This design comes from an exercise in tuning for small area on the open sky130 flow, not from production work. At most, simulation tests tie the RTL to the original design; equivalence was not proved. The series may have gaps, and a smaller design here may also do less where the tests do not look. Function not checked in runs 2 to 4: the RTL went through the layout flow alone. In run 12 the design's own scripts or RTL, not TritonCTS, make the clock network. The flow treats the clock pin as an ideal source. Dropping or thinning the clock tree relies on that and would not hold on a real chip.

`config.mk`:
```
export PLATFORM = sky130hd
export DESIGN_NAME = tes_mux_sseg_counter4_up
export DESIGN_NICKNAME = tes_mux_sseg_counter4_up
export VERILOG_FILES = /design/flow/design.v
export SDC_FILE = /design/flow/constraint.sdc
export NUM_CORES = 4
export LEC_CHECK = 0
export CAP_MARGIN = 20
export CORE_MARGIN = 2
export CORE_UTILIZATION = 40
export SLEW_MARGIN = 20
```
`constraint.sdc`:
```
create_clock -name core_clock -period 10.0 [get_ports {clk}]
set_input_delay 2.0000 -clock core_clock [delete_from_list [all_inputs] [get_ports {clk}]]
set_output_delay 2.0000 -clock core_clock [all_outputs]
set_load 0.01 [all_outputs]
```
`design.v`:
```
module debouncer(
  input clk,  
  input PB,   
  output reg PB_state,   
  output PB_state_nx,    
  output PB_fall         
);
  reg PB_sync_0;
  always @(posedge clk) PB_sync_0 <= PB;
  reg PB_sync_1;
  always @(posedge clk) PB_sync_1 <= PB_sync_0;
  reg [15:0] PB_cnt;
  always @(posedge clk)
  if(PB_state==PB_sync_1)
    PB_cnt <= 0;
  else
  begin
    PB_cnt <= PB_cnt + 1'b1; 
    if(PB_cnt == 16'hffff) PB_state <= ~PB_state; 
  end
  wire PB_toggle = (PB_state != PB_sync_1) && (PB_cnt == 16'hffff);
  assign PB_state_nx = PB_state ^ PB_toggle;
  assign PB_fall = PB_state & PB_toggle;
endmodule
module counter4_up(
  input clk,
  input rst,
  input en,
  output reg [3:0] cnt
);
  wire [3:0] q_next;
  always@(posedge clk)
  if(rst)
    cnt <= 0;
  else if(en)
    cnt <= q_next;
  assign q_next = cnt + 1;
endmodule
module hex_to_sseg_case(
  input [3:0] hex,
  output reg [7:0] sseg );
  always @*
  begin
    case(hex)
      4'b0000: sseg = 8'b1100_0000;  
      4'b0001: sseg = 8'b1111_1001;  
      4'b0010: sseg = 8'b1010_0100;  
      4'b0011: sseg = 8'b1011_0000;  
      4'b0100: sseg = 8'b1001_1001;  
      4'b0101: sseg = 8'b1001_0010;  
      4'b0110: sseg = 8'b1000_0010;  
      4'b0111: sseg = 8'b1111_1000;  
      4'b1000: sseg = 8'b1000_0000;  
      4'b1001: sseg = 8'b1001_0000;  
      4'b1010: sseg = 8'b1000_1000;  
      4'b1011: sseg = 8'b1000_0011;  
      4'b1100: sseg = 8'b1100_0110;  
      4'b1101: sseg = 8'b1010_0001;  
      4'b1110: sseg = 8'b1000_0110;  
      4'b1111: sseg = 8'b1000_1110;  
    endcase
  end
endmodule
module mux_sseg_4dig(
  input wire clk, reset,
  input [7:0] dig3, dig2, dig1, dig0,
  output reg [3:0] en_dig,
  output reg [7:0] sseg
  );
  localparam N = 18;
  reg [N-1:0] q_reg;
  wire [N-1:0] q_next;
  always@(posedge clk)
  if(reset)
    q_reg <= 0;
  else
    q_reg <= q_next;
  assign q_next = q_reg + 1'b1;
  always @*
  case(q_reg[N-1:N-2])
    2'b00:
      begin
        en_dig = 4'b1110;
        sseg = dig0;
      end
    2'b01:
      begin
        en_dig = 4'b1101;
        sseg = dig1;
      end
    2'b10:
      begin
        en_dig = 4'b1011;
        sseg = dig2;
      end
    2'b11:    
      begin
        en_dig = 4'b0111;
        sseg = dig3;
      end
  endcase
endmodule
module tes_mux_sseg_counter4_up(
  input clk,
  input [3:0] btn,
  input reset,
  output [3:0] led,
  output [7:0] sseg,
  output [3:0] en_dig  
);
  wire [3:0] cnt0, cnt1, cnt2, cnt3;
  wire [7:0] dig0, dig1, dig2, dig3;
  wire [3:0] dbtn;
  wire [3:0] dbtn_nx;
  wire [3:0] dbtn_fall;
  wire dreset;
  wire dreset_nx;
  wire dreset_fall;
  debouncer DB0( clk, btn[0], dbtn[0], dbtn_nx[0], dbtn_fall[0] );
  debouncer DB1( clk, btn[1], dbtn[1], dbtn_nx[1], dbtn_fall[1] );
  debouncer DB2( clk, btn[2], dbtn[2], dbtn_nx[2], dbtn_fall[2] );
  debouncer DB3( clk, btn[3], dbtn[3], dbtn_nx[3], dbtn_fall[3] );
  debouncer DBr( clk, reset, dreset, dreset_nx, dreset_fall ); 
  wire clr = ~dreset | ~dreset_nx;
  counter4_up CNT0( clk, clr, dbtn_fall[0], cnt0 );
  counter4_up CNT1( clk, clr, dbtn_fall[1], cnt1 );
  counter4_up CNT2( clk, clr, dbtn_fall[2], cnt2 );
  counter4_up CNT3( clk, clr, dbtn_fall[3], cnt3 );  
  assign led = ~cnt0;  
  hex_to_sseg_case BCD4SSEG0( cnt0, dig0);
  hex_to_sseg_case BCD4SSEG1( cnt1, dig1);
  hex_to_sseg_case BCD4SSEG2( cnt2, dig2);
  hex_to_sseg_case BCD4SSEG3( cnt3, dig3);  
  mux_sseg_4dig MUXSSEG( clk, clr, dig3, dig2, dig1, dig0, en_dig, sseg); 
endmodule
```
`run.sh`:
```
#!/bin/bash
# synth_recipe.tcl (not shown) runs the flow's synth.tcl, then flattens the netlist and writes it again
# the make line also repeats each setting of config.mk as NAME=value (left out here)
make -C /OpenROAD-flow-scripts/flow DESIGN_CONFIG=/design/flow/config.mk WORK_HOME=/design/flow/orfs CLKGATE_MAP_FILE= SYNTH_SCRIPT=/design/flow/synth_recipe.tcl finish
```
==> reports/results.txt, run 1 <==
Cells after synthesis -> 751
Final setup fails -> 0
Cell Rows -> 48
Area post-placement -> 7600 sq um
Reg2Reg Setup Slack -> 6.73 ns
ANT cells -> 0
Hold endpoint -> DB1.PB_sync_1
Vias in the first global route -> 4,994
Worst EP arrival -> 2.25 ns
Initial antenna violation count -> 0
Final Hold Fails -> 0
Max reg flops -> 18
Die height -> 138 um
Bufs and invs on worst path -> 1
Most common cell after layout, fill and taps aside -> dfxtp_1
Highest clock rate -> 236 MHz
Layout cell share with drive strength beyond 1 -> 0.0811
Min Hold Slack -> 0.327 ns
Slew Limit Fails -> 0
Post-synth EDFFs -> 5
CTS tree -> built
DR iter-0 viols -> 284
Post-layout util -> 0.469
GRT overflow -> 0
Resize count post-CTS -> 0
Placer Congestion -> 0.766
Total of max-cap violations -> 0
Synth cell types -> 58
Die width -> 138 um
Required @ worst endpoint -> 8.00 ns
Mapped Area -> 7180 sq um
Placed wire-length estimate -> 9.46 mm
Synthesized flop and latch total -> 157
Final #Nets -> 816
Setup Crit Path Kind -> flop to output pin
Reg2Reg Depth -> 13
Reg-to-Reg Start -> DBr.PB_cnt[0]
Syn_nets -> 791
DRC viols -> 0
Hold path startpoint -> DB1.PB_sync_0
Fin worst setup slack -> 5.75 ns
CTS buffer count -> 17
Area delta synth->final -> 13.8%
Htree depth -> 4
Status -> finished clean
Postcts setup bufs -> 0
Final cell count without fillers -> 1,014
Clock network latency to the later pin of the worst-skew pair -> 0.43 ns
Avg Cell Area, Syn -> 9.56 sq um
Crit start category -> flop
Max_slew headroom -> 0.371
Clk sinks -> 157
Worst-path maximum fanout -> 13
DIE AREA -> 19,000 sq um
Avg WL per Cell -> 13.2 um
Vias/cell -> 5.18
ANT nets after route -> 0
Hold path depth -> 0
Slew @ Worst Pin -> 0.943 ns
Top Family by Delay on Critical Path -> flip-flops
Unrepaired setup endpoints after global routing -> false
Seq/Total Area, Yosys -> 0.445
## run 1: logic make-up (layout without fill, tap and decap cells)
| kind of cell | after synthesis | count (layout) | share of synthesized area |
|---|---|---|---|
| AO/OA/AOI/OAI | 91 | 91 | 0.0828 |
| XOR/XNOR | 87 | 87 | 0.106 |
| adder cells (fa/ha/maj) | 34 | 34 | 0.0593 |
| buffers and inverters | 52 | 90 | 0.0312 |
| flip-flops | 157 | 157 | 0.445 |
| multiplexers | 32 | 32 | 0.0575 |
| other | 1 | 1 | 0.000522 |
| AND/OR/NAND/NOR | 297 | 297 | 0.218 |
## run 1: Yosys cell counts, drive strengths merged (15+ instances only)
master | n | area (sq um)
nand4 | 18 | 113
inv | 32 | 120
xor2 | 50 | 438
a21oi | 28 | 155
dfxtp | 152 | 3040
xnor2 | 37 | 324
nand2 | 32 | 120
and4 | 15 | 131
mux2i | 21 | 210
ha | 34 | 425
and3 | 22 | 138
nand3 | 49 | 258
o21ai | 22 | 114
nor2 | 96 | 360
## run 1: worst max-delay path by stage
stage                            startpoint  slack, ns      end  depth (start not counted)
after floorplan           MUXSSEG.q_reg[16]       6.62  sseg[2]                          2
after global routing      MUXSSEG.q_reg[16]       5.62  sseg[6]                          2
after CTS                 MUXSSEG.q_reg[16]       5.70  sseg[6]                          2
after detailed placement  MUXSSEG.q_reg[16]       6.17  sseg[5]                          2
final                     MUXSSEG.q_reg[16]       5.75  sseg[5]                          2
after global placement    MUXSSEG.q_reg[16]       6.19  sseg[6]                          2
## run 1: routing by layer
metal,share of wire,global-route usage,vias up
met5,0,0,-
met2,0.47,0.249,70
met1,0.48,0.186,2488
li1,-,-,2675
met3,0.031,0.0329,18
met4,0.016,0.0641,0
## run 1: worst reg2reg max path, cell delays in order (launching register included)
cell and delay [ns]:
dfxtp_1 0.36, ha_1 0.21, and2_1 0.15, nand4_1 0.33, o31ai_4 0.32, buf_4 0.45, nor2_1 0.22, inv_1 0.15
ha_1 0.28, o21ai_0 0.12, and4_1 0.20, a21oi_1 0.13, nand4_1 0.13, o31ai_1 0.12
## run 1: cell type report
type | count | area [sq um]
Sequential cell | 157 | 3190
Fill cell | 1671 | 9250
Inverter | 32 | 120
Timing Repair Buffer | 26 | 245
Multi-Input combinational cell | 542 | 3760
Clock inverter | 13 | 103
Clock buffer | 19 | 464
Tap cell | 225 | 282
Run 1, clock wires, drivers and flops:
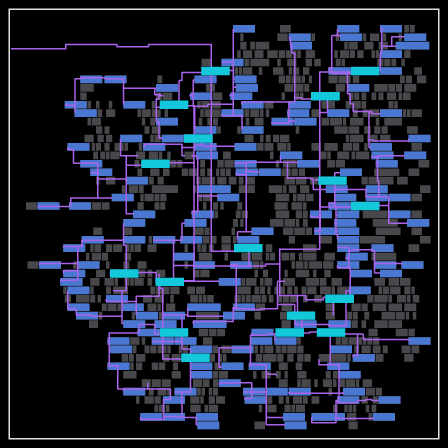
Blue marks flip-flops, count 157. Cyan marks clock-net drivers, count 17. Purple marks clock wires, length 2,030 um.
There are 18 routed clock nets. Position of the flops: spread over the die.
Final Skew: 0.00847 ns

Run 1, layout detail:
Window x 78 to 128, y 78 to 128 um. Cells in grey, sequential cells in the stronger grey; small squares are vias.
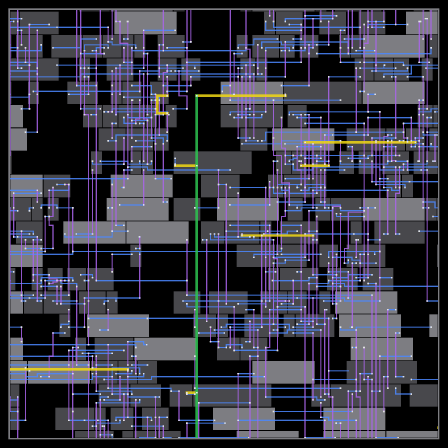
Yellow marks M3. Blue marks M1. Purple marks M2. Green marks M4.
156 logic cells have their middle in the window. Most frequent: dfxtp_1 (22), nor2_1 (14), inv_1 (12). Sequential cells in the window: 22. Netlist names of flops here include `DB0.PB_cnt` (6), `MUXSSEG.q_reg` (5), `CNT0.cnt` (4).

Run 1, the metal 1 layer:
The bar under the picture is 50 um long.
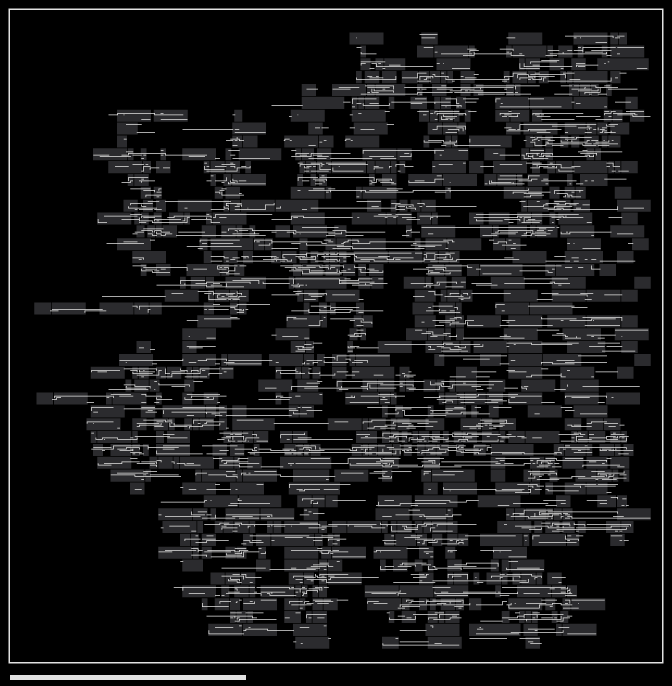
763 nets have wire on it. The layer holds 48% of the routed length. The layer carries 6,450 um of wire. The wires run mostly horizontal. The longest straight run is 36.3 um.
wirelength, routed: 13.4 mm
met1 usage: 0.186
Vias: 5,251

Run 1, I/O nets highlighted:
The bar under the picture is 50 um long.
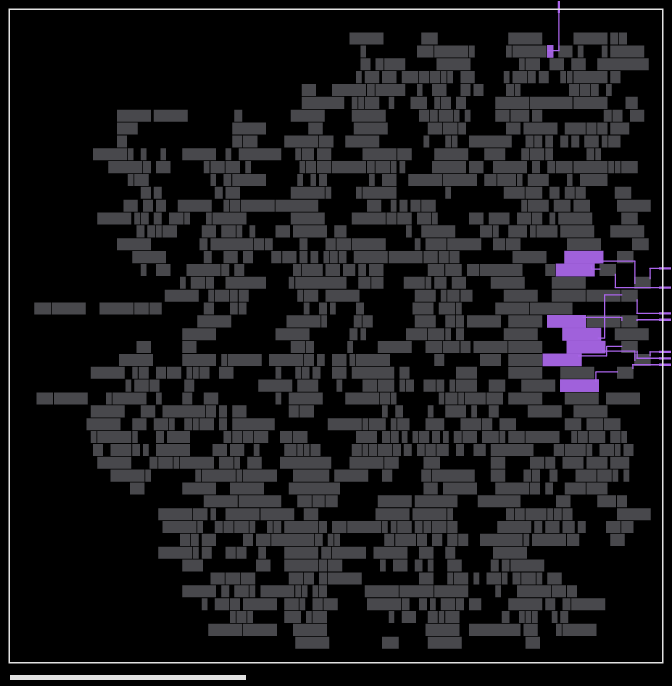
Purple marks `sseg`, direction output, end cells 8, wire 121 um.
Ports: 22
IO Port Bufs: 20

Run 1, wires after detailed routing:
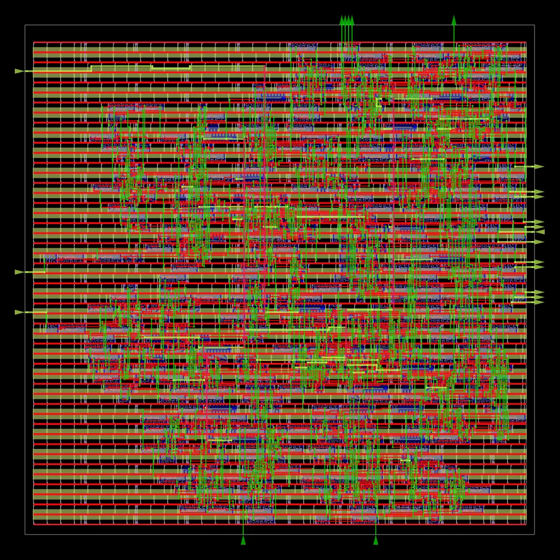

==> run 2: changes to the inputs <==
==> design.v (replaced) <==
module debouncer(
  input clk,
  input PB,              
  output reg PB_state,   
  output PB_state_nx,    
  output PB_fall         
);
  reg PB_sync_0;
  always @(posedge clk) PB_sync_0 <= PB;
  reg PB_sync_1;
  always @(posedge clk) PB_sync_1 <= PB_sync_0;
  wire run = PB_state ^ PB_sync_1;    
  wire term;
  lfsr_cnt16 CNT(clk, run, term);
  assign PB_state_nx = term ? PB_sync_1 : PB_state;
  assign PB_fall = PB_state & ~PB_sync_1 & term;
  always @(posedge clk) PB_state <= PB_state_nx;
endmodule
module lfsr_cnt16(
  input clk,
  input en,
  output term
);
  localparam [15:0] P = 16'haaaa;         
  localparam [15:0] S0 = 16'haaaa;        
  localparam [15:0] T = 16'h5555;         
  reg  [15:0] r;
  wire [15:0] t = r ^ P;
  wire z15 = ~|t[14:0];
  wire fb = t[15] ^ t[14] ^ t[12] ^ t[3] ^ z15;
  wire [15:0] tn = {t[14:0], fb};
  always @(posedge clk) r <= en ? (tn ^ P) : 16'h0000;
  assign term = (t == T);
endmodule
module counter4_up(
  input clk,
  input rst,
  input en,
  output reg [3:0] cnt_n
);
  always @(posedge clk)
  if (rst)
    cnt_n <= 4'hf;
  else if (en)
    cnt_n <= cnt_n - 1'b1;
endmodule
module hex_to_sseg_case(
  input [3:0] hex_n,
  output reg [7:0] sseg );
  always @*
  begin
    case(~hex_n)
      4'b0000: sseg = 8'b1100_0000;  
      4'b0001: sseg = 8'b1111_1001;  
      4'b0010: sseg = 8'b1010_0100;  
      4'b0011: sseg = 8'b1011_0000;  
      4'b0100: sseg = 8'b1001_1001;  
      4'b0101: sseg = 8'b1001_0010;  
      4'b0110: sseg = 8'b1000_0010;  
      4'b0111: sseg = 8'b1111_1000;  
      4'b1000: sseg = 8'b1000_0000;  
      4'b1001: sseg = 8'b1001_0000;  
      4'b1010: sseg = 8'b1000_1000;  
      4'b1011: sseg = 8'b1000_0011;  
      4'b1100: sseg = 8'b1100_0110;  
      4'b1101: sseg = 8'b1010_0001;  
      4'b1110: sseg = 8'b1000_0110;  
      default: sseg = 8'b1000_1110;  
    endcase
  end
endmodule
module mux_sseg_4dig(
  input wire clk, reset,
  input [3:0] dig3, dig2, dig1, dig0,    
  output reg [3:0] en_dig,
  output [7:0] sseg
  );
  wire wrap;
  lfsr_cnt16 LOW(clk, ~reset, wrap);
  reg [1:0] k;
  always @(posedge clk)
  if (reset)
    k <= 2'd0;
  else if (wrap)
    k <= k + 1'b1;
  reg [3:0] dsel;
  always @*
  case (k)
    2'b00: begin en_dig = 4'b1110; dsel = dig0; end
    2'b01: begin en_dig = 4'b1101; dsel = dig1; end
    2'b10: begin en_dig = 4'b1011; dsel = dig2; end
    default: begin en_dig = 4'b0111; dsel = dig3; end
  endcase
  hex_to_sseg_case DEC(dsel, sseg);
endmodule
module tes_mux_sseg_counter4_up(
  input clk,
  input [3:0] btn,
  input reset,
  output [3:0] led,
  output [7:0] sseg,
  output [3:0] en_dig
);
  wire [3:0] cnt0_n, cnt1_n, cnt2_n, cnt3_n;
  wire [3:0] dbtn;
  wire [3:0] dbtn_nx;
  wire [3:0] dbtn_fall;
  wire dreset;
  wire dreset_nx;
  wire dreset_fall;
  debouncer DB0( clk, btn[0], dbtn[0], dbtn_nx[0], dbtn_fall[0] );
  debouncer DB1( clk, btn[1], dbtn[1], dbtn_nx[1], dbtn_fall[1] );
  debouncer DB2( clk, btn[2], dbtn[2], dbtn_nx[2], dbtn_fall[2] );
  debouncer DB3( clk, btn[3], dbtn[3], dbtn_nx[3], dbtn_fall[3] );
  debouncer DBr( clk, reset, dreset, dreset_nx, dreset_fall );
  wire clr = ~dreset | ~dreset_nx;
  counter4_up CNT0( clk, clr, dbtn_fall[0], cnt0_n );
  counter4_up CNT1( clk, clr, dbtn_fall[1], cnt1_n );
  counter4_up CNT2( clk, clr, dbtn_fall[2], cnt2_n );
  counter4_up CNT3( clk, clr, dbtn_fall[3], cnt3_n );
  assign led = cnt0_n;  
  mux_sseg_4dig MUXSSEG( clk, clr, cnt3_n, cnt2_n, cnt1_n, cnt0_n, en_dig, sseg);
endmodule
--- a/config.mk
+++ b/config.mk
@@ -10,2 +10,5 @@
 export CORE_UTILIZATION = 40
+export CTS_BUF_LIST = sky130_fd_sc_hd__clkbuf_4
+export CTS_CLUSTER_DIAMETER = 100
+export CTS_CLUSTER_SIZE = 40
 export SLEW_MARGIN = 20
Run 2, wires after detailed routing:
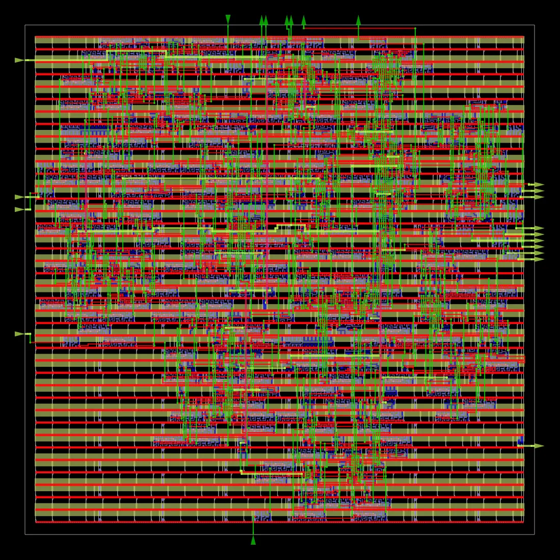
routed wl met2: 3.82 mm
WL met1: 3.68 mm
Vias: 3,104
met3 WL post-DR: 347 um

Run 2, clock wires, drivers and flops:
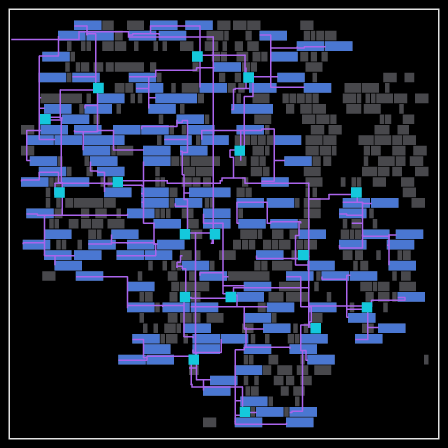
Cyan marks clock-net drivers, count 17. Blue marks flip-flops, count 129. Purple marks clock wires, length 1,470 um.
Position of the flops: spread over the die. There are 18 routed clock nets.
clock network latency to the later pin of the worst-skew pair: 0.53 ns
Final Skew: 0.0124 ns

==> run 2 against run 1 <==
Effect of this change:
- fmax shrank 21%
- die area shrank 35%
- still clean on timing, DRC and antenna
- flip-flop and latch count shrank 28
- worst hold slack gained 0.0094 ns
- first-iteration DRC count shrank 17%
- sequential share of layout area grew 11 points
==> reports/results.txt, run 2 <==
Crit start category -> flop
Reg-to-Reg Start -> DBr.CNT.r[14]
DP Cell Count -> 591
Ys flop type -> dfxtp_1
Reg area -> 2620 sq um (-18%)
Top Family by Delay on Critical Path -> buffers and inverters
Final #Nets -> 497 (-39%)
Area delta synth->final -> 13.0%
Clock tree buffer depth -> 2
Initial antenna violation count -> 1 (+1)
Tcrit/Tclk final -> 0.539
GRT overflow -> 0 (unchanged)
Largest net degree at the start of global routing -> 19
Bufs and invs on worst path -> 4 (+3)
Ranking of synthesized cells by area -> dfxtp_1 (54%), nor2_1 (8.1%), ha_1 (6.5%), edfxtp_1 (2.6%), nand4_1 (2.4%)
Setup Crit Path Kind -> flop to output pin
Final setup fails -> 0 (unchanged)
Fin worst setup slack -> 4.61 ns (-1.15 ns)
Wirelength, routed -> 7.99 mm (-40%)
Vias in the first global route -> 3,085 (-38%)
Slowest stage cell, crit path -> clkdlybuf4s50_1
Most common cell after layout, fill and taps aside -> dfxtp_1
CTS tree -> built
Gr usage total -> 0.141
Total of max-cap violations -> 0 (unchanged)
Synthesized flop and latch total -> 129 (-18%)
ANT nets after route -> 0 (unchanged)
Postcts setup bufs -> 0 (unchanged)
Mapped Area -> 4610 sq um (-36%)
DR iter-0 viols -> 237 (-17%)
Worst EP arrival -> 3.39 ns (+1.14 ns)
Final Hold Fails -> 0 (unchanged)
Status -> finished clean
Max_slew headroom -> 0.354 (-0.0173)
Vias/cell -> 4.97 (-3.9%)
Unrepaired setup endpoints after global routing -> false
Cells after synthesis -> 442 (-41%)
Starting density of the core -> 0.408
Final cell count without fillers -> 624 (-38%)
Die height -> 111 um (-19%)
Die width -> 111 um (-19%)
Top-count cell post-synth -> dfxtp_1
Synth cell count leaders -> dfxtp_1 (125), nor2_1 (99), ha_1 (24)
Seq/Total Area, Yosys -> 0.568 (+0.124)
Placer Congestion -> 0.769 (+0.42%)
Hold path startpoint -> DB3.PB_sync_0
Multi-input logic area -> 1840 sq um (-51%)
Most frequent cells in the layout -> dfxtp_1 (125), nor2_1 (99), ha_1 (24), inv_1 (22), clkdlybuf4s50_1 (20)
Post-layout util -> 0.461 (-0.00838)
Slew Limit Fails -> 0 (unchanged)
Post-synth EDFFs -> 4 (-1)
First-pass GRT wire length -> 13.9 mm
Clk sinks -> 129 (-18%)
DIE AREA -> 12,400 sq um (-35%)
Avg Cell Area, Syn -> 10.4 sq um (+9.2%)
Pre-CTS setup slack -> 5.18 ns
Slew @ Worst Pin -> 0.969 ns (+0.0260 ns)
Worst-path maximum fanout -> 7 (-6)
Syn_nets -> 472 (-40%)
Cell Rows -> 39 (-19%)
Required @ worst endpoint -> 8.00 ns (about the same)
Crit path cell chain -> inv_1, ha_1, a222oi_1, mux2i_1, inv_1, ha_1, inv_1, mux2_2, mux2i_1, clkdlybuf4s50_1
Highest clock rate -> 185 MHz (-21%)
Cell taking the most area after synthesis -> dfxtp_1
Synth cell types -> 37 (-36%)
IO Port Bufs -> 20 (unchanged)
DRC viols -> 0 (unchanged)
CP startpoint -> MUXSSEG.k[0]
Share of Yosys cell area claimed by the top area cell type -> 0.542 (+0.118)
Htree depth -> 4 (unchanged)
CTS buffer count -> 17 (unchanged)
Ports -> 22 (unchanged)
Avg WL per Cell -> 12.8 um (-3.3%)
Placed wire-length estimate -> 5.62 mm (-41%)
Resize count post-CTS -> 0 (unchanged)
Fillers -> 1,100 (-34%)
Layout cell share with drive strength beyond 1 -> 0.0958 (+0.0147)
run 2: cell types whose count changed after synthesis, sizes merged, moves of 12 or more:
cell   previous run  this run
xor2             50        12
a21oi            28        10
dfxtp           152       125
nand3            49         7
mux2i            21         7
o22ai            12         0
nand2            32         1
xnor2            37         9
and3             22         8
run 2: area by class of cell:
type                       instances  area share
clock inverter                    15      0.0302
sequential                       129       0.503
multi-input combinational        277       0.353
clock buffer                      17      0.0245
timing repair buffer              20      0.0384
antenna                            1    0.000480
tap                              143      0.0343
inverter                          22      0.0158
run 2: worst paths after layout:
check / slack [ns] / end / cells after the start
worst max-delay path: 4.61 / sseg[3] / 10
worst min-delay path: 0.34 / DB3.PB_sync_1 / 0
worst max register to register: 8.18 / MUXSSEG.k[0] / 5
worst min register to register: 0.34 / DB3.PB_sync_1 / 0
run 2: routing by layer:
metal | up-vias | global-route usage | part of all wire | wire, um
li1 | 1592 | - | - | -
met1 | 1448 | 0.165 | 0.46 | 3680
met2 | 49 | 0.229 | 0.48 | 3820
met3 | 15 | 0.0539 | 0.043 | 347
met4 | 0 | 0.0691 | 0.018 | 147
met5 | - | 0 | 0 | 0
run 2: stage by stage:
stage | hold slack (ns) | instance area [sq um]
floorplan | 0.310 | 4610
global placement | 0.315 | 4920
detailed placement | 0.312 | 4920
CTS | 0.339 | 5200
global route | 0.334 | 5220
finish | 0.337 | 5220
run 2: kinds of logic (layout without fill, tap and decap cells):
family,Yosys count,count (layout),share of synthesized area
AOI/OAI and AO/OA,45,45,0.0635
muxes,12,12,0.0274
adders and majority gates,24,24,0.0651
other,1,2,0.000813
and+or+nand+nor,174,174,0.201
DFF,129,129,0.568
xor gates and xnor gates,21,21,0.0399
buffers and inverters,36,74,0.0339
Run 2, layout detail:
Window x 59 to 109, y 59 to 109 um. Cells in grey, sequential cells in the stronger grey; small squares are vias.
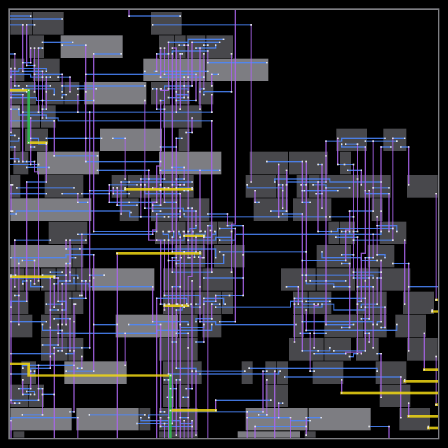

==> run 3: changes to the inputs <==
==> flow/run.sh (new file) <==
#!/bin/bash
# Standard ORFS layout (standard.sh, standard synthesis), with two
# changes: clock tree synthesis without dummy loads, and minimum-size
# buffers on the ports.  Tool output goes to the logs under orfs/logs and
# to standard.log here.
set -euo pipefail
CTS="-sink_clustering_enable -repair_clock_nets -dont_use_dummy_load -buf_list sky130_fd_sc_hd__clkbuf_4"
bash standard.sh "CTS_ARGS=$CTS" "BUFFER_PORTS_ARGS=-buffer_cell sky130_fd_sc_hd__buf_1" finish > standard.log 2>&1
==> standard.sh (new file) <==
#!/bin/bash
# synth_recipe.tcl (not shown) runs the flow's synth.tcl, then flattens the netlist and writes it again
# the make line also repeats each setting of config.mk as NAME=value (left out here)
make -C /OpenROAD-flow-scripts/flow DESIGN_CONFIG=/design/flow/config.mk WORK_HOME=/design/flow/orfs CLKGATE_MAP_FILE= SYNTH_SCRIPT=/design/flow/synth_recipe.tcl "${@:-finish}"
--- a/config.mk
+++ b/config.mk
@@ -10,5 +10,2 @@
 export CORE_UTILIZATION = 40
-export CTS_BUF_LIST = sky130_fd_sc_hd__clkbuf_4
-export CTS_CLUSTER_DIAMETER = 100
-export CTS_CLUSTER_SIZE = 40
 export SLEW_MARGIN = 20
removed: run.sh
Run 3, layout detail:
Window x 59 to 109, y 59 to 109 um. Cells in grey, sequential cells in the stronger grey; small squares are vias.
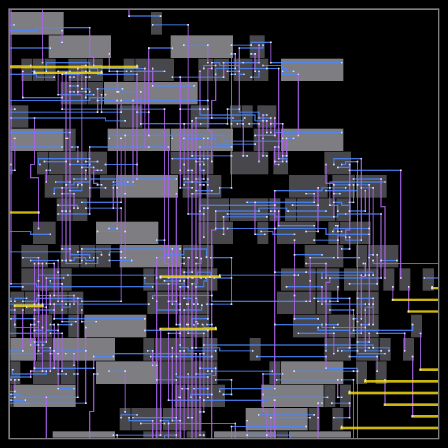
Yellow marks M3. Blue marks M1. Purple marks M2.
Most frequent: dfxtp_1 (18), inv_1 (17), buf_1 (14). 134 logic cells have their middle in the window. Sequential cells in the window: 19. Netlist names of flops here include `CNT0.cnt_n` (4), `CNT1.cnt_n` (4), `CNT3.cnt_n` (3).

==> run 3 against run 2 <==
Effect of this change:
- still clean
- final area fell by 5.5%
- final cell count fell by 2.6%
- critical path type unchanged
==> reports/results.txt, run 3 <==
Status -> finished clean
Share of Yosys cell area claimed by the top area cell type -> 0.542 (unchanged)
ANT nets after route -> 0 (unchanged)
DRC viols -> 0 (unchanged)
Top-count cell post-synth -> dfxtp_1
Met2 usage -> 0.215 (-0.0142)
Worst EP arrival -> 2.90 ns (-0.49 ns)
Final Cell Area -> 4930 sq um (-5.5%)
DIE AREA -> 12,400 sq um (unchanged)
Min Hold Slack -> 0.316 ns (-0.0208 ns)
Synth cell types -> 37 (unchanged)
Clk sinks -> 129 (unchanged)
XOR/XNOR Fraction of Synth Area -> 0.0399 (unchanged)
CTS buffer count -> 17 (unchanged)
Placed wire-length estimate -> 5.58 mm (-0.77%)
Most common cell after layout, fill and taps aside -> dfxtp_1
Final Hold Fails -> 0 (unchanged)
Seq/Total Area, Yosys -> 0.568 (unchanged)
Area post-placement -> 4790 sq um (-2.5%)
DP Cell Count -> 591 (unchanged)
Slew @ Worst Pin -> 0.978 ns (+0.00839 ns)
First drt pass iteration count -> 4
Synth cell count leaders -> dfxtp_1 (125), nor2_1 (99), ha_1 (24)
Area delta synth->final -> 6.83%
Htree depth -> 4 (unchanged)
Resize count post-CTS -> 0 (unchanged)
Required @ worst endpoint -> 8.00 ns (about the same)
Max_slew headroom -> 0.348 (-0.00560)
Compound-gate portion of the synthesized area -> 0.0634 (unchanged)
Crit. End Element -> output pin
Vias -> 3,043 (-2.0%)
Die height -> 111 um (unchanged)
Final #Nets -> 497 (unchanged)
Vias in the first global route -> 2,984 (-3.3%)
Die width -> 111 um (unchanged)
Layout cell share with drive strength beyond 1 -> 0.0667 (-0.0292)
Highest clock rate -> 204 MHz (+9.9%)
Final setup fails -> 0 (unchanged)
Final cell count without fillers -> 608 (-2.6%)
Mux cell area share after synthesis -> 0.0274 (unchanged)
Largest net degree at the start of global routing -> 19 (unchanged)
Syn_nets -> 472 (unchanged)
Slew Limit Fails -> 0 (unchanged)
Clock tree buffer depth -> 2 (unchanged)
Total of max-cap violations -> 0 (unchanged)
Met1 usage -> 0.161 (-0.00392)
Most frequent cells in the layout -> dfxtp_1 (125), nor2_1 (99), ha_1 (24), inv_1 (22), buf_1 (20)
Pre-CTS setup slack -> 5.67 ns (+0.489 ns)
Cell Rows -> 39 (unchanged)
Ports -> 22 (unchanged)
Unrepaired setup endpoints after global routing -> false
Starting density of the core -> 0.408 (unchanged)
Wirelength, routed -> 7.83 mm (-1.9%)
Clock network latency to the later pin of the worst-skew pair -> 0.53 ns (about the same)
Crit start category -> flop
GRT busiest layer -> met2
Placer Congestion -> 0.786 (+2.2%)
CTS tree -> built
IO Port Bufs -> 20 (unchanged)
Cells after synthesis -> 442 (unchanged)
Worst-path maximum fanout -> 7 (unchanged)
Fin worst setup slack -> 5.10 ns (+0.487 ns)
Mapped Area -> 4610 sq um (unchanged)
First-pass GRT wire length -> 13.4 mm (-4.1%)
Cell taking the most area after synthesis -> dfxtp_1
Ys flop type -> dfxtp_1
Synthesized flop and latch total -> 129 (unchanged)
GRT overflow -> 0 (unchanged)
DR iter-0 viols -> 202 (-15%)
ANT cells -> 0 (-1)
Initial antenna violation count -> 0 (-1)
Gr usage total -> 0.134 (-0.00695)
Synth Area in Adders -> 0.0651 (unchanged)
Setup Crit Path Kind -> flop to output pin
Vias/cell -> 5.00 (+0.61%)
Postcts setup bufs -> 0 (unchanged)
Run 3, clock wires, drivers and flops:
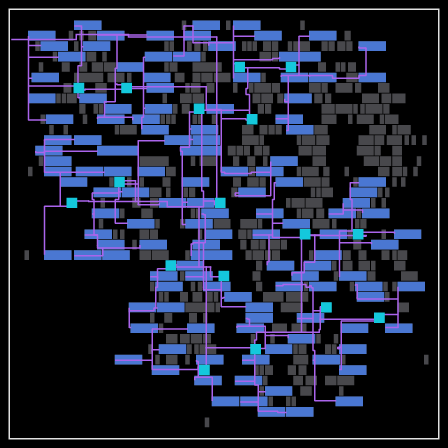
Cyan marks clock-net drivers, count 17. Purple marks clock wires, length 1,420 um. Blue marks flip-flops, count 129.
There are 18 routed clock nets. Position of the flops: spread over the die.
Final Skew: 0.0432 ns

[run 3: stage by stage]
| step | util |
|---|---|
| final | 0.435 |
| after global routing | 0.435 |
| after CTS | 0.435 |
| after detailed placement | 0.424 |
| after global placement | 0.424 |
| after floorplan | - |
[run 3: kinds of logic (layout without fill, tap and decap cells)]
group | count (synthesis) | count (layout)
xor gates and xnor gates | 21 | 21
and+or+nand+nor | 174 | 174
muxes | 12 | 12
buffers and inverters | 36 | 59
AOI/OAI and AO/OA | 45 | 45
adders and majority gates | 24 | 24
DFF | 129 | 129
other | 1 | 1
[run 3: worst max-delay path, stage by stage (launching register included)]
cell      delay, ns
dfxtp_1        0.41
inv_1          0.08
ha_1           0.26
a222oi_1       0.34
mux2i_1        0.28
inv_1          0.15
ha_1           0.23
inv_1          0.07
mux2_2         0.26
mux2i_1        0.15
buf_1          0.17
[run 3: worst paths after layout]
path	slack [ns]	depth (start not counted)	start	to
worst min-delay path	0.32	0	DB2.PB_sync_0	DB2.PB_sync_1
worst max-delay path	5.10	10	MUXSSEG.k[0]	sseg[3]
worst min register to register	0.32	0	DB2.PB_sync_0	DB2.PB_sync_1
worst max register to register	8.20	5	DBr.CNT.r[14]	MUXSSEG.LOW.r[5]
[run 3: metal layers]
metal / wire length (um) / vias to the layer above
met3: 343 / 13
met4: 121 / 0
met5: 0 / -
li1: - / 1583
met2: 3540 / 44
met1: 3830 / 1403
[run 3: layout make-up]
| type | count | area, sq um |
|---|---|---|
| well taps | 143 | 179 |
| fillers | 1101 | 6390 |
| inverters | 22 | 82.6 |
| repair buffers | 20 | 75.1 |
| multi-input cells | 277 | 1840 |
| clock buffers | 17 | 128 |
| flip-flops and latches | 129 | 2620 |
Run 3, I/O nets highlighted:
The bar under the picture is 20 um long.
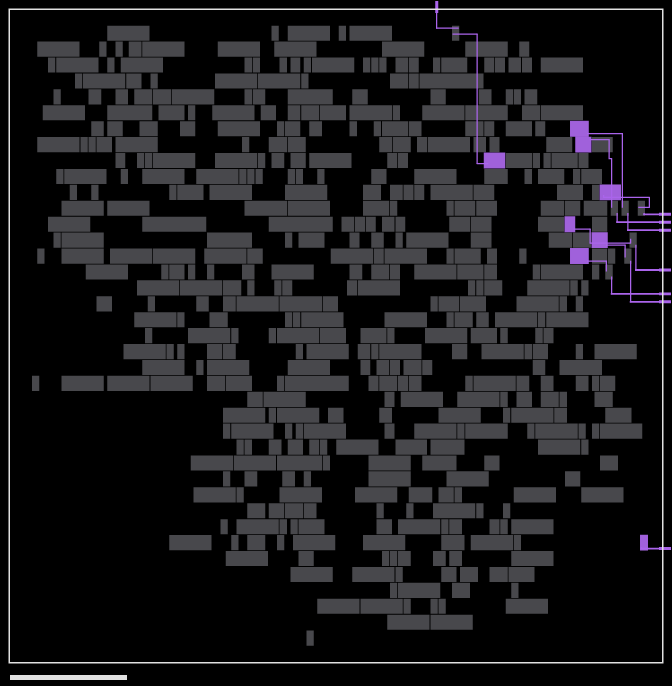

==> run 4: changes to the inputs <==
--- a/config.mk
+++ b/config.mk
@@ -9,3 +9,4 @@
 export CORE_MARGIN = 2
-export CORE_UTILIZATION = 40
+export CORE_UTILIZATION = 70
+export PLACE_DENSITY = 0.8
 export SLEW_MARGIN = 20
Run 4, I/O nets highlighted:
The bar under the picture is 20 um long.
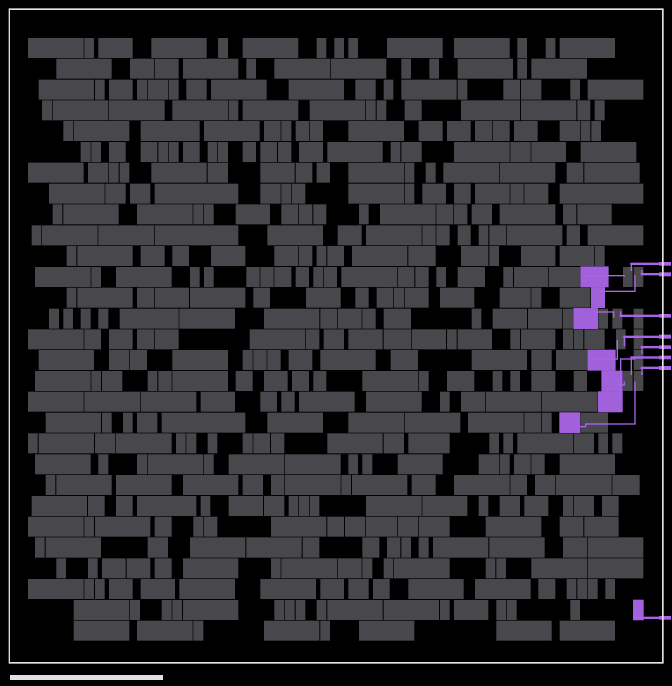
Purple marks `sseg`, direction output, end cells 8, wire 76.3 um.

==> run 4 against run 3 <==
Effect of this change:
- final area decreased by 1.7%
- critical path type unchanged
- highest routed layer unchanged
- die area shrank 42%
- first-iteration DRC count shrank 28%
- worst hold slack is essentially flat
- largest cell class unchanged
- still clean
- flip-flop and latch count unchanged
- fmax down 0.51%
==> reports/results.txt, run 4 <==
Crit start category -> flop
Clk sinks -> 129 (unchanged)
Max_slew headroom -> 0.327 (-0.0209)
CTS tree -> built
Syn_nets -> 472 (unchanged)
Area delta synth->final -> 5.04%
Setup Crit Path Kind -> flop to output pin
Most common cell after layout, fill and taps aside -> dfxtp_1
Reg2Reg Setup Slack -> 8.22 ns (+0.02 ns)
Initial antenna violation count -> 0 (unchanged)
First-pass GRT wire length -> 13.1 mm (-2.2%)
Top-count cell post-synth -> dfxtp_1
Final cell count without fillers -> 542 (-11%)
Synthesized flop and latch total -> 129 (unchanged)
Slew Limit Fails -> 0 (unchanged)
Postcts setup bufs -> 0 (unchanged)
Crit. End Element -> output pin
Final setup fails -> 0 (unchanged)
IO Port Bufs -> 20 (unchanged)
Largest net degree at the start of global routing -> 19 (unchanged)
Wirelength, routed -> 7.68 mm (-2.0%)
Most frequent cells in the layout -> dfxtp_1 (125), nor2_1 (99), ha_1 (24), inv_1 (22), buf_1 (20)
DR iter-0 viols -> 145 (-28%)
ANT cells -> 0 (unchanged)
Required @ worst endpoint -> 8.00 ns (about the same)
Min Hold Slack -> 0.315 ns (-0.000487 ns)
R2R Path End -> MUXSSEG.k[1]
Unrepaired setup endpoints after global routing -> false
Mapped Area -> 4610 sq um (unchanged)
Ports -> 22 (unchanged)
First drt pass iteration count -> 5 (+1)
Cell taking the most area after synthesis -> dfxtp_1
Final Cell Area -> 4850 sq um (-1.7%)
Htree depth -> 4 (unchanged)
Die width -> 85.2 um (-24%)
Resize count post-CTS -> 0 (unchanged)
Reg-to-Reg Start -> DBr.CNT.r[14]
Fin worst setup slack -> 5.07 ns (-0.0253 ns)
Vias -> 3,064 (+0.69%)
DP Cell Count -> 525 (-11%)
Highest clock rate -> 203 MHz (-0.51%)
DRC viols -> 0 (unchanged)
Synth cell count leaders -> dfxtp_1 (125), nor2_1 (99), ha_1 (24)
Clock network latency to the later pin of the worst-skew pair -> 0.49 ns (-0.04 ns)
Share of Yosys cell area claimed by the top area cell type -> 0.542 (unchanged)
Placed wire-length estimate -> 5.59 mm (+0.23%)
Vias/cell -> 5.65 (+13%)
Status -> finished clean
DIE AREA -> 7260 sq um (-42%)
Clock tree buffer depth -> 2 (unchanged)
Reg2Reg Depth -> 5 (unchanged)
Worst EP arrival -> 2.93 ns (+0.03 ns)
Total of max-cap violations -> 0 (unchanged)
Starting density of the core -> 0.727 (+0.319)
Fillers -> 463 (-58%)
Crit path capture -> sseg[3]
Vias in the first global route -> 2,917 (-2.2%)
Layout cell share with drive strength beyond 1 -> 0.0667 (unchanged)
Area post-placement -> 4710 sq um (-1.7%)
Final Hold Fails -> 0 (unchanged)
Placer Congestion -> 0.914 (+16%)
ANT nets after route -> 0 (unchanged)
CP startpoint -> MUXSSEG.k[0]
Seq/Total Area, Yosys -> 0.568 (unchanged)
Die height -> 85.2 um (-24%)
Cells after synthesis -> 442 (unchanged)
Worst-path maximum fanout -> 7 (unchanged)
Slew @ Worst Pin -> 1.01 ns (+0.0314 ns)
Run 4, layout detail:
Window x 35 to 85, y 35 to 85 um. Cells in grey, sequential cells in the stronger grey; small squares are vias.
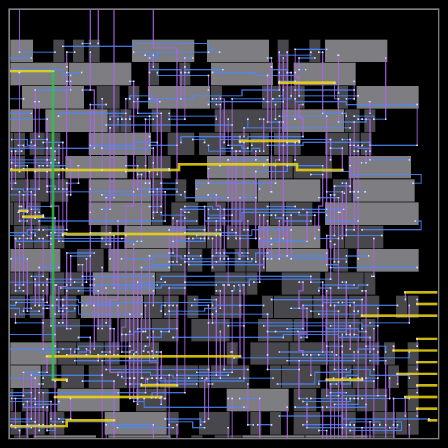
Green marks M4. Yellow marks M3. Blue marks M1. Purple marks M2.
Most frequent: dfxtp_1 (33), nor2_1 (18). 177 logic cells have their middle in the window. Sequential cells in the window: 34. Netlist names of flops here include `DB1.CNT.r` (16), `CNT0.cnt_n` (4), `CNT1.cnt_n` (4).

-- run 4: cell counts in the layout (fill, tap and decap cells not counted) --
No cell type changed its count.
-- run 4: worst max-delay path: stages, from the launching register on --
cell and delay [ns]:
dfxtp_1 0.41, inv_1 0.09, ha_1 0.26, a222oi_1 0.40
mux2i_1 0.31, inv_1 0.15, ha_1 0.22, inv_1 0.07
mux2_2 0.26, mux2i_1 0.13, buf_1 0.17
-- run 4: cell type report --
type	count	area (sq um)	share of cell area
flip-flops and latches	129	2620	0.541
multi-input cells	277	1840	0.380
repair buffers	20	75.1	0.0155
inverters	22	82.6	0.0170
well taps	77	96.3	0.0199
clock buffers	17	128	0.0263
-- run 4: layer usage --
metal	routed length, um	track usage	part of all wire
met1	3540	0.288	0.46
met3	327	0.0710	0.043
met5	0	0	0
met2	3720	0.374	0.48
met4	86	0.0823	0.011
-- run 4: kinds of logic after synthesis --
logic type                 share of synthesized area
other                                       0.000813
muxes                                         0.0274
xor gates and xnor gates                      0.0399
AOI/OAI and AO/OA                             0.0635
adders and majority gates                     0.0651
and+or+nand+nor                                0.201
buffers and inverters                         0.0339
DFF                                            0.568
-- run 4: worst min-delay path by stage --
stage | start | to | slack [ns] | cells after the start
final | DB1.PB_sync_0 | DB1.PB_sync_1 | 0.32 | 0
after CTS | DB3.PB_sync_0 | DB3.PB_sync_1 | 0.31 | 0
after floorplan | DB0.PB_sync_0 | DB0.PB_sync_1 | 0.31 | 0
after global routing | DB1.PB_sync_0 | DB1.PB_sync_1 | 0.31 | 0
after detailed placement | DB3.PB_sync_0 | DB3.PB_sync_1 | 0.31 | 0
after global placement | DBr.PB_sync_0 | DBr.PB_sync_1 | 0.31 | 0
Run 4, the metal 1 layer:
The bar under the picture is 20 um long.
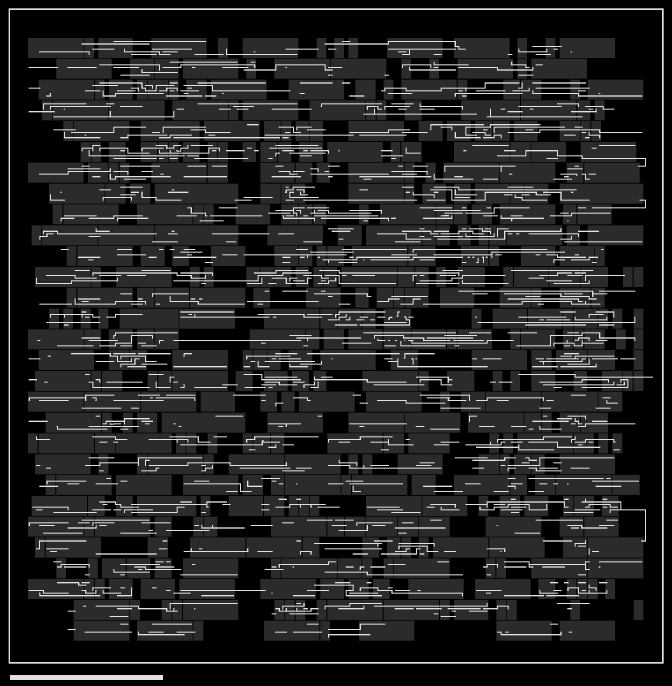

==> run 5: changes to the inputs <==
--- a/design.v
+++ b/design.v
@@ -15,3 +15,3 @@
   assign PB_state_nx = term ? PB_sync_1 : PB_state;
-  assign PB_fall = PB_state & ~PB_sync_1 & term;
+  assign PB_fall = (term & ~PB_sync_1) & PB_state;
   always @(posedge clk) PB_state <= PB_state_nx;
@@ -23,12 +23,11 @@
 );
-  localparam [15:0] P = 16'haaaa;         
-  localparam [15:0] S0 = 16'haaaa;        
-  localparam [15:0] T = 16'h5555;         
-  reg  [15:0] r;
-  wire [15:0] t = r ^ P;
-  wire z15 = ~|t[14:0];
-  wire fb = t[15] ^ t[14] ^ t[12] ^ t[3] ^ z15;
-  wire [15:0] tn = {t[14:0], fb};
-  always @(posedge clk) r <= en ? (tn ^ P) : 16'h0000;
-  assign term = (t == T);
+  reg [15:0] r;
+  wire ev = ((r[0] & r[2]) & (r[4] & r[6])) & ((r[8] & r[10]) & (r[12] & r[14]));
+  wire z15 = ev & ~(((r[1] | r[3]) | (r[5] | r[7])) | ((r[9] | r[11]) | r[13]));
+  assign term = ev & (((r[1] & r[3]) & (r[5] & r[7])) & ((r[9] & r[11]) & r[13])) & ~r[15];
+  wire fb = ((r[15] ^ r[12]) ^ (r[14] ^ r[3])) ^ z15;
+  always @(posedge clk) begin
+    r[0] <= en & ~fb;
+    r[15:1] <= en ? ~r[14:0] : 15'd0;
+  end
 endmodule
@@ -40,10 +39,11 @@
 );
+  wire c1 = en & ~cnt_n[0];
+  wire c2 = c1 & ~cnt_n[1];
+  wire c3 = c2 & ~cnt_n[2];
   always @(posedge clk)
-  if (rst)
-    cnt_n <= 4'hf;
-  else if (en)
-    cnt_n <= cnt_n - 1'b1;
+    cnt_n <= {rst | (cnt_n[3] ^ c3), rst | (cnt_n[2] ^ c2),
+              rst | (cnt_n[1] ^ c1), rst | (cnt_n[0] ^ en)};
 endmodule
 module hex_to_sseg_case(
-  input [3:0] hex_n,
+  input [3:0] hex,
   output reg [7:0] sseg );
@@ -51,3 +51,3 @@
   begin
-    case(~hex_n)
+    case(hex)
       4'b0000: sseg = 8'b1100_0000;  
@@ -73,4 +73,4 @@
   input wire clk, reset,
-  input [3:0] dig3, dig2, dig1, dig0,    
-  output reg [3:0] en_dig,
+  input [3:0] dig3_n, dig2_n, dig1_n, dig0_n,
+  output [3:0] en_dig,
   output [7:0] sseg
@@ -81,15 +81,6 @@
   always @(posedge clk)
-  if (reset)
-    k <= 2'd0;
-  else if (wrap)
-    k <= k + 1'b1;
-  reg [3:0] dsel;
-  always @*
-  case (k)
-    2'b00: begin en_dig = 4'b1110; dsel = dig0; end
-    2'b01: begin en_dig = 4'b1101; dsel = dig1; end
-    2'b10: begin en_dig = 4'b1011; dsel = dig2; end
-    default: begin en_dig = 4'b0111; dsel = dig3; end
-  endcase
-  hex_to_sseg_case DEC(dsel, sseg);
+    k <= {~reset & (k[1] ^ (wrap & k[0])), ~reset & (k[0] ^ wrap)};
+  assign en_dig = {~(k[1] & k[0]), ~(k[1] & ~k[0]), ~(~k[1] & k[0]), ~(~k[1] & ~k[0])};
+  wire [3:0] dsel_n = k[1] ? (k[0] ? dig3_n : dig2_n) : (k[0] ? dig1_n : dig0_n);
+  hex_to_sseg_case DEC(~dsel_n, sseg);
 endmodule
Run 5, the metal 1 layer:
The bar under the picture is 20 um long.
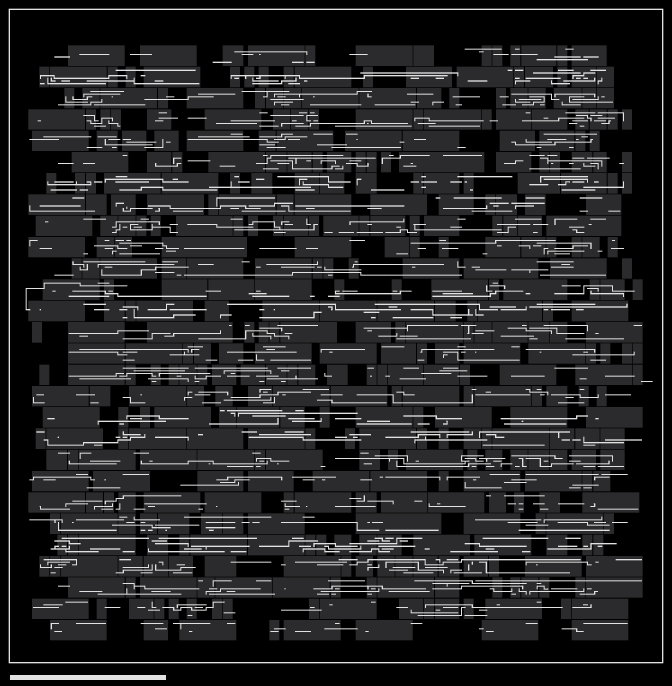
The wires run mostly horizontal. The layer carries 3,170 um of wire. The longest straight run is 21.2 um. 439 nets have wire on it. The layer holds 46% of the routed length.
Vias: 2,783
wirelength, routed: 6.83 mm
met1 usage: 0.261

Run 5, wires after detailed routing:
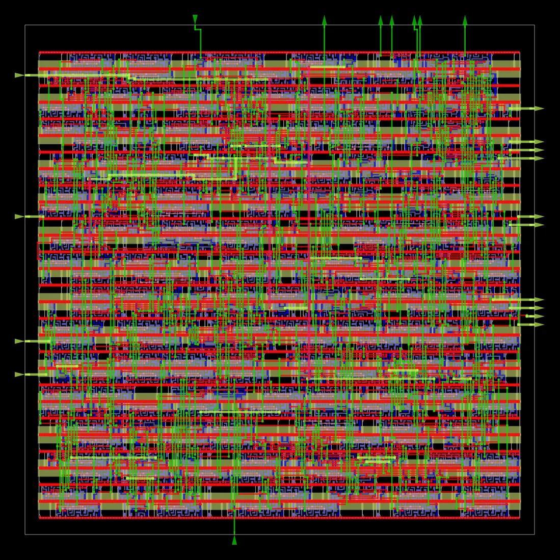
met3 WL post-DR: 238 um
Avg WL per Cell: 13.4 um
WL met1: 3.17 mm

==> run 5 against run 4 <==
Effect of this change:
- wire length down 11%
- final area shrank 3.8%
- sequential share of layout area grew 2.1 points
- critical endpoint unchanged
- largest cell class unchanged
==> reports/results.txt, run 5 <==
Status -> finished clean
Clock tree buffer depth -> 2 (unchanged)
Worst EP arrival -> 2.82 ns (-0.11 ns)
Clock network latency to the later pin of the worst-skew pair -> 0.50 ns (about the same)
Highest clock rate -> 207 MHz (+2.2%)
Worst-path maximum fanout -> 10 (+3)
First-pass GRT wire length -> 12.0 mm (-8.4%)
ANT nets after route -> 0 (unchanged)
Required @ worst endpoint -> 8.00 ns (about the same)
CP startpoint -> MUXSSEG.k[0]
Mapped Area -> 4410 sq um (-4.4%)
Critical Path Stages -> 5 (-5)
R2R Path End -> CNT0.cnt_n[3]
Initial antenna violation count -> 0 (unchanged)
Postcts setup bufs -> 0 (unchanged)
Placer Congestion -> 0.829 (-9.3%)
Crit path largest cell delay -> 0.76 ns (+0.35 ns)
Total of max-cap violations -> 0 (unchanged)
Reg2Reg Depth -> 8 (+3)
Slowest stage cell, crit path -> mux4_1
Share of Yosys cell area claimed by the top area cell type -> 0.568 (+0.0252)
Synth cell count leaders -> dfxtp_1 (125), nor2_1 (97), xnor2_1 (22)
DIE AREA -> 6950 sq um (-4.2%)
Slew @ Worst Pin -> 0.705 ns (-0.304 ns)
ANT cells -> 0 (unchanged)
DRC viols -> 0 (unchanged)
Crit. End Element -> output pin
Starting density of the core -> 0.736 (+0.00931)
DR iter-0 viols -> 107 (-26%)
Final Hold Fails -> 0 (unchanged)
Vias/cell -> 5.47 (-3.3%)
Layout cell share with drive strength beyond 1 -> 0.0714 (+0.00476)
Top Family by Delay on Critical Path -> multiplexers
Resize count post-CTS -> 0 (unchanged)
DP Cell Count -> 492 (-6.3%)
Largest net degree at the start of global routing -> 18 (-1)
Synthesized flop and latch total -> 129 (unchanged)
Slew Limit Fails -> 0 (unchanged)
Reg2Reg Setup Slack -> 7.99 ns (-0.23 ns)
First drt pass iteration count -> 4 (-1)
Most common cell after layout, fill and taps aside -> dfxtp_1
Final cell count without fillers -> 509 (-6.1%)
[run 5: cell count changes after synthesis, moves of 8 or more]
cell | previous run | this run
and4_1 | 8 | 0
o21ai_0 | 17 | 1
nand2_1 | 1 | 20
and3_1 | 8 | 0
xnor2_1 | 9 | 22
a21oi_1 | 9 | 1
a31oi_1 | 8 | 0
[run 5: cell families after synthesis]
kind of cell | after synthesis | share of synthesized area
other | 1 | 0.000850
adders and majority gates | 19 | 0.0539
and+or+nand+nor | 177 | 0.193
DFF | 129 | 0.595
xor gates and xnor gates | 34 | 0.0675
AOI/OAI and AO/OA | 12 | 0.0244
muxes | 8 | 0.0326
buffers and inverters | 29 | 0.0329
[run 5: worst min path at each step]
stage / cells after the start / endpoint / slack (ns) / startpoint
finish: 0 / DB2.PB_sync_1 / 0.34 / DB2.PB_sync_0
global route: 0 / DB2.PB_sync_1 / 0.34 / DB2.PB_sync_0
CTS: 0 / DB2.PB_sync_1 / 0.33 / DB2.PB_sync_0
detailed placement: 0 / DB2.PB_sync_1 / 0.31 / DB2.PB_sync_0
global placement: 0 / DB0.PB_sync_1 / 0.31 / DB0.PB_sync_0
floorplan: 0 / DB0.PB_sync_1 / 0.31 / DB0.PB_sync_0
[run 5: per-layer routing]
layer,part of all wire,track usage,vias up
met5,0,0,-
met4,0.014,0.0894,0
met3,0.035,0.0686,9
met2,0.49,0.359,46
met1,0.46,0.261,1305
li1,-,-,1423
[run 5: stage by stage]
step | setup slack (ns) | hold slack (ns) | utilization
after floorplan | 5.97 | 0.310 | -
after global placement | 5.75 | 0.310 | 0.751
after detailed placement | 5.65 | 0.314 | 0.751
after CTS | 5.11 | 0.334 | 0.772
after global routing | 4.98 | 0.344 | 0.778
final | 5.18 | 0.335 | 0.778
[run 5: layout make-up]
cell class,count,area [sq um]
timing repair buffer,20,75.1
fill,405,1330
clock buffer,17,128
sequential,129,2620
tap,75,93.8
multi-input combinational,251,1680
inverter,17,63.8
Run 5, I/O nets highlighted:
The bar under the picture is 20 um long.
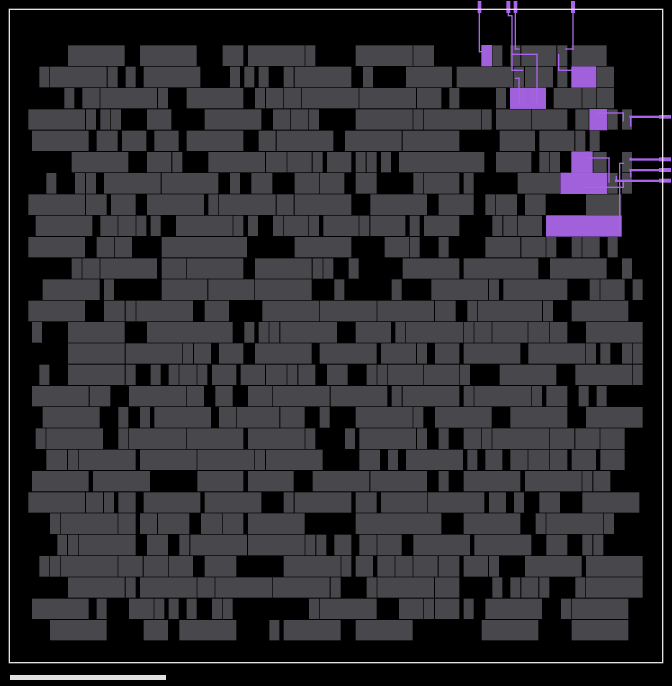

==> run 6: changes to the inputs <==
--- a/design.v
+++ b/design.v
@@ -24,5 +24,4 @@
   reg [15:0] r;
-  wire ev = ((r[0] & r[2]) & (r[4] & r[6])) & ((r[8] & r[10]) & (r[12] & r[14]));
-  wire z15 = ev & ~(((r[1] | r[3]) | (r[5] | r[7])) | ((r[9] | r[11]) | r[13]));
-  assign term = ev & (((r[1] & r[3]) & (r[5] & r[7])) & ((r[9] & r[11]) & r[13])) & ~r[15];
+  wire z15 = (r[14:0] == 15'h5555);
+  assign term = z15 & ~r[15];
   wire fb = ((r[15] ^ r[12]) ^ (r[14] ^ r[3])) ^ z15;
@@ -30,3 +29,3 @@
     r[0] <= en & ~fb;
-    r[15:1] <= en ? ~r[14:0] : 15'd0;
+    r[15:1] <= en ? ~r[14:0] : 15'h2aaa;
   end
==> flow/run.sh (replaced) <==
#!/bin/bash
# Layout flow: the standard flow (standard.sh, standard synthesis) with
#  - the synthesized netlist's combinational logic re-mapped by ABC with a
#    stronger area script (flow/resynth.tcl); registers, their names and
#    cell types are kept exactly as the standard synthesis made them,
#  - clock tree synthesis without dummy loads,
#  - minimum-size buffers on the ports.
# Each tool's output goes to a log file in this folder (and ORFS's own logs
# under orfs/logs).
set -euo pipefail
W=$(pwd)
R=$W/orfs/results/$FLOW_PLATFORM/tes_mux_sseg_counter4_up/base
CTS="-sink_clustering_enable -repair_clock_nets -dont_use_dummy_load -buf_list sky130_fd_sc_hd__clkbuf_4"
MK=("CTS_ARGS=$CTS" "BUFFER_PORTS_ARGS=-buffer_cell sky130_fd_sc_hd__buf_1")

bash standard.sh "${MK[@]}" synth > standard_synth.log 2>&1
cp $R/1_2_yosys.v $W/standard_1_2_yosys.v

export RS_LIB=$FLOW_HOME/platforms/$FLOW_PLATFORM/lib/sky130_fd_sc_hd__tt_025C_1v80.lib
export RS_TOP=$FLOW_TOP
export RS_DONT_USE="$(cat $W/flow/dont_use.txt)"
export RS_SCRIPT=$W/flow/abc_area.script
export RS_IN=$W/standard_1_2_yosys.v
export RS_OUT=$W/resynth_1_2_yosys.v
export RS_STAT=$W/resynth_stat.txt
yosys -c $W/flow/resynth.tcl > $W/resynth.log 2>&1

cp $RS_OUT $R/1_2_yosys.v
rm -f $R/1_synth.odb $R/1_synth.sdc
bash standard.sh "${MK[@]}" finish > standard.log 2>&1
==> flow/abc_area.script (new file) <==
&get -n
&deepsyn -T 30
&dch -f
&nf -R 1000 -p
&put
topo
==> flow/dont_use.txt (new file) <==
sky130_fd_sc_hd__probe_p_8
sky130_fd_sc_hd__probec_p_8
sky130_fd_sc_hd__lpflow_bleeder_1
sky130_fd_sc_hd__lpflow_clkbufkapwr_1
sky130_fd_sc_hd__lpflow_clkbufkapwr_16
sky130_fd_sc_hd__lpflow_clkbufkapwr_2
sky130_fd_sc_hd__lpflow_clkbufkapwr_4
sky130_fd_sc_hd__lpflow_clkbufkapwr_8
sky130_fd_sc_hd__lpflow_clkinvkapwr_1
sky130_fd_sc_hd__lpflow_clkinvkapwr_16
sky130_fd_sc_hd__lpflow_clkinvkapwr_2
sky130_fd_sc_hd__lpflow_clkinvkapwr_4
sky130_fd_sc_hd__lpflow_clkinvkapwr_8
sky130_fd_sc_hd__lpflow_decapkapwr_12
sky130_fd_sc_hd__lpflow_decapkapwr_3
sky130_fd_sc_hd__lpflow_decapkapwr_4
sky130_fd_sc_hd__lpflow_decapkapwr_6
sky130_fd_sc_hd__lpflow_decapkapwr_8
sky130_fd_sc_hd__lpflow_inputiso0n_1
sky130_fd_sc_hd__lpflow_inputiso0p_1
sky130_fd_sc_hd__lpflow_inputiso1n_1
sky130_fd_sc_hd__lpflow_inputiso1p_1
sky130_fd_sc_hd__lpflow_inputisolatch_1
sky130_fd_sc_hd__lpflow_isobufsrc_1
sky130_fd_sc_hd__lpflow_isobufsrc_16
sky130_fd_sc_hd__lpflow_isobufsrc_2
sky130_fd_sc_hd__lpflow_isobufsrc_4
sky130_fd_sc_hd__lpflow_isobufsrc_8
sky130_fd_sc_hd__lpflow_isobufsrckapwr_16
sky130_fd_sc_hd__lpflow_lsbuf_lh_hl_isowell_tap_1
sky130_fd_sc_hd__lpflow_lsbuf_lh_hl_isowell_tap_2
sky130_fd_sc_hd__lpflow_lsbuf_lh_hl_isowell_tap_4
sky130_fd_sc_hd__lpflow_lsbuf_lh_isowell_4
sky130_fd_sc_hd__lpflow_lsbuf_lh_isowell_tap_1
sky130_fd_sc_hd__lpflow_lsbuf_lh_isowell_tap_2
sky130_fd_sc_hd__lpflow_lsbuf_lh_isowell_tap_4
==> flow/resynth.tcl (new file) <==
# Re-map the combinational logic of the standard synthesis netlist with a
# stronger ABC area script.  Registers (and tie cells) are kept as they are:
# same instances, names and cell types.
yosys -import
set lib $::env(RS_LIB)
read_liberty -ignore_miss_func $lib
read_verilog -sv $::env(RS_IN)
hierarchy -top $::env(RS_TOP)
blackbox sky130_fd_sc_hd__df* sky130_fd_sc_hd__edf* sky130_fd_sc_hd__sdf* sky130_fd_sc_hd__sedf* sky130_fd_sc_hd__dl* sky130_fd_sc_hd__conb_1
flatten
opt_clean -purge
opt -full
set du {}
foreach c $::env(RS_DONT_USE) { lappend du -dont_use $c }
abc -liberty $lib {*}$du -script $::env(RS_SCRIPT)
opt_clean -purge
hilomap -singleton -hicell sky130_fd_sc_hd__conb_1 HI -locell sky130_fd_sc_hd__conb_1 LO
insbuf -buf sky130_fd_sc_hd__buf_4 A X
splitnets
opt_clean -purge
tee -o $::env(RS_STAT) stat -liberty $lib
write_verilog -noattr -nohex -nodec $::env(RS_OUT)
Run 6, I/O nets highlighted:
The bar under the picture is 20 um long.
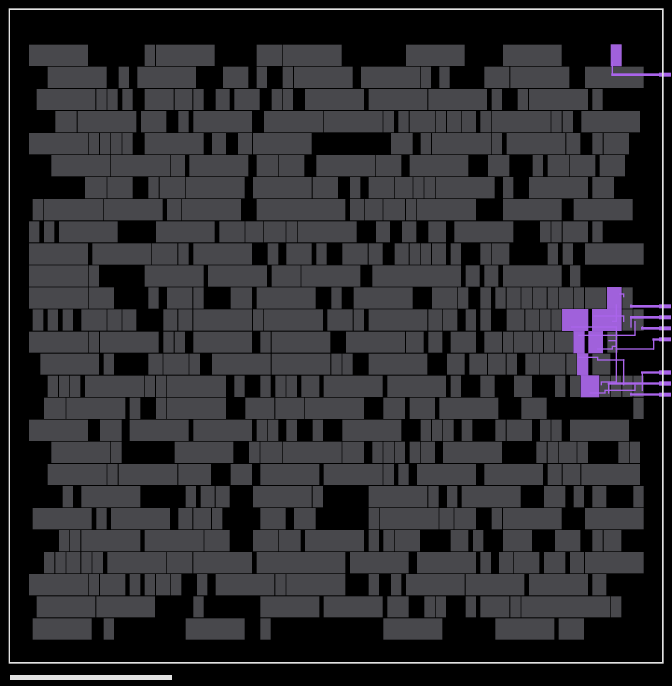
Purple marks `sseg`, direction output, end cells 8, wire 89.7 um.

==> run 6 against run 5 <==
Effect of this change:
- wire length fell by 0.22%
- flip-flop and latch count is the same
- register-to-register slack got worse by 0.28 ns
- via count is 1.1% higher
- global-route usage rose by 2.3 points
- clock-buffer cell count unchanged
- first-iteration DRC count rose by 36%
- sequential share of layout area grew 4.1 points
- synthesized cell count is 0.24% higher
- clock skew shrank 0.0015 ns
==> reports/results.txt, run 6 <==
Hold endpoint -> DBr.PB_sync_1
Hold buffers post-CTS -> 0
Reg2Reg Setup Slack -> 7.71 ns (-0.28 ns)
Cells after synthesis -> 410
Vias -> 2,813 (+1.1%)
CP startpoint -> MUXSSEG.k[0]
Most frequent cells in the layout -> dfxtp_1 (125), nor2_1 (76), nand2_1 (73), buf_1 (20), xnor2_1 (19)
Syn_nets -> 416
Initial antenna violation count -> 0 (unchanged)
Ports -> 22
Slew @ Worst Pin -> 0.726 ns (+0.0211 ns)
Wirelength, routed -> 6.82 mm (-0.22%)
Setup Crit Path Kind -> flop to output pin
Final Hold Fails -> 0 (unchanged)
Unrepaired setup endpoints after global routing -> false
First-pass GRT wire length -> 11.7 mm (-2.6%)
DIE AREA -> 6460 sq um (-7.0%)
First drt pass iteration count -> 5 (+1)
Hold path startpoint -> DBr.PB_sync_0
Most common cell after layout, fill and taps aside -> dfxtp_1
Fin worst setup slack -> 5.52 ns (+0.345 ns)
Postcts setup bufs -> 0 (unchanged)
Crit path time final -> 4.48 ns
Vias/cell -> 5.47 (about the same)
Cell Rows -> 27
ANT cells -> 0 (unchanged)
Die height -> 80.4 um
Avg Cell Area, Syn -> 9.96 sq um
Vias in the first global route -> 2,792
Mapped Area -> 4090 sq um (-7.3%)
Total of max-cap violations -> 0 (unchanged)
Worst-path clk slew -> 0.10 ns
Status -> finished clean
Setup TNS -> 0 ns
GRT overflow -> 0
Layout cell share with drive strength beyond 1 -> 0.0407 (-0.0307)
Area delta synth->final -> 6.31%
Crit start category -> flop
Final Skew -> 0.0421 ns
Tcrit/Tclk final -> 0.448
Avg WL per Cell -> 13.3 um (-1.2%)
DR iter-0 viols -> 146 (+36%)
Die width -> 80.4 um
DRC viols -> 0 (unchanged)
Reg2Reg Depth -> 9 (+1)
Final #Nets -> 450
Worst-path maximum fanout -> 7 (-3)
Starting density of the core -> 0.733 (-0.00312)
Reg-to-Reg Start -> DB1.CNT.r[5]
Root Driver -> clkbuf_4
Clk sinks -> 129
Required @ worst endpoint -> 8.00 ns (about the same)
CTS buffer count -> 17
Resize count post-CTS -> 0 (unchanged)
Area of the core -> 5570 sq um
Placer Congestion -> 0.863 (+4.1%)
Htree depth -> 4
Hold crit path type -> flop to flop
IO Port Bufs -> 20
Max_slew headroom -> 0.513
Pre-CTS setup slack -> 6.05 ns (+0.399 ns)
Final setup fails -> 0
Clock tree buffer depth -> 2 (unchanged)
Highest clock rate -> 223 MHz (+7.7%)
Placed wire-length estimate -> 4.79 mm
Synthesis Warnings -> 5
ANT nets after route -> 0 (unchanged)
Crit. End Element -> output pin
Slew Limit Fails -> 0 (unchanged)
Gr usage total -> 0.239
Hold path depth -> 0 (unchanged)
Worst EP arrival -> 2.48 ns (-0.34 ns)
CTS tree -> built
Largest net degree at the start of global routing -> 20 (+2)
R2R Path End -> CNT1.cnt_n[3]
Run 6, clock wires, drivers and flops:
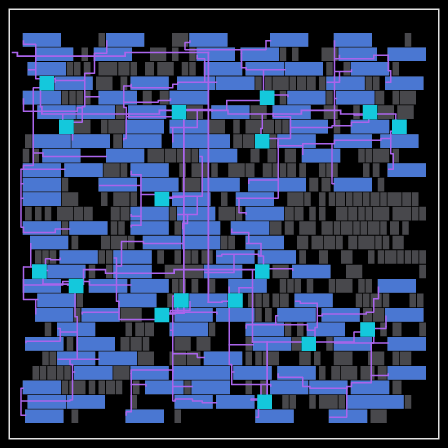
Purple marks clock wires, length 1,200 um. Cyan marks clock-net drivers, count 17. Blue marks flip-flops, count 129.
Position of the flops: spread over the die. There are 18 routed clock nets.
clock network latency to the later pin of the worst-skew pair: 0.50 ns

run 6: stage by stage:
step	instance area (sq um)	instances	utilization	hold slack (ns)
after global routing	4340	514	0.779	0.338
final	4340	514	0.779	0.323
after floorplan	4090	410	-	0.310
after global placement	4210	497	0.756	0.310
after detailed placement	4210	497	0.756	0.312
after CTS	4340	514	0.779	0.325
run 6: how the worst max path moves through the flow:
stage	slack [ns]	cells past startpoint	to
after global routing	5.23	9	sseg[5]
final	5.52	10	sseg[5]
after floorplan	6.11	7	sseg[5]
after CTS	5.53	9	sseg[5]
after global placement	6.16	9	sseg[5]
after detailed placement	6.05	9	sseg[5]
run 6: critical path: stages, from the launching register on:
cell	delay (ns)
dfxtp_1	0.37
nor2_1	0.17
clkinv_1	0.15
o22ai_1	0.14
or2_0	0.34
a21oi_1	0.11
a21oi_1	0.20
nand3_1	0.10
o21ai_0	0.14
o21ba_1	0.14
buf_1	0.15
run 6: per-layer routing:
metal | GRT usage | part of all wire | vias up
li1 | - | - | 1424
met1 | 0.282 | 0.46 | 1312
met2 | 0.393 | 0.46 | 65
met3 | 0.0899 | 0.055 | 12
met4 | 0.0966 | 0.018 | 0
met5 | 0 | 0 | -
run 6: final cells by class:
cell class | count | area [sq um]
clock buffer | 17 | 128
inverter | 4 | 15.0
tap | 72 | 90.1
fill | 402 | 1230
multi-input combinational | 272 | 1410
sequential | 129 | 2620
timing repair buffer | 20 | 75.1
Run 6, wires after detailed routing:
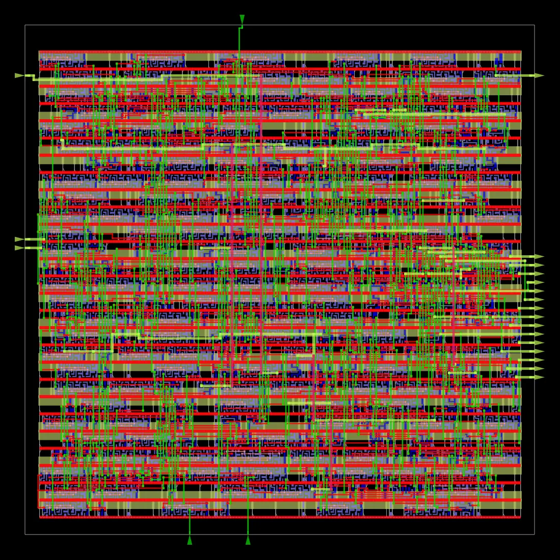

==> run 7: changes to the inputs <==
--- a/design.v
+++ b/design.v
@@ -23,8 +23,10 @@
 );
-  reg [15:0] r;
-  wire z15 = (r[14:0] == 15'h5555);
-  assign term = z15 & ~r[15];
-  wire fb = ((r[15] ^ r[12]) ^ (r[14] ^ r[3])) ^ z15;
+  localparam [15:0] P = 16'h5555;        
+  reg  [15:0] r;
+  wire [15:0] t = r ^ P;
+  wire s = (t[14:0] == 15'h0000);
+  assign term = s & ~t[15];
+  wire fb = t[15] ^ ((~t[1] & t[3] & t[4]) | t[14]) ^ s;
   always @(posedge clk) begin
-    r[0] <= en & ~fb;
+    r[0] <= en ? (fb ^ P[0]) : 1'b0;
     r[15:1] <= en ? ~r[14:0] : 15'h2aaa;
Run 7, wires after detailed routing:
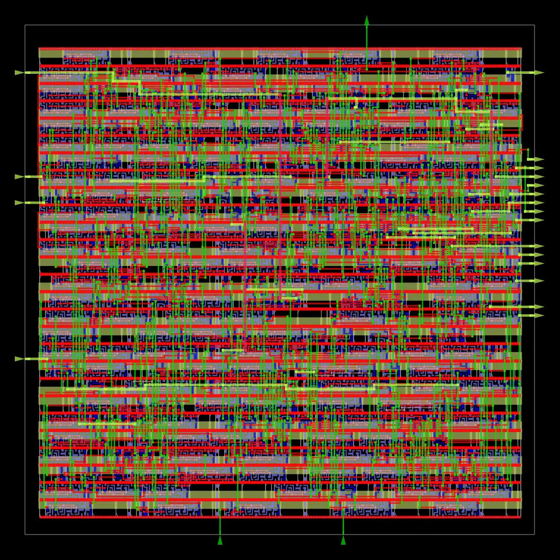
routed wl met2: 3.18 mm
WL met1: 3.22 mm
Vias: 2,831

Run 7, the metal 1 layer:
The bar under the picture is 20 um long.
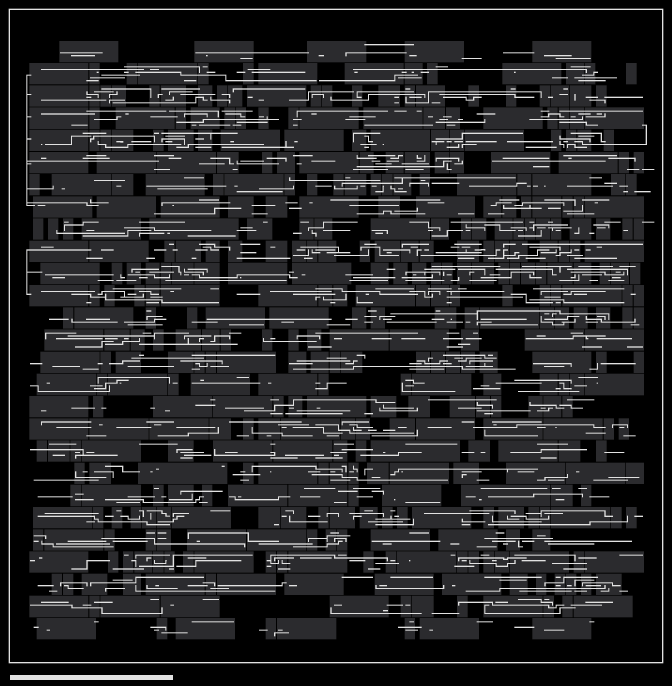
The longest straight run is 28.5 um. The layer holds 47% of the routed length.
met1 usage: 0.283
wirelength, routed: 6.80 mm

==> run 7 against run 6 <==
Effect of this change:
- critical path type unchanged
- still clean on timing, DRC and antenna
- flip-flop and latch count unchanged
- fmax shrank 5.3%
- clock-buffer cell count unchanged
- highest routed layer unchanged
- clock skew is 0.0088 ns higher
- setup slack worse by 0.25 ns
- global-route usage fell by 0.28 points
==> reports/results.txt, run 7 <==
Status -> finished clean
DIE AREA -> 6380 sq um (-1.3%)
Tcrit/Tclk final -> 0.473 (+0.0250)
Synthesis Warnings -> 5 (unchanged)
Slew Limit Fails -> 0 (unchanged)
Starting density of the core -> 0.728 (-0.00524)
Setup Crit Path Kind -> flop to output pin
Worst EP arrival -> 2.73 ns (+0.25 ns)
Crit. End Element -> output pin
Cell Rows -> 27 (unchanged)
Ports -> 22 (unchanged)
Setup TNS -> 0 ns (unchanged)
Clock tree buffer depth -> 2 (unchanged)
Final cell count without fillers -> 514 (unchanged)
Slew @ Worst Pin -> 0.785 ns (+0.0592 ns)
CTS buffer count -> 17 (unchanged)
Final #Nets -> 450 (unchanged)
Hold buffers post-CTS -> 0 (unchanged)
Die height -> 79.9 um (-0.63%)
Final Skew -> 0.0509 ns (+0.00885 ns)
Reg2Reg Depth -> 6 (-3)
Resize count post-CTS -> 0 (unchanged)
Avg WL per Cell -> 13.2 um (-0.22%)
GRT overflow -> 0 (unchanged)
CP startpoint -> MUXSSEG.k[0]
Vias/cell -> 5.51 (+0.64%)
Hold crit path type -> flop to flop
Gr usage total -> 0.236 (-0.00281)
ANT cells -> 0 (unchanged)
Crit path capture -> sseg[0]
Largest net degree at the start of global routing -> 23 (+15%)
Required @ worst endpoint -> 8.00 ns (about the same)
Highest clock rate -> 212 MHz (-5.3%)
Placer Congestion -> 0.790 (-8.5%)
First-pass GRT wire length -> 11.3 mm (-3.3%)
Syn_nets -> 416 (unchanged)
Worst-path clk slew -> 0.09 ns (about the same)
IO Port Bufs -> 20 (unchanged)
Unrepaired setup endpoints after global routing -> false
Cells after synthesis -> 410 (unchanged)
Clock network latency to the later pin of the worst-skew pair -> 0.51 ns (about the same)
Crit start category -> flop
Placed wire-length estimate -> 4.80 mm (+0.13%)
Avg Cell Area, Syn -> 9.83 sq um (-1.3%)
ANT nets after route -> 0 (unchanged)
Mapped Area -> 4030 sq um (-1.3%)
Clk sinks -> 129 (unchanged)
Most frequent cells in the layout -> dfxtp_1 (125), nand2_1 (78), nor2_1 (62), a21oi_1 (26), buf_1 (20)
Post-layout util -> 0.774 (-0.00541)
R2R Path End -> MUXSSEG.LOW.r[0]
Reg2Reg Setup Slack -> 7.72 ns (about the same)
Postcts setup bufs -> 0 (unchanged)
Area of the core -> 5540 sq um (-0.61%)
Root Driver -> clkbuf_4
Htree depth -> 4 (unchanged)
Worst-path maximum fanout -> 10 (+3)
DRC viols -> 0 (unchanged)
DR iter-0 viols -> 123 (-16%)
Final setup fails -> 0 (unchanged)
Most common cell after layout, fill and taps aside -> dfxtp_1
DP Cell Count -> 497 (unchanged)
First drt pass iteration count -> 5 (unchanged)
CTS tree -> built
Crit path time final -> 4.73 ns (+0.250 ns)
Reg-to-Reg Start -> DBr.CNT.r[1]
Die width -> 79.9 um (-0.63%)
Max_slew headroom -> 0.477 (-0.0360)
Final Hold Fails -> 0 (unchanged)
Total of max-cap violations -> 0 (unchanged)
Layout cell share with drive strength beyond 1 -> 0.0385 (-0.00226)
Initial antenna violation count -> 0 (unchanged)
Vias in the first global route -> 2,623 (-6.1%)
Area delta synth->final -> 6.33% (about the same)
-- run 7: cell types whose count changed in the layout (fill, tap and decap cells not counted), moves of 4 or more --
cell	previous run	this run
nor4_1	2	8
o22ai_1	5	1
o21ai_0	13	17
nand3_1	9	14
nand2_1	73	78
nor2_1	76	62
or3_1	2	8
xnor2_1	19	5
xor2_1	11	7
nor3_1	10	2
a21oi_1	12	26
-- run 7: layout make-up --
type	instances	area, sq um
Multi-Input combinational cell	271	1350
Inverter	5	18.8
Sequential cell	129	2620
Fill cell	391	1250
Clock buffer	17	128
Timing Repair Buffer	20	75.1
Tap cell	72	90.1
-- run 7: worst min path at each step --
stage,cells past startpoint,end,start
6_report,0,DB3.PB_sync_1,DB3.PB_sync_0
3_3_place_gp,0,DB0.PB_sync_1,DB0.PB_sync_0
4_1_cts,0,DB3.PB_sync_1,DB3.PB_sync_0
3_5_place_dp,0,DBr.PB_sync_1,DBr.PB_sync_0
2_1_floorplan,0,DB0.PB_sync_1,DB0.PB_sync_0
5_1_grt,0,DB3.PB_sync_1,DB3.PB_sync_0
-- run 7: per-stage QoR --
stage | instance area, sq um | setup slack (ns) | hold WS [ns]
floorplan | 4030 | 5.93 | 0.310
global placement | 4160 | 5.99 | 0.310
detailed placement | 4160 | 5.81 | 0.313
CTS | 4290 | 5.27 | 0.340
global route | 4290 | 4.98 | 0.345
finish | 4290 | 5.27 | 0.338
-- run 7: critical path, cell delays in order (launching register included) --
cell	delay (ns)
dfxtp_1	0.47
nor2b_1	0.36
a22oi_1	0.14
nand3_1	0.20
nand2b_1	0.18
a31oi_1	0.07
o21ai_0	0.19
nand2_1	0.12
o21ai_0	0.25
o22ai_1	0.13
buf_1	0.14
-- run 7: per-layer routing --
| metal | GRT usage | share of wire | wire, um | vias to the layer above |
|---|---|---|---|---|
| met5 | 0 | 0 | 0 | - |
| met4 | 0.0881 | 0.011 | 76 | 0 |
| met3 | 0.0962 | 0.048 | 328 | 9 |
| met2 | 0.382 | 0.47 | 3180 | 52 |
| met1 | 0.283 | 0.47 | 3220 | 1326 |
| li1 | - | - | - | 1444 |
Run 7, layout detail:
Window x 30 to 80, y 30 to 80 um. Cells in grey, sequential cells in the stronger grey; small squares are vias.
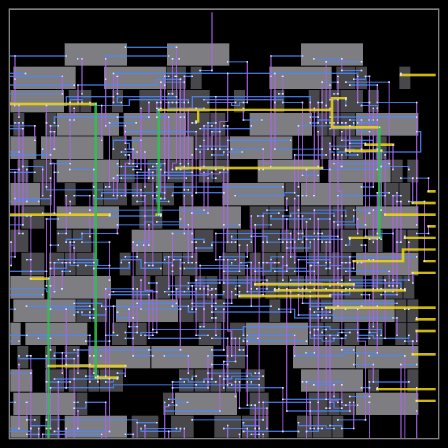

==> run 8: changes to the inputs <==
--- a/design.v
+++ b/design.v
@@ -28,3 +28,3 @@
   assign term = s & ~t[15];
-  wire fb = t[15] ^ ((~t[1] & t[3] & t[4]) | t[14]) ^ s;
+  wire fb = t[15] ^ ((~t[1] & t[3] & t[4]) | t[14] | s);
   always @(posedge clk) begin
--- a/flow/run.sh
+++ b/flow/run.sh
@@ -3,4 +3,6 @@
 #  - the synthesized netlist's combinational logic re-mapped by ABC with a
-#    stronger area script (flow/resynth.tcl); registers, their names and
-#    cell types are kept exactly as the standard synthesis made them,
+#    stronger area script (flow/resynth.tcl, flow/abc_area.script.in), run
+#    from four random seeds, keeping the smallest result; registers, their
+#    names and cell types are kept exactly as the standard synthesis made
+#    them,
 #  - clock tree synthesis without dummy loads,
@@ -21,10 +23,23 @@
 export RS_DONT_USE="$(cat $W/flow/dont_use.txt)"
-export RS_SCRIPT=$W/flow/abc_area.script
 export RS_IN=$W/standard_1_2_yosys.v
-export RS_OUT=$W/resynth_1_2_yosys.v
-export RS_STAT=$W/resynth_stat.txt
-yosys -c $W/flow/resynth.tcl > $W/resynth.log 2>&1
+for s in 1 2 3 4; do
+  sed "s/SEED/$s/" $W/flow/abc_area.script.in > $W/abc_area_$s.script
+  RS_SCRIPT=$W/abc_area_$s.script RS_OUT=$W/resynth_$s.v RS_STAT=$W/resynth_stat_$s.txt \
+    yosys -c $W/flow/resynth.tcl > $W/resynth_$s.log 2>&1 &
+done
+wait
+best=""; best_area=""
+for s in 1 2 3 4; do
+  a=$(awk '/Chip area for module/ {print $NF}' $W/resynth_stat_$s.txt 2>/dev/null || true)
+  echo "seed $s: ${a:-failed}" >> $W/resynth_summary.txt
+  if [[ -n "$a" ]] && { [[ -z "$best_area" ]] || awk -v x="$a" -v y="$best_area" 'BEGIN{exit !(x<y)}'; }; then
+    best=$s; best_area=$a
+  fi
+done
+echo "best: seed $best, $best_area" >> $W/resynth_summary.txt
 
-cp $RS_OUT $R/1_2_yosys.v
-rm -f $R/1_synth.odb $R/1_synth.sdc
+if [[ -n "$best" ]]; then
+  cp $W/resynth_$best.v $R/1_2_yosys.v
+  rm -f $R/1_synth.odb $R/1_synth.sdc
+fi
 bash standard.sh "${MK[@]}" finish > standard.log 2>&1
==> flow/abc_area.script.in (new file) <==
&get -n
&deepsyn -J 1000 -T 900 -S SEED
&dch -f
&nf -R 1000 -p
&put
topo
removed: flow/abc_area.script
Run 8, layout detail:
Window x 30 to 80, y 30 to 80 um. Cells in grey, sequential cells in the stronger grey; small squares are vias.
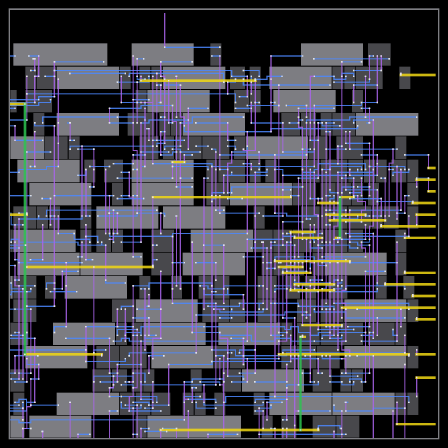
Blue marks M1. Yellow marks M3. Green marks M4. Purple marks M2.
190 logic cells have their middle in the window. Sequential cells in the window: 41. Most frequent: dfxtp_1 (39), nand2_1 (26), nor2_1 (25). Netlist names of flops here include `MUXSSEG.LOW.r` (16), `CNT1.cnt_n` (4), `CNT2.cnt_n` (4).

==> run 8 against run 7 <==
Effect of this change:
- die area down 0.15%
- synthesized cell count down 1.2%
- fmax down 2.2%
- final cell count down 0.78%
- non-clock buffer count up 1
- register-to-register slack better by 0.07 ns
- setup slack worse by 0.10 ns
- area after synthesis down 0.16%
- global-route usage down 0.43 points
- flip-flop and latch count unchanged
==> reports/results.txt, run 8 <==
Clock network latency to the later pin of the worst-skew pair -> 0.47 ns (-0.04 ns)
Most frequent cells in the layout -> dfxtp_1 (125), nor2_1 (70), nand2_1 (69), buf_1 (20), clkbuf_4 (17)
Synthesis Warnings -> 5 (unchanged)
Slew Limit Fails -> 0 (unchanged)
Total of max-cap violations -> 0 (unchanged)
Initial antenna violation count -> 0 (unchanged)
Vias -> 2,754 (-2.7%)
Most common cell after layout, fill and taps aside -> dfxtp_1
Tcrit/Tclk final -> 0.483 (+0.0104)
Crit path largest cell delay -> 0.61 ns (+0.14 ns)
Clock tree buffer depth -> 2 (unchanged)
Cell Rows -> 27 (unchanged)
Gr usage total -> 0.232 (-0.00426)
Unrepaired setup endpoints after global routing -> false
Vias/cell -> 5.40 (-2.0%)
Status -> finished clean
Layout cell share with drive strength beyond 1 -> 0.0411 (+0.00263)
Setup TNS -> 0 ns (unchanged)
Postcts setup bufs -> 0 (unchanged)
Crit path time final -> 4.83 ns (+0.104 ns)
Avg WL per Cell -> 12.9 um (-2.8%)
Htree depth -> 4 (unchanged)
Hold crit path type -> flop to flop
Post-layout util -> 0.774 (about the same)
Top Family by Delay on Critical Path -> compound AO/OA/AOI/OAI gates
Slowest stage cell, crit path -> o21ai_0
First-pass GRT wire length -> 11.2 mm (-0.67%)
Resize count post-CTS -> 0 (unchanged)
Hold path depth -> 0 (unchanged)
Worst-path clk slew -> 0.09 ns (about the same)
Slew @ Worst Pin -> 0.755 ns (-0.0300 ns)
Starting density of the core -> 0.727 (-0.00113)
Ports -> 22 (unchanged)
CP dominant cell by count -> o21ai_0
Final Hold Fails -> 0 (unchanged)
Crit. End Element -> output pin
Final #Nets -> 446 (-0.89%)
DIE AREA -> 6370 sq um (-0.15%)
Highest clock rate -> 207 MHz (-2.2%)
Vias in the first global route -> 2,570 (-2.0%)
Mapped Area -> 4030 sq um (-0.16%)
Final setup fails -> 0 (unchanged)
Reg-to-Reg Start -> DB0.CNT.r[5]
Run 8, I/O nets highlighted:
The bar under the picture is 20 um long.
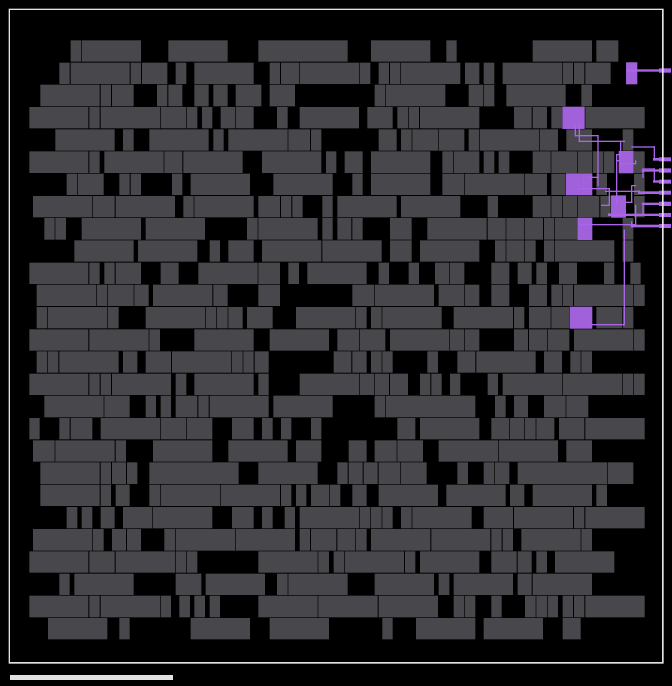
Purple marks `sseg`, direction output, end cells 8, wire 102 um.

## run 8: how the worst max path moves through the flow
stage                             from  depth (start not counted)  endpoint
after global placement    MUXSSEG.k[0]                          9   sseg[4]
after floorplan           MUXSSEG.k[0]                          8   sseg[4]
after CTS                 MUXSSEG.k[1]                          9   sseg[4]
final                     MUXSSEG.k[1]                          9   sseg[4]
after global routing      MUXSSEG.k[1]                          9   sseg[4]
after detailed placement  MUXSSEG.k[0]                          9   sseg[4]
## run 8: layout make-up
| cell class | count | area, sq um |
|---|---|---|
| inverter | 11 | 41.3 |
| clock buffer | 17 | 128 |
| timing repair buffer | 21 | 82.6 |
| tap | 72 | 90.1 |
| multi-input combinational | 260 | 1320 |
| fill | 393 | 1250 |
| sequential | 129 | 2620 |
## run 8: metrics by stage
stage / cells / setup WS (ns) / cell area [sq um]
4_1_cts: 510 / 5.17 / 4290
3_3_place_gp: 493 / 5.89 / 4160
2_1_floorplan: 405 / 5.72 / 4030
6_report: 510 / 5.17 / 4290
3_5_place_dp: 493 / 5.67 / 4160
5_1_grt: 510 / 4.85 / 4290
## run 8: per-layer routing
layer  share of wire  vias up  global-route usage  routed length [um]
met2            0.46       83               0.355                3030
met5               0        -                   0                   0
met1            0.48     1258               0.302                3140
li1                -     1407                   -                   -
met4          0.0067        0               0.107                  44
met3           0.053        6              0.0735                 345
Run 8, wires after detailed routing:
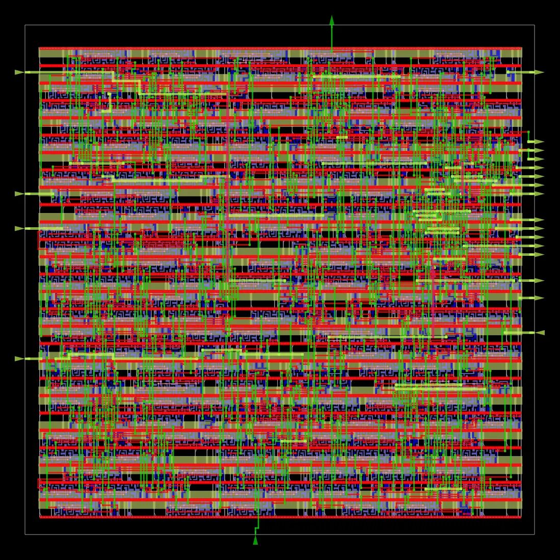

==> run 9: changes to the inputs <==
--- a/flow/run.sh
+++ b/flow/run.sh
@@ -4,3 +4,3 @@
 #    stronger area script (flow/resynth.tcl, flow/abc_area.script.in), run
-#    from four random seeds, keeping the smallest result; registers, their
+#    from eight random seeds, keeping the smallest result; registers, their
 #    names and cell types are kept exactly as the standard synthesis made
@@ -24,10 +24,12 @@
 export RS_IN=$W/standard_1_2_yosys.v
-for s in 1 2 3 4; do
-  sed "s/SEED/$s/" $W/flow/abc_area.script.in > $W/abc_area_$s.script
-  RS_SCRIPT=$W/abc_area_$s.script RS_OUT=$W/resynth_$s.v RS_STAT=$W/resynth_stat_$s.txt \
-    yosys -c $W/flow/resynth.tcl > $W/resynth_$s.log 2>&1 &
+for batch in "1 2 3 4" "5 6 7 8"; do
+  for s in $batch; do
+    sed "s/SEED/$s/" $W/flow/abc_area.script.in > $W/abc_area_$s.script
+    RS_SCRIPT=$W/abc_area_$s.script RS_OUT=$W/resynth_$s.v RS_STAT=$W/resynth_stat_$s.txt \
+      yosys -c $W/flow/resynth.tcl > $W/resynth_$s.log 2>&1 &
+  done
+  wait
 done
-wait
 best=""; best_area=""
-for s in 1 2 3 4; do
+for s in 1 2 3 4 5 6 7 8; do
   a=$(awk '/Chip area for module/ {print $NF}' $W/resynth_stat_$s.txt 2>/dev/null || true)
==> flow/abc_area.script.in (replaced) <==
&get -n
&deepsyn -J 2000 -T 1200 -S SEED
&dch -f
&nf -R 1000 -p
&put
topo
--- a/config.mk
+++ b/config.mk
@@ -10,2 +10,3 @@
 export CORE_UTILIZATION = 70
+export GPL_TIMING_DRIVEN = 0
 export PLACE_DENSITY = 0.8
Run 9, wires after detailed routing:
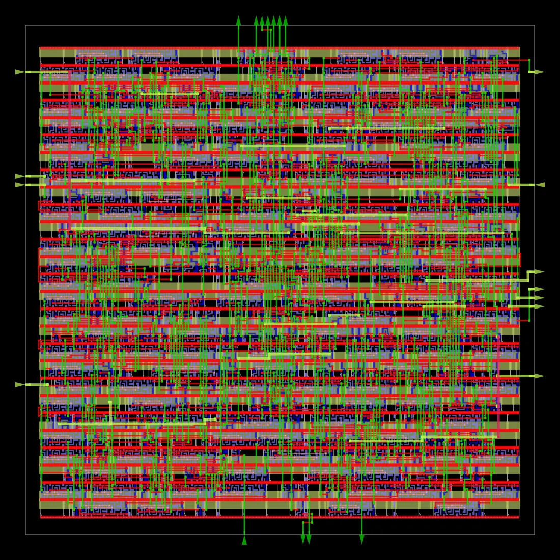
Top Layer Used: met4
met3 WL post-DR: 324 um

Run 9, clock wires, drivers and flops:
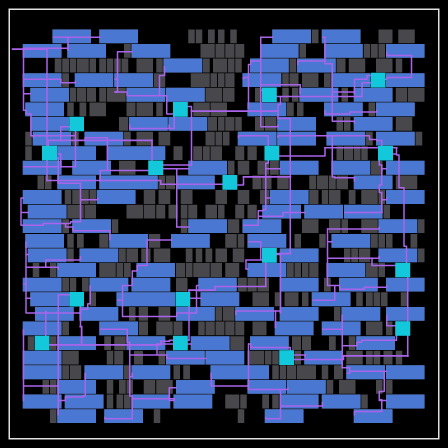
Cyan marks clock-net drivers, count 17. Blue marks flip-flops, count 129. Purple marks clock wires, length 1,230 um.
There are 18 routed clock nets.
Final Skew: 0.0321 ns

==> run 9 against run 8 <==
Effect of this change:
- still clean on timing, DRC and antenna
- register-to-register slack got worse by 0.24 ns
- flip-flop and latch count stayed put
- sequential share of layout area fell by 0.23 points
- setup slack better by 0.071 ns
- fmax up 1.5%
- final cell count shrank 0.20%
- clock-buffer cell count unchanged
- final area rose by 0.38%
- critical path type unchanged
- critical endpoint unchanged
==> reports/results.txt, run 9 <==
Status -> finished clean
Highest clock rate -> 210 MHz (+1.5%)
Die width -> 79.7 um
Tcrit/Tclk final -> 0.476 (-0.00708)
Avg Cell Area, Syn -> 10.0 sq um
Most frequent cells in the layout -> dfxtp_1 (125), nor2_1 (67), nand2_1 (62), buf_1 (20), o21ai_0 (18)
Crit start category -> flop
Setup Crit Path Kind -> flop to output pin
Placed wire-length estimate -> 4.90 mm
Root Driver -> clkbuf_4
Final Hold Fails -> 0 (unchanged)
Hold crit path type -> flop to flop
Unrepaired setup endpoints after global routing -> false
CTS buffer count -> 17
Reg-to-Reg Start -> DBr.CNT.r[1]
Reg2Reg Depth -> 7
Worst-path maximum fanout -> 6
Largest net degree at the start of global routing -> 19
Hold path depth -> 0 (unchanged)
Required @ worst endpoint -> 8.00 ns
Worst EP arrival -> 2.76 ns
Final setup fails -> 0 (unchanged)
Cells after synthesis -> 400
Initial antenna violation count -> 0 (unchanged)
Crit path capture -> sseg[4]
Avg WL per Cell -> 13.9 um (+8.0%)
Starting density of the core -> 0.728 (+0.00196)
Crit. End Element -> output pin
Area of the core -> 5510 sq um
Resize count post-CTS -> 0 (unchanged)
Most common cell after layout, fill and taps aside -> dfxtp_1
Vias -> 2,818 (+2.3%)
ANT cells -> 0
Vias/cell -> 5.54 (+2.5%)
Worst-path clk slew -> 0.11 ns (+0.02 ns)
Hold buffers post-CTS -> 0
Reg2Reg Setup Slack -> 7.55 ns
Synthesis Warnings -> 5 (unchanged)
Placer Congestion -> 0.804
Crit path time final -> 4.76 ns (-0.0708 ns)
DRC viols -> 0
Final #Nets -> 445 (-0.22%)
Cell Rows -> 27 (unchanged)
DIE AREA -> 6350 sq um (-0.33%)
GRT overflow -> 0
Area delta synth->final -> 7.30%
CTS tree -> built
Mapped Area -> 4010 sq um (-0.34%)
Final Cell Area -> 4300 sq um (+0.38%)
Area post-placement -> 4180 sq um (+0.39%)
Vias in the first global route -> 2,743 (+6.7%)
DR iter-0 viols -> 179
Hold path startpoint -> DB1.PB_sync_0
ANT nets after route -> 0
Setup TNS -> 0 ns (unchanged)
Clock network latency to the later pin of the worst-skew pair -> 0.51 ns (+0.04 ns)
Wirelength, routed -> 7.07 mm
Total of max-cap violations -> 0 (unchanged)
Clock tree buffer depth -> 2 (unchanged)
Slew Limit Fails -> 0 (unchanged)
IO Port Bufs -> 20
CP startpoint -> MUXSSEG.k[1]
Htree depth -> 4 (unchanged)
Syn_nets -> 406
First drt pass iteration count -> 4
Clk sinks -> 129
Ports -> 22 (unchanged)
Die height -> 79.7 um
R2R Path End -> CNT1.cnt_n[0]
Gr usage total -> 0.247 (+0.0148)
Layout cell share with drive strength beyond 1 -> 0.0503 (+0.00925)
Max_slew headroom -> 0.423
First-pass GRT wire length -> 11.8 mm (+5.5%)
Postcts setup bufs -> 0 (unchanged)
Fillers -> 375 (-4.6%)
Slew @ Worst Pin -> 0.865 ns (+0.110 ns)
## run 9: stage by stage
step	util	std cells	setup slack [ns]	hold WS, ns
2_1_floorplan	-	400	5.74	0.310
3_3_place_gp	0.758	492	5.85	0.313
3_5_place_dp	0.758	492	5.79	0.313
4_1_cts	0.782	509	5.25	0.310
5_1_grt	0.782	509	4.95	0.320
6_report	0.782	509	5.24	0.316
## run 9: critical path, stage by stage (launching register included)
cell     delay [ns]
dfxtp_1        0.40
or2_0          0.34
o22ai_1        0.13
nor2_1         0.37
and3b_1        0.25
o31ai_1        0.28
o22ai_1        0.18
o21ai_0        0.17
buf_1          0.17
## run 9: metal layers
metal,up-vias,share of wire,track usage
met2,52,0.49,0.411
met5,-,0,0
li1,1415,-,-
met3,5,0.046,0.0962
met1,1346,0.46,0.288
met4,0,0.0057,0.0931
## run 9: final cells by class
type                    instances  area (sq um)  area share
flip-flops and latches        129          2620       0.609
multi-input cells             257          1320       0.306
clock buffers                  17           128      0.0297
well taps                      72          90.1      0.0209
repair buffers                 20          75.1      0.0174
plain buffers                   5          37.5     0.00872
inverters                       9          33.8     0.00785
## run 9: how the worst min path moves through the flow
stage	to
CTS	DB1.PB_sync_1
detailed placement	DB1.PB_sync_1
floorplan	DB0.PB_sync_1
finish	DB1.PB_sync_1
global placement	DB3.PB_sync_1
global route	DB1.PB_sync_1
Run 9, I/O nets highlighted:
The bar under the picture is 20 um long.
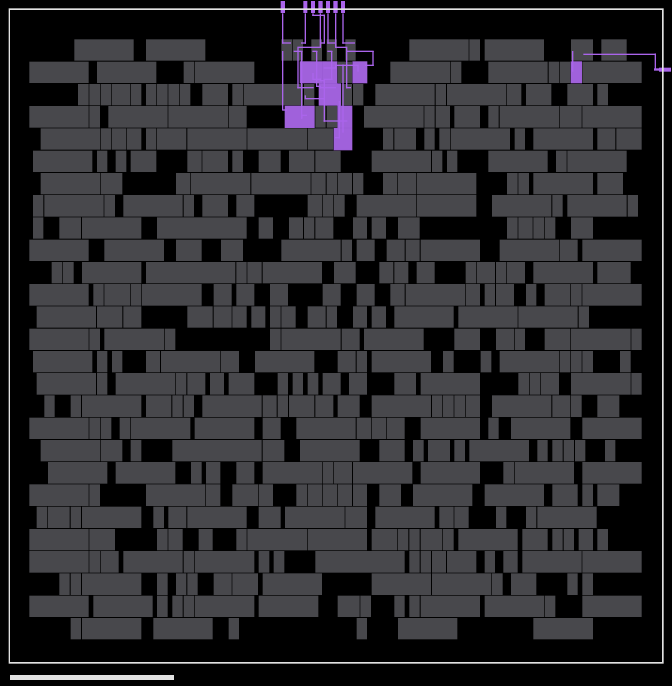

==> run 10: changes to the inputs <==
--- a/flow/run.sh
+++ b/flow/run.sh
@@ -35,2 +35,6 @@
   a=$(awk '/Chip area for module/ {print $NF}' $W/resynth_stat_$s.txt 2>/dev/null || true)
+  # keep only netlists with the standard synthesis's registers and no assigns
+  nreg_std=$(grep -cE '^ *sky130_fd_sc_hd__e?df' $W/standard_1_2_yosys.v || true)
+  nreg=$(grep -cE '^ *sky130_fd_sc_hd__e?df' $W/resynth_$s.v 2>/dev/null || true)
+  if [[ "$nreg" != "$nreg_std" ]] || grep -q '^ *assign' $W/resynth_$s.v 2>/dev/null; then a=""; fi
   echo "seed $s: ${a:-failed}" >> $W/resynth_summary.txt
==> flow/abc_area.script.in (replaced) <==
&get -n
&deepsyn -J 2000 -T 1200 -S SEED
&dch -f
&nf -R 1000 -p
&put
&get -n
&dch -f
&nf -R 1000 -p
&put
topo
==> flow/resynth.tcl (replaced) <==
# Re-map the combinational logic of the standard synthesis netlist with a
# stronger ABC area script.  Registers are kept as they are (same instances,
# names and cell types): their cell models are black boxes here, every other
# cell is flattened into its logic function and mapped again.
yosys -import
set lib $::env(RS_LIB)
read_liberty -ignore_miss_func $lib
read_verilog -sv $::env(RS_IN)
hierarchy -top $::env(RS_TOP)
blackbox sky130_fd_sc_hd__df* sky130_fd_sc_hd__edf* sky130_fd_sc_hd__sdf* sky130_fd_sc_hd__sedf* sky130_fd_sc_hd__dl*
flatten
# names made by flattening the cell models (e.g. _123_.A) are internal
yosys rename -hide w:_*_.*
opt_clean -purge
opt -full
set du {}
foreach c $::env(RS_DONT_USE) { lappend du -dont_use $c }
abc -liberty $lib {*}$du -script $::env(RS_SCRIPT)
opt_clean -purge
hilomap -singleton -hicell sky130_fd_sc_hd__conb_1 HI -locell sky130_fd_sc_hd__conb_1 LO
splitnets
opt_clean -purge
tee -o $::env(RS_STAT) stat -liberty $lib
write_verilog -noattr -nohex -nodec $::env(RS_OUT)
Run 10, I/O nets highlighted:
The bar under the picture is 20 um long.
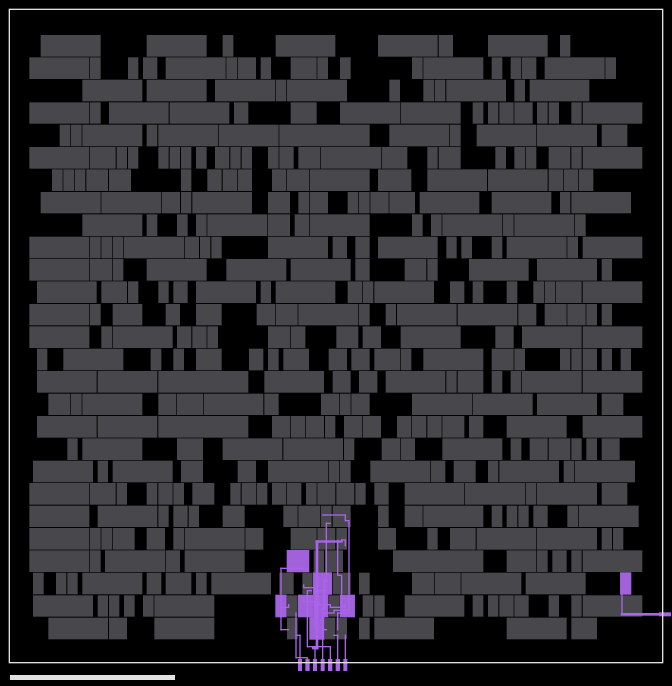
Purple marks `sseg`, direction output, end cells 8, wire 130 um.

==> run 10 against run 9 <==
Effect of this change:
- register-to-register slack improved by 0.21 ns
- wire length increased by 4.2%
- highest routed layer unchanged
- final area decreased by 1.4%
- area after synthesis decreased by 1.5%
- worst hold slack improved by 0.015 ns
- final cell count decreased by 0.79%
- clock skew increased by 0.013 ns
==> reports/results.txt, run 10 <==
Resize count post-CTS -> 0 (unchanged)
Required @ worst endpoint -> 8.00 ns (about the same)
Slew @ Worst Pin -> 0.940 ns (+0.0753 ns)
Tcrit/Tclk final -> 0.473 (-0.00267)
CTS tree -> built
Top Family by Delay on Critical Path -> compound AO/OA/AOI/OAI gates
First drt pass iteration count -> 5 (+1)
Hold path startpoint -> DB3.PB_sync_0
Slowest stage cell, crit path -> dfxtp_1
First-pass GRT wire length -> 12.2 mm (+3.4%)
Total of max-cap violations -> 0 (unchanged)
Reg-to-Reg Start -> DBr.CNT.r[1]
Hold buffers post-CTS -> 0 (unchanged)
Area delta synth->final -> 7.41%
Worst-path maximum fanout -> 7 (+1)
Htree depth -> 4 (unchanged)
Worst EP arrival -> 2.73 ns (-0.03 ns)
Min Hold Slack -> 0.331 ns (+0.0154 ns)
Largest net degree at the start of global routing -> 19 (unchanged)
Bufs and invs on worst path -> 1 (unchanged)
Clock tree buffer depth -> 2 (unchanged)
DIE AREA -> 6260 sq um (-1.4%)
Crit path cell chain -> or2_0, o22ai_1, nor2_1, o22ai_1, a22oi_1, a21oi_1, nor2_1, a31oi_1, o21ai_0, buf_1
Clk sinks -> 129 (unchanged)
Placed wire-length estimate -> 5.05 mm (+3.0%)
Status -> finished clean
Slew Limit Fails -> 0 (unchanged)
Die width -> 79.1 um (-0.70%)
Area of the core -> 5470 sq um (-0.61%)
CP startpoint -> MUXSSEG.k[0]
Postcts setup bufs -> 0 (unchanged)
Crit start category -> flop
Fillers -> 384 (+2.4%)
Cell Rows -> 27 (unchanged)
Reg2Reg Setup Slack -> 7.76 ns (+0.21 ns)
Most common cell after layout, fill and taps aside -> dfxtp_1
Synthesis Warnings -> 5 (unchanged)
Die height -> 79.1 um (-0.70%)
Initial antenna violation count -> 0 (unchanged)
Ports -> 22 (unchanged)
Mapped Area -> 3950 sq um (-1.5%)
Root Driver -> clkbuf_4
Setup Crit Path Kind -> flop to output pin
Gr usage total -> 0.259 (+0.0119)
Final Hold Fails -> 0 (unchanged)
Crit. End Element -> output pin
Crit path largest cell delay -> 0.42 ns (+0.02 ns)
Final #Nets -> 441 (-0.90%)
Setup TNS -> 0 ns (unchanged)
Run 10, clock wires, drivers and flops:
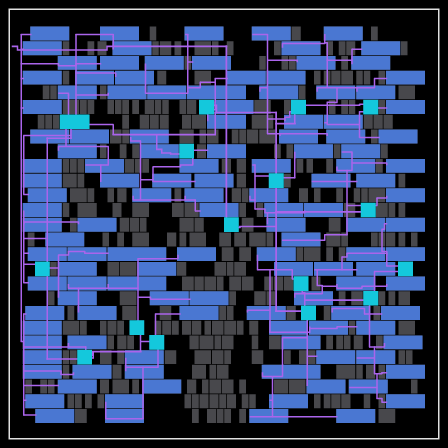
Cyan marks clock-net drivers, count 17. Purple marks clock wires, length 1,210 um. Blue marks flip-flops, count 129.
There are 18 routed clock nets. Position of the flops: spread over the die.
clock network latency to the later pin of the worst-skew pair: 0.51 ns
Final Skew: 0.0453 ns

==> run 10: area by class of cell <==
type                       instances  area, sq um  share of cell area
inverter                           1         3.75            0.000884
timing repair buffer              20         75.1              0.0177
multi-input combinational        266         1330               0.312
tap                               72         90.1              0.0212
sequential                       129         2620               0.618
clock buffer                      17          128              0.0301
==> run 10: path summary, 6_finish.rpt <==
kind | endpoint | cells after the start
setup reg to reg | CNT2.cnt_n[0] | 7
hold reg to reg | DB3.PB_sync_1 | 0
setup / recovery | sseg[1] | 10
hold / removal | DB3.PB_sync_1 | 0
==> run 10: per-layer routing <==
metal | vias to the layer above | share of wire | GRT usage
met5 | - | 0 | 0
met4 | 0 | 0.022 | 0.117
met3 | 19 | 0.035 | 0.0886
met2 | 51 | 0.51 | 0.457
met1 | 1376 | 0.43 | 0.279
li1 | 1418 | - | -
==> run 10: per-stage QoR <==
step / setup WS (ns) / util / instance area [sq um] / instances
6_report: 5.27 / 0.776 / 4250 / 505
5_1_grt: 4.99 / 0.776 / 4250 / 505
4_1_cts: 5.30 / 0.776 / 4250 / 505
3_5_place_dp: 5.84 / 0.752 / 4120 / 488
3_3_place_gp: 5.91 / 0.752 / 4120 / 488
2_1_floorplan: 5.92 / - / 3950 / 396
==> run 11: changes to the inputs <==
--- a/flow/run.sh
+++ b/flow/run.sh
@@ -7,3 +7,4 @@
 #    them,
-#  - clock tree synthesis without dummy loads,
+#  - clock tree synthesis without dummy loads, its buffers then rebuilt as
+#    inverters sized to the flip-flops each one drives (flow/post_cts.tcl),
 #  - minimum-size buffers on the ports.
@@ -15,3 +16,3 @@
 CTS="-sink_clustering_enable -repair_clock_nets -dont_use_dummy_load -buf_list sky130_fd_sc_hd__clkbuf_4"
-MK=("CTS_ARGS=$CTS" "BUFFER_PORTS_ARGS=-buffer_cell sky130_fd_sc_hd__buf_1")
+MK=("CTS_ARGS=$CTS" "BUFFER_PORTS_ARGS=-buffer_cell sky130_fd_sc_hd__buf_1" "POST_CTS_TCL=$W/flow/post_cts.tcl")
 
==> flow/post_cts.tcl (new file) <==
# POST_CTS hook: rebuild the two-level clock tree that clock_tree_synthesis
# made (clk -> root buffer -> leaf buffers -> flip-flops) with inverters
# (two inversions on every path, so every flip-flop still sees clk), then
# size each leaf inverter to the smallest one that keeps the slew at its
# flip-flop clock pins under a target, and legalize the placement.
set cts_target_slew 0.100
set cts_leaf_sizes {sky130_fd_sc_hd__inv_2 sky130_fd_sc_hd__inv_4 sky130_fd_sc_hd__inv_6 sky130_fd_sc_hd__inv_8}
set cts_root_cell sky130_fd_sc_hd__inv_6

proc cts_buf_to_inv { inst mname } {
  set block [ord::get_db_block]
  set m [[ord::get_db] findMaster $mname]
  set name [$inst getName]
  set in [[$inst findITerm A] getNet]
  set out [[$inst findITerm X] getNet]
  set loc [$inst getLocation]
  odb::dbInst_destroy $inst
  set ni [odb::dbInst_create $block $m $name]
  $ni setLocation [lindex $loc 0] [lindex $loc 1]
  $ni setPlacementStatus PLACED
  [$ni findITerm A] connect $in
  [$ni findITerm Y] connect $out
  return $ni
}

proc cts_is_clkbuf { inst } {
  return [string match "sky130_fd_sc_hd__clkbuf_*" [[$inst getMaster] getName]]
}

proc cts_invert_tree { } {
  global cts_target_slew cts_leaf_sizes cts_root_cell
  set block [ord::get_db_block]
  set clknet [$block findNet clk]
  # the clock port must drive exactly one clock buffer (the root)
  set roots {}
  foreach it [$clknet getITerms] { lappend roots [$it getInst] }
  if { [llength $roots] != 1 || ![cts_is_clkbuf [lindex $roots 0]] } {
    puts "post_cts: clock tree is not root/leaf shaped, left as it is"
    return
  }
  set root [lindex $roots 0]
  set rootnet [[$root findITerm X] getNet]
  set leaves {}
  foreach it [$rootnet getITerms] {
    set inst [$it getInst]
    if { $inst eq $root } { continue }
    if { ![cts_is_clkbuf $inst] } {
      puts "post_cts: root drives [$inst getName] directly, left as it is"
      return
    }
    # every load of a leaf must be a flip-flop clock pin
    foreach lt [[[$inst findITerm X] getNet] getITerms] {
      set li [$lt getInst]
      if { $li eq $inst } { continue }
      if { [[$lt getMTerm] getName] ne "CLK" } {
        puts "post_cts: leaf [$inst getName] drives [$li getName], left as it is"
        return
      }
    }
    lappend leaves $inst
  }
  puts "post_cts: root [$root getName], [llength $leaves] leaves"
  cts_buf_to_inv $root $cts_root_cell
  set leafnames {}
  foreach l $leaves {
    lappend leafnames [$l getName]
    cts_buf_to_inv $l [lindex $cts_leaf_sizes 0]
  }
  set_propagated_clock [all_clocks]
  for { set iter 0 } { $iter < [llength $cts_leaf_sizes] } { incr iter } {
    estimate_parasitics -placement
    set changed 0
    foreach n $leafnames {
      set inst [$block findInst $n]
      set worst 0.0
      foreach lt [[[$inst findITerm Y] getNet] getITerms] {
        if { [$lt getInst] eq $inst } { continue }
        set pin [get_pins "[[$lt getInst] getName]/CLK"]
        set s [get_property $pin slew_max]
        if { $s > $worst } { set worst $s }
      }
      set cur [lsearch $cts_leaf_sizes [[$inst getMaster] getName]]
      if { $worst > $cts_target_slew && $cur < [llength $cts_leaf_sizes] - 1 } {
        $inst swapMaster [[ord::get_db] findMaster [lindex $cts_leaf_sizes [expr {$cur + 1}]]]
        set changed 1
      }
    }
    if { !$changed } { break }
  }
  foreach n $leafnames {
    set inst [$block findInst $n]
    puts "post_cts: $n [[$inst getMaster] getName]"
  }
  detailed_placement
  check_placement -verbose
  estimate_parasitics -placement
}

cts_invert_tree
==> run 11 against run 10 <==
Effect of this change:
- the flow now stops in clock tree synthesis
- area after synthesis did not move
- synthesized cell count unchanged
==> reports/results.txt, run 11 <==
Mapped Area -> 3950 sq um (unchanged)
Status -> did not finish
Stop stage -> clock tree synthesis
Syn_nets -> 402
Starting density of the core -> 0.722
Halt Reason -> Error: cts.tcl, 90 can't read "cts_root_cell": no such variable
Ports -> 22 (unchanged)
Cells after synthesis -> 396
Cell Rows -> 27 (unchanged)
Area post-placement -> 4120 sq um (unchanged)
IO Port Bufs -> 20
Die height -> 79.1 um (unchanged)
Avg Cell Area, Syn -> 9.98 sq um
Die width -> 79.1 um (unchanged)
Synthesis Warnings -> 5 (unchanged)
Placer Congestion -> 0.801
Placed wire-length estimate -> 5.05 mm (unchanged)
DP Cell Count -> 488 (unchanged)
## run 11: metrics by stage
step,hold slack [ns],setup WS (ns)
after global placement,0.311,5.91
after detailed placement,0.314,5.84
after floorplan,0.310,5.92
## run 11: how the worst max path moves through the flow
stage                      start      end  slack, ns  cells after the start
floorplan           MUXSSEG.k[1]  sseg[1]       5.92                      8
global placement    MUXSSEG.k[1]  sseg[1]       5.91                     10
detailed placement  MUXSSEG.k[0]  sseg[1]       5.84                     10
==> run 12: changes to the inputs <==
--- a/flow/post_cts.tcl
+++ b/flow/post_cts.tcl
@@ -5,5 +5,5 @@
 # flip-flop clock pins under a target, and legalize the placement.
-set cts_target_slew 0.100
-set cts_leaf_sizes {sky130_fd_sc_hd__inv_2 sky130_fd_sc_hd__inv_4 sky130_fd_sc_hd__inv_6 sky130_fd_sc_hd__inv_8}
-set cts_root_cell sky130_fd_sc_hd__inv_6
+set ::cts_target_slew 0.110
+set ::cts_leaf_sizes {sky130_fd_sc_hd__inv_2 sky130_fd_sc_hd__inv_4 sky130_fd_sc_hd__inv_6 sky130_fd_sc_hd__inv_8}
+set ::cts_root_cell sky130_fd_sc_hd__inv_6
 
@@ -30,3 +30,5 @@
 proc cts_invert_tree { } {
-  global cts_target_slew cts_leaf_sizes cts_root_cell
+  set cts_target_slew $::cts_target_slew
+  set cts_leaf_sizes $::cts_leaf_sizes
+  set cts_root_cell $::cts_root_cell
   set block [ord::get_db_block]
Run 12, wires after detailed routing:
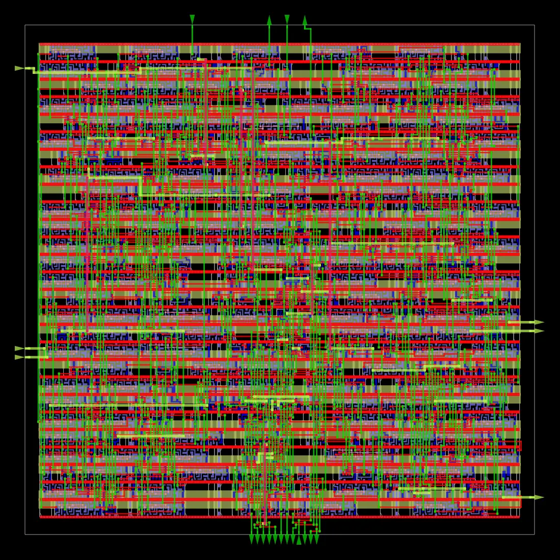
met3 WL post-DR: 293 um
wirelength, routed: 7.34 mm
gr usage total: 0.259

Run 12, clock wires, drivers and flops:
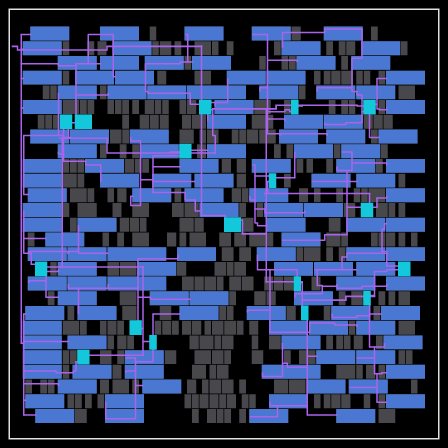
Purple marks clock wires, length 1,210 um. Cyan marks clock-net drivers, count 17. Blue marks flip-flops, count 129.
There are 18 routed clock nets. Position of the flops: spread over the die.
Final Skew: 0.0240 ns
clock network latency to the later pin of the worst-skew pair: 0.24 ns

==> run 12 against run 11 <==
Effect of this change:
- synthesized cell count unchanged
- the run now finishes clean
- area after synthesis stayed put
==> reports/results.txt, run 12 <==
Layout cell share with drive strength beyond 1 -> 0.0393
Setup Crit Path Kind -> flop to output pin
Total of max-cap violations -> 0
Crit start category -> flop
First-pass GRT wire length -> 12.3 mm
First drt pass iteration count -> 5
Fin worst setup slack -> 5.55 ns
Crit path time final -> 4.45 ns
Area delta synth->final -> 6.62%
DIE AREA -> 6260 sq um
Worst-path clk slew -> 0.10 ns
Cells after synthesis -> 396 (unchanged)
Crit path cell chain -> or2_0, o22ai_1, nor2_1, o22ai_1, a22oi_1, a21oi_1, nor2_1, a31oi_1, o21ai_0, buf_1
Slew @ Worst Pin -> 0.945 ns
Most frequent cells in the layout -> dfxtp_1 (125), nor2_1 (72), nand2_1 (67), buf_1 (20)
Hold endpoint -> DBr.PB_sync_1
Hold path depth -> 0
Initial antenna violation count -> 0
Vias in the first global route -> 2,834
Unrepaired setup endpoints after global routing -> false
R2R Path End -> CNT2.cnt_n[0]
Status -> finished clean
Top Family by Delay on Critical Path -> compound AO/OA/AOI/OAI gates
Worst EP arrival -> 2.45 ns
Ports -> 22 (unchanged)
Clk sinks -> 129
GRT overflow -> 0
Reg2Reg Setup Slack -> 7.79 ns
Synthesis Warnings -> 5 (unchanged)
Slew Limit Fails -> 0
Final setup fails -> 0
Tcrit/Tclk final -> 0.445
Avg Cell Area, Syn -> 9.98 sq um (unchanged)
Vias -> 2,906
Post-layout util -> 0.770
Placer Congestion -> 0.801 (unchanged)
Hold crit path type -> flop to flop
Syn_nets -> 402 (unchanged)
Final #Nets -> 441
Reg2Reg Depth -> 7
Bufs and invs on worst path -> 1
Most common cell after layout, fill and taps aside -> dfxtp_1
Highest clock rate -> 225 MHz
Die height -> 79.1 um (unchanged)
Largest net degree at the start of global routing -> 19
Crit path largest cell delay -> 0.42 ns
Avg WL per Cell -> 14.5 um
Area of the core -> 5470 sq um
Final Hold Fails -> 0
ANT nets after route -> 0
Mapped Area -> 3950 sq um (unchanged)
Setup TNS -> 0 ns
Reg-to-Reg Start -> DBr.CNT.r[1]
Pre-CTS setup slack -> 5.84 ns (unchanged)
Worst-path maximum fanout -> 7
Die width -> 79.1 um (unchanged)
DRC viols -> 0
Starting density of the core -> 0.722 (unchanged)
Crit. End Element -> output pin
Required @ worst endpoint -> 8.00 ns
Max_slew headroom -> 0.369
ANT cells -> 0
Hold path startpoint -> DBr.PB_sync_0
Placed wire-length estimate -> 5.05 mm (unchanged)
DR iter-0 viols -> 140
IO Port Bufs -> 20 (unchanged)
Min Hold Slack -> 0.309 ns
Cell Rows -> 27 (unchanged)
Slowest stage cell, crit path -> dfxtp_1
Vias/cell -> 5.75
==> run 12: area by class of cell <==
cell class,count,area (sq um)
fill,394,1260
inverter,18,100
multi-input combinational,266,1330
sequential,129,2620
tap,72,90.1
timing repair buffer,20,75.1
==> run 12: worst max path at each step <==
stage          endpoint  slack [ns]  cells after the start    startpoint
2_1_floorplan   sseg[1]        5.92                      8  MUXSSEG.k[1]
3_3_place_gp    sseg[1]        5.91                     10  MUXSSEG.k[1]
3_5_place_dp    sseg[1]        5.84                     10  MUXSSEG.k[0]
5_1_grt         sseg[1]        5.28                     10  MUXSSEG.k[1]
6_report        sseg[1]        5.55                     10  MUXSSEG.k[0]
==> run 12: routing by layer <==
metal | wire length [um] | GRT usage | part of all wire
met3 | 293 | 0.0920 | 0.040
met5 | 0 | 0 | 0
met1 | 3110 | 0.280 | 0.42
met2 | 3790 | 0.458 | 0.52
met4 | 144 | 0.107 | 0.020
==> run 12: through the flow <==
| stage | cells | instance area [sq um] |
|---|---|---|
| finish | 505 | 4210 |
| global route | 505 | 4210 |
| detailed placement | 488 | 4120 |
| global placement | 488 | 4120 |
| floorplan | 396 | 3950 |

-- what the ideal ports hide --
The results above use ideal ports. As a check the final layouts listed here were re-extracted and re-timed, cells and wires unchanged.
Step 1 sets driving cells, clkbuf_16 on the clock port and buf_2 on the other inputs (assumed; they add their load-dependent delay and slew).
Step 2, shift: input delay + t, output delay - t, t = (earliest + latest rising clock arrival at the registers) / 2. This alone moves slack from input paths to output paths.
Slacks: no drivers / after step 1 / after step 2; pairs: no drivers / after step 1.
| run | t (ns) | setup WS [ns] | worst hold slack (ns) |
|---|---|---|---|
| run 1 | 0.469 | 5.754 / 5.708 / 6.177 | 0.327 / 0.327 / 0.327 |
| run 2 | 0.560 | 4.608 / 4.573 / 5.133 | 0.337 / 0.337 / 0.337 |
| run 3 | 0.534 | 5.095 / 5.065 / 5.599 | 0.316 / 0.316 / 0.316 |
| run 4 | 0.497 | 5.070 / 5.041 / 5.538 | 0.315 / 0.315 / 0.315 |
| run 5 | 0.504 | 5.177 / 5.149 / 5.653 | 0.335 / 0.335 / 0.335 |
| run 6 | 0.514 | 5.523 / 5.492 / 6.006 | 0.323 / 0.323 / 0.323 |
| run 7 | 0.510 | 5.273 / 5.244 / 5.753 | 0.338 / 0.338 / 0.338 |
| run 8 | 0.480 | 5.169 / 5.140 / 5.619 | 0.335 / 0.335 / 0.335 |
| run 9 | 0.519 | 5.240 / 5.214 / 5.733 | 0.316 / 0.316 / 0.316 |
| run 10 | 0.516 | 5.266 / 5.239 / 5.754 | 0.331 / 0.331 / 0.331 |
| run 12 | 0.269 | 5.553 / 5.510 / 5.779 | 0.309 / 0.309 / 0.309 |
After both steps every run listed still meets setup and hold.
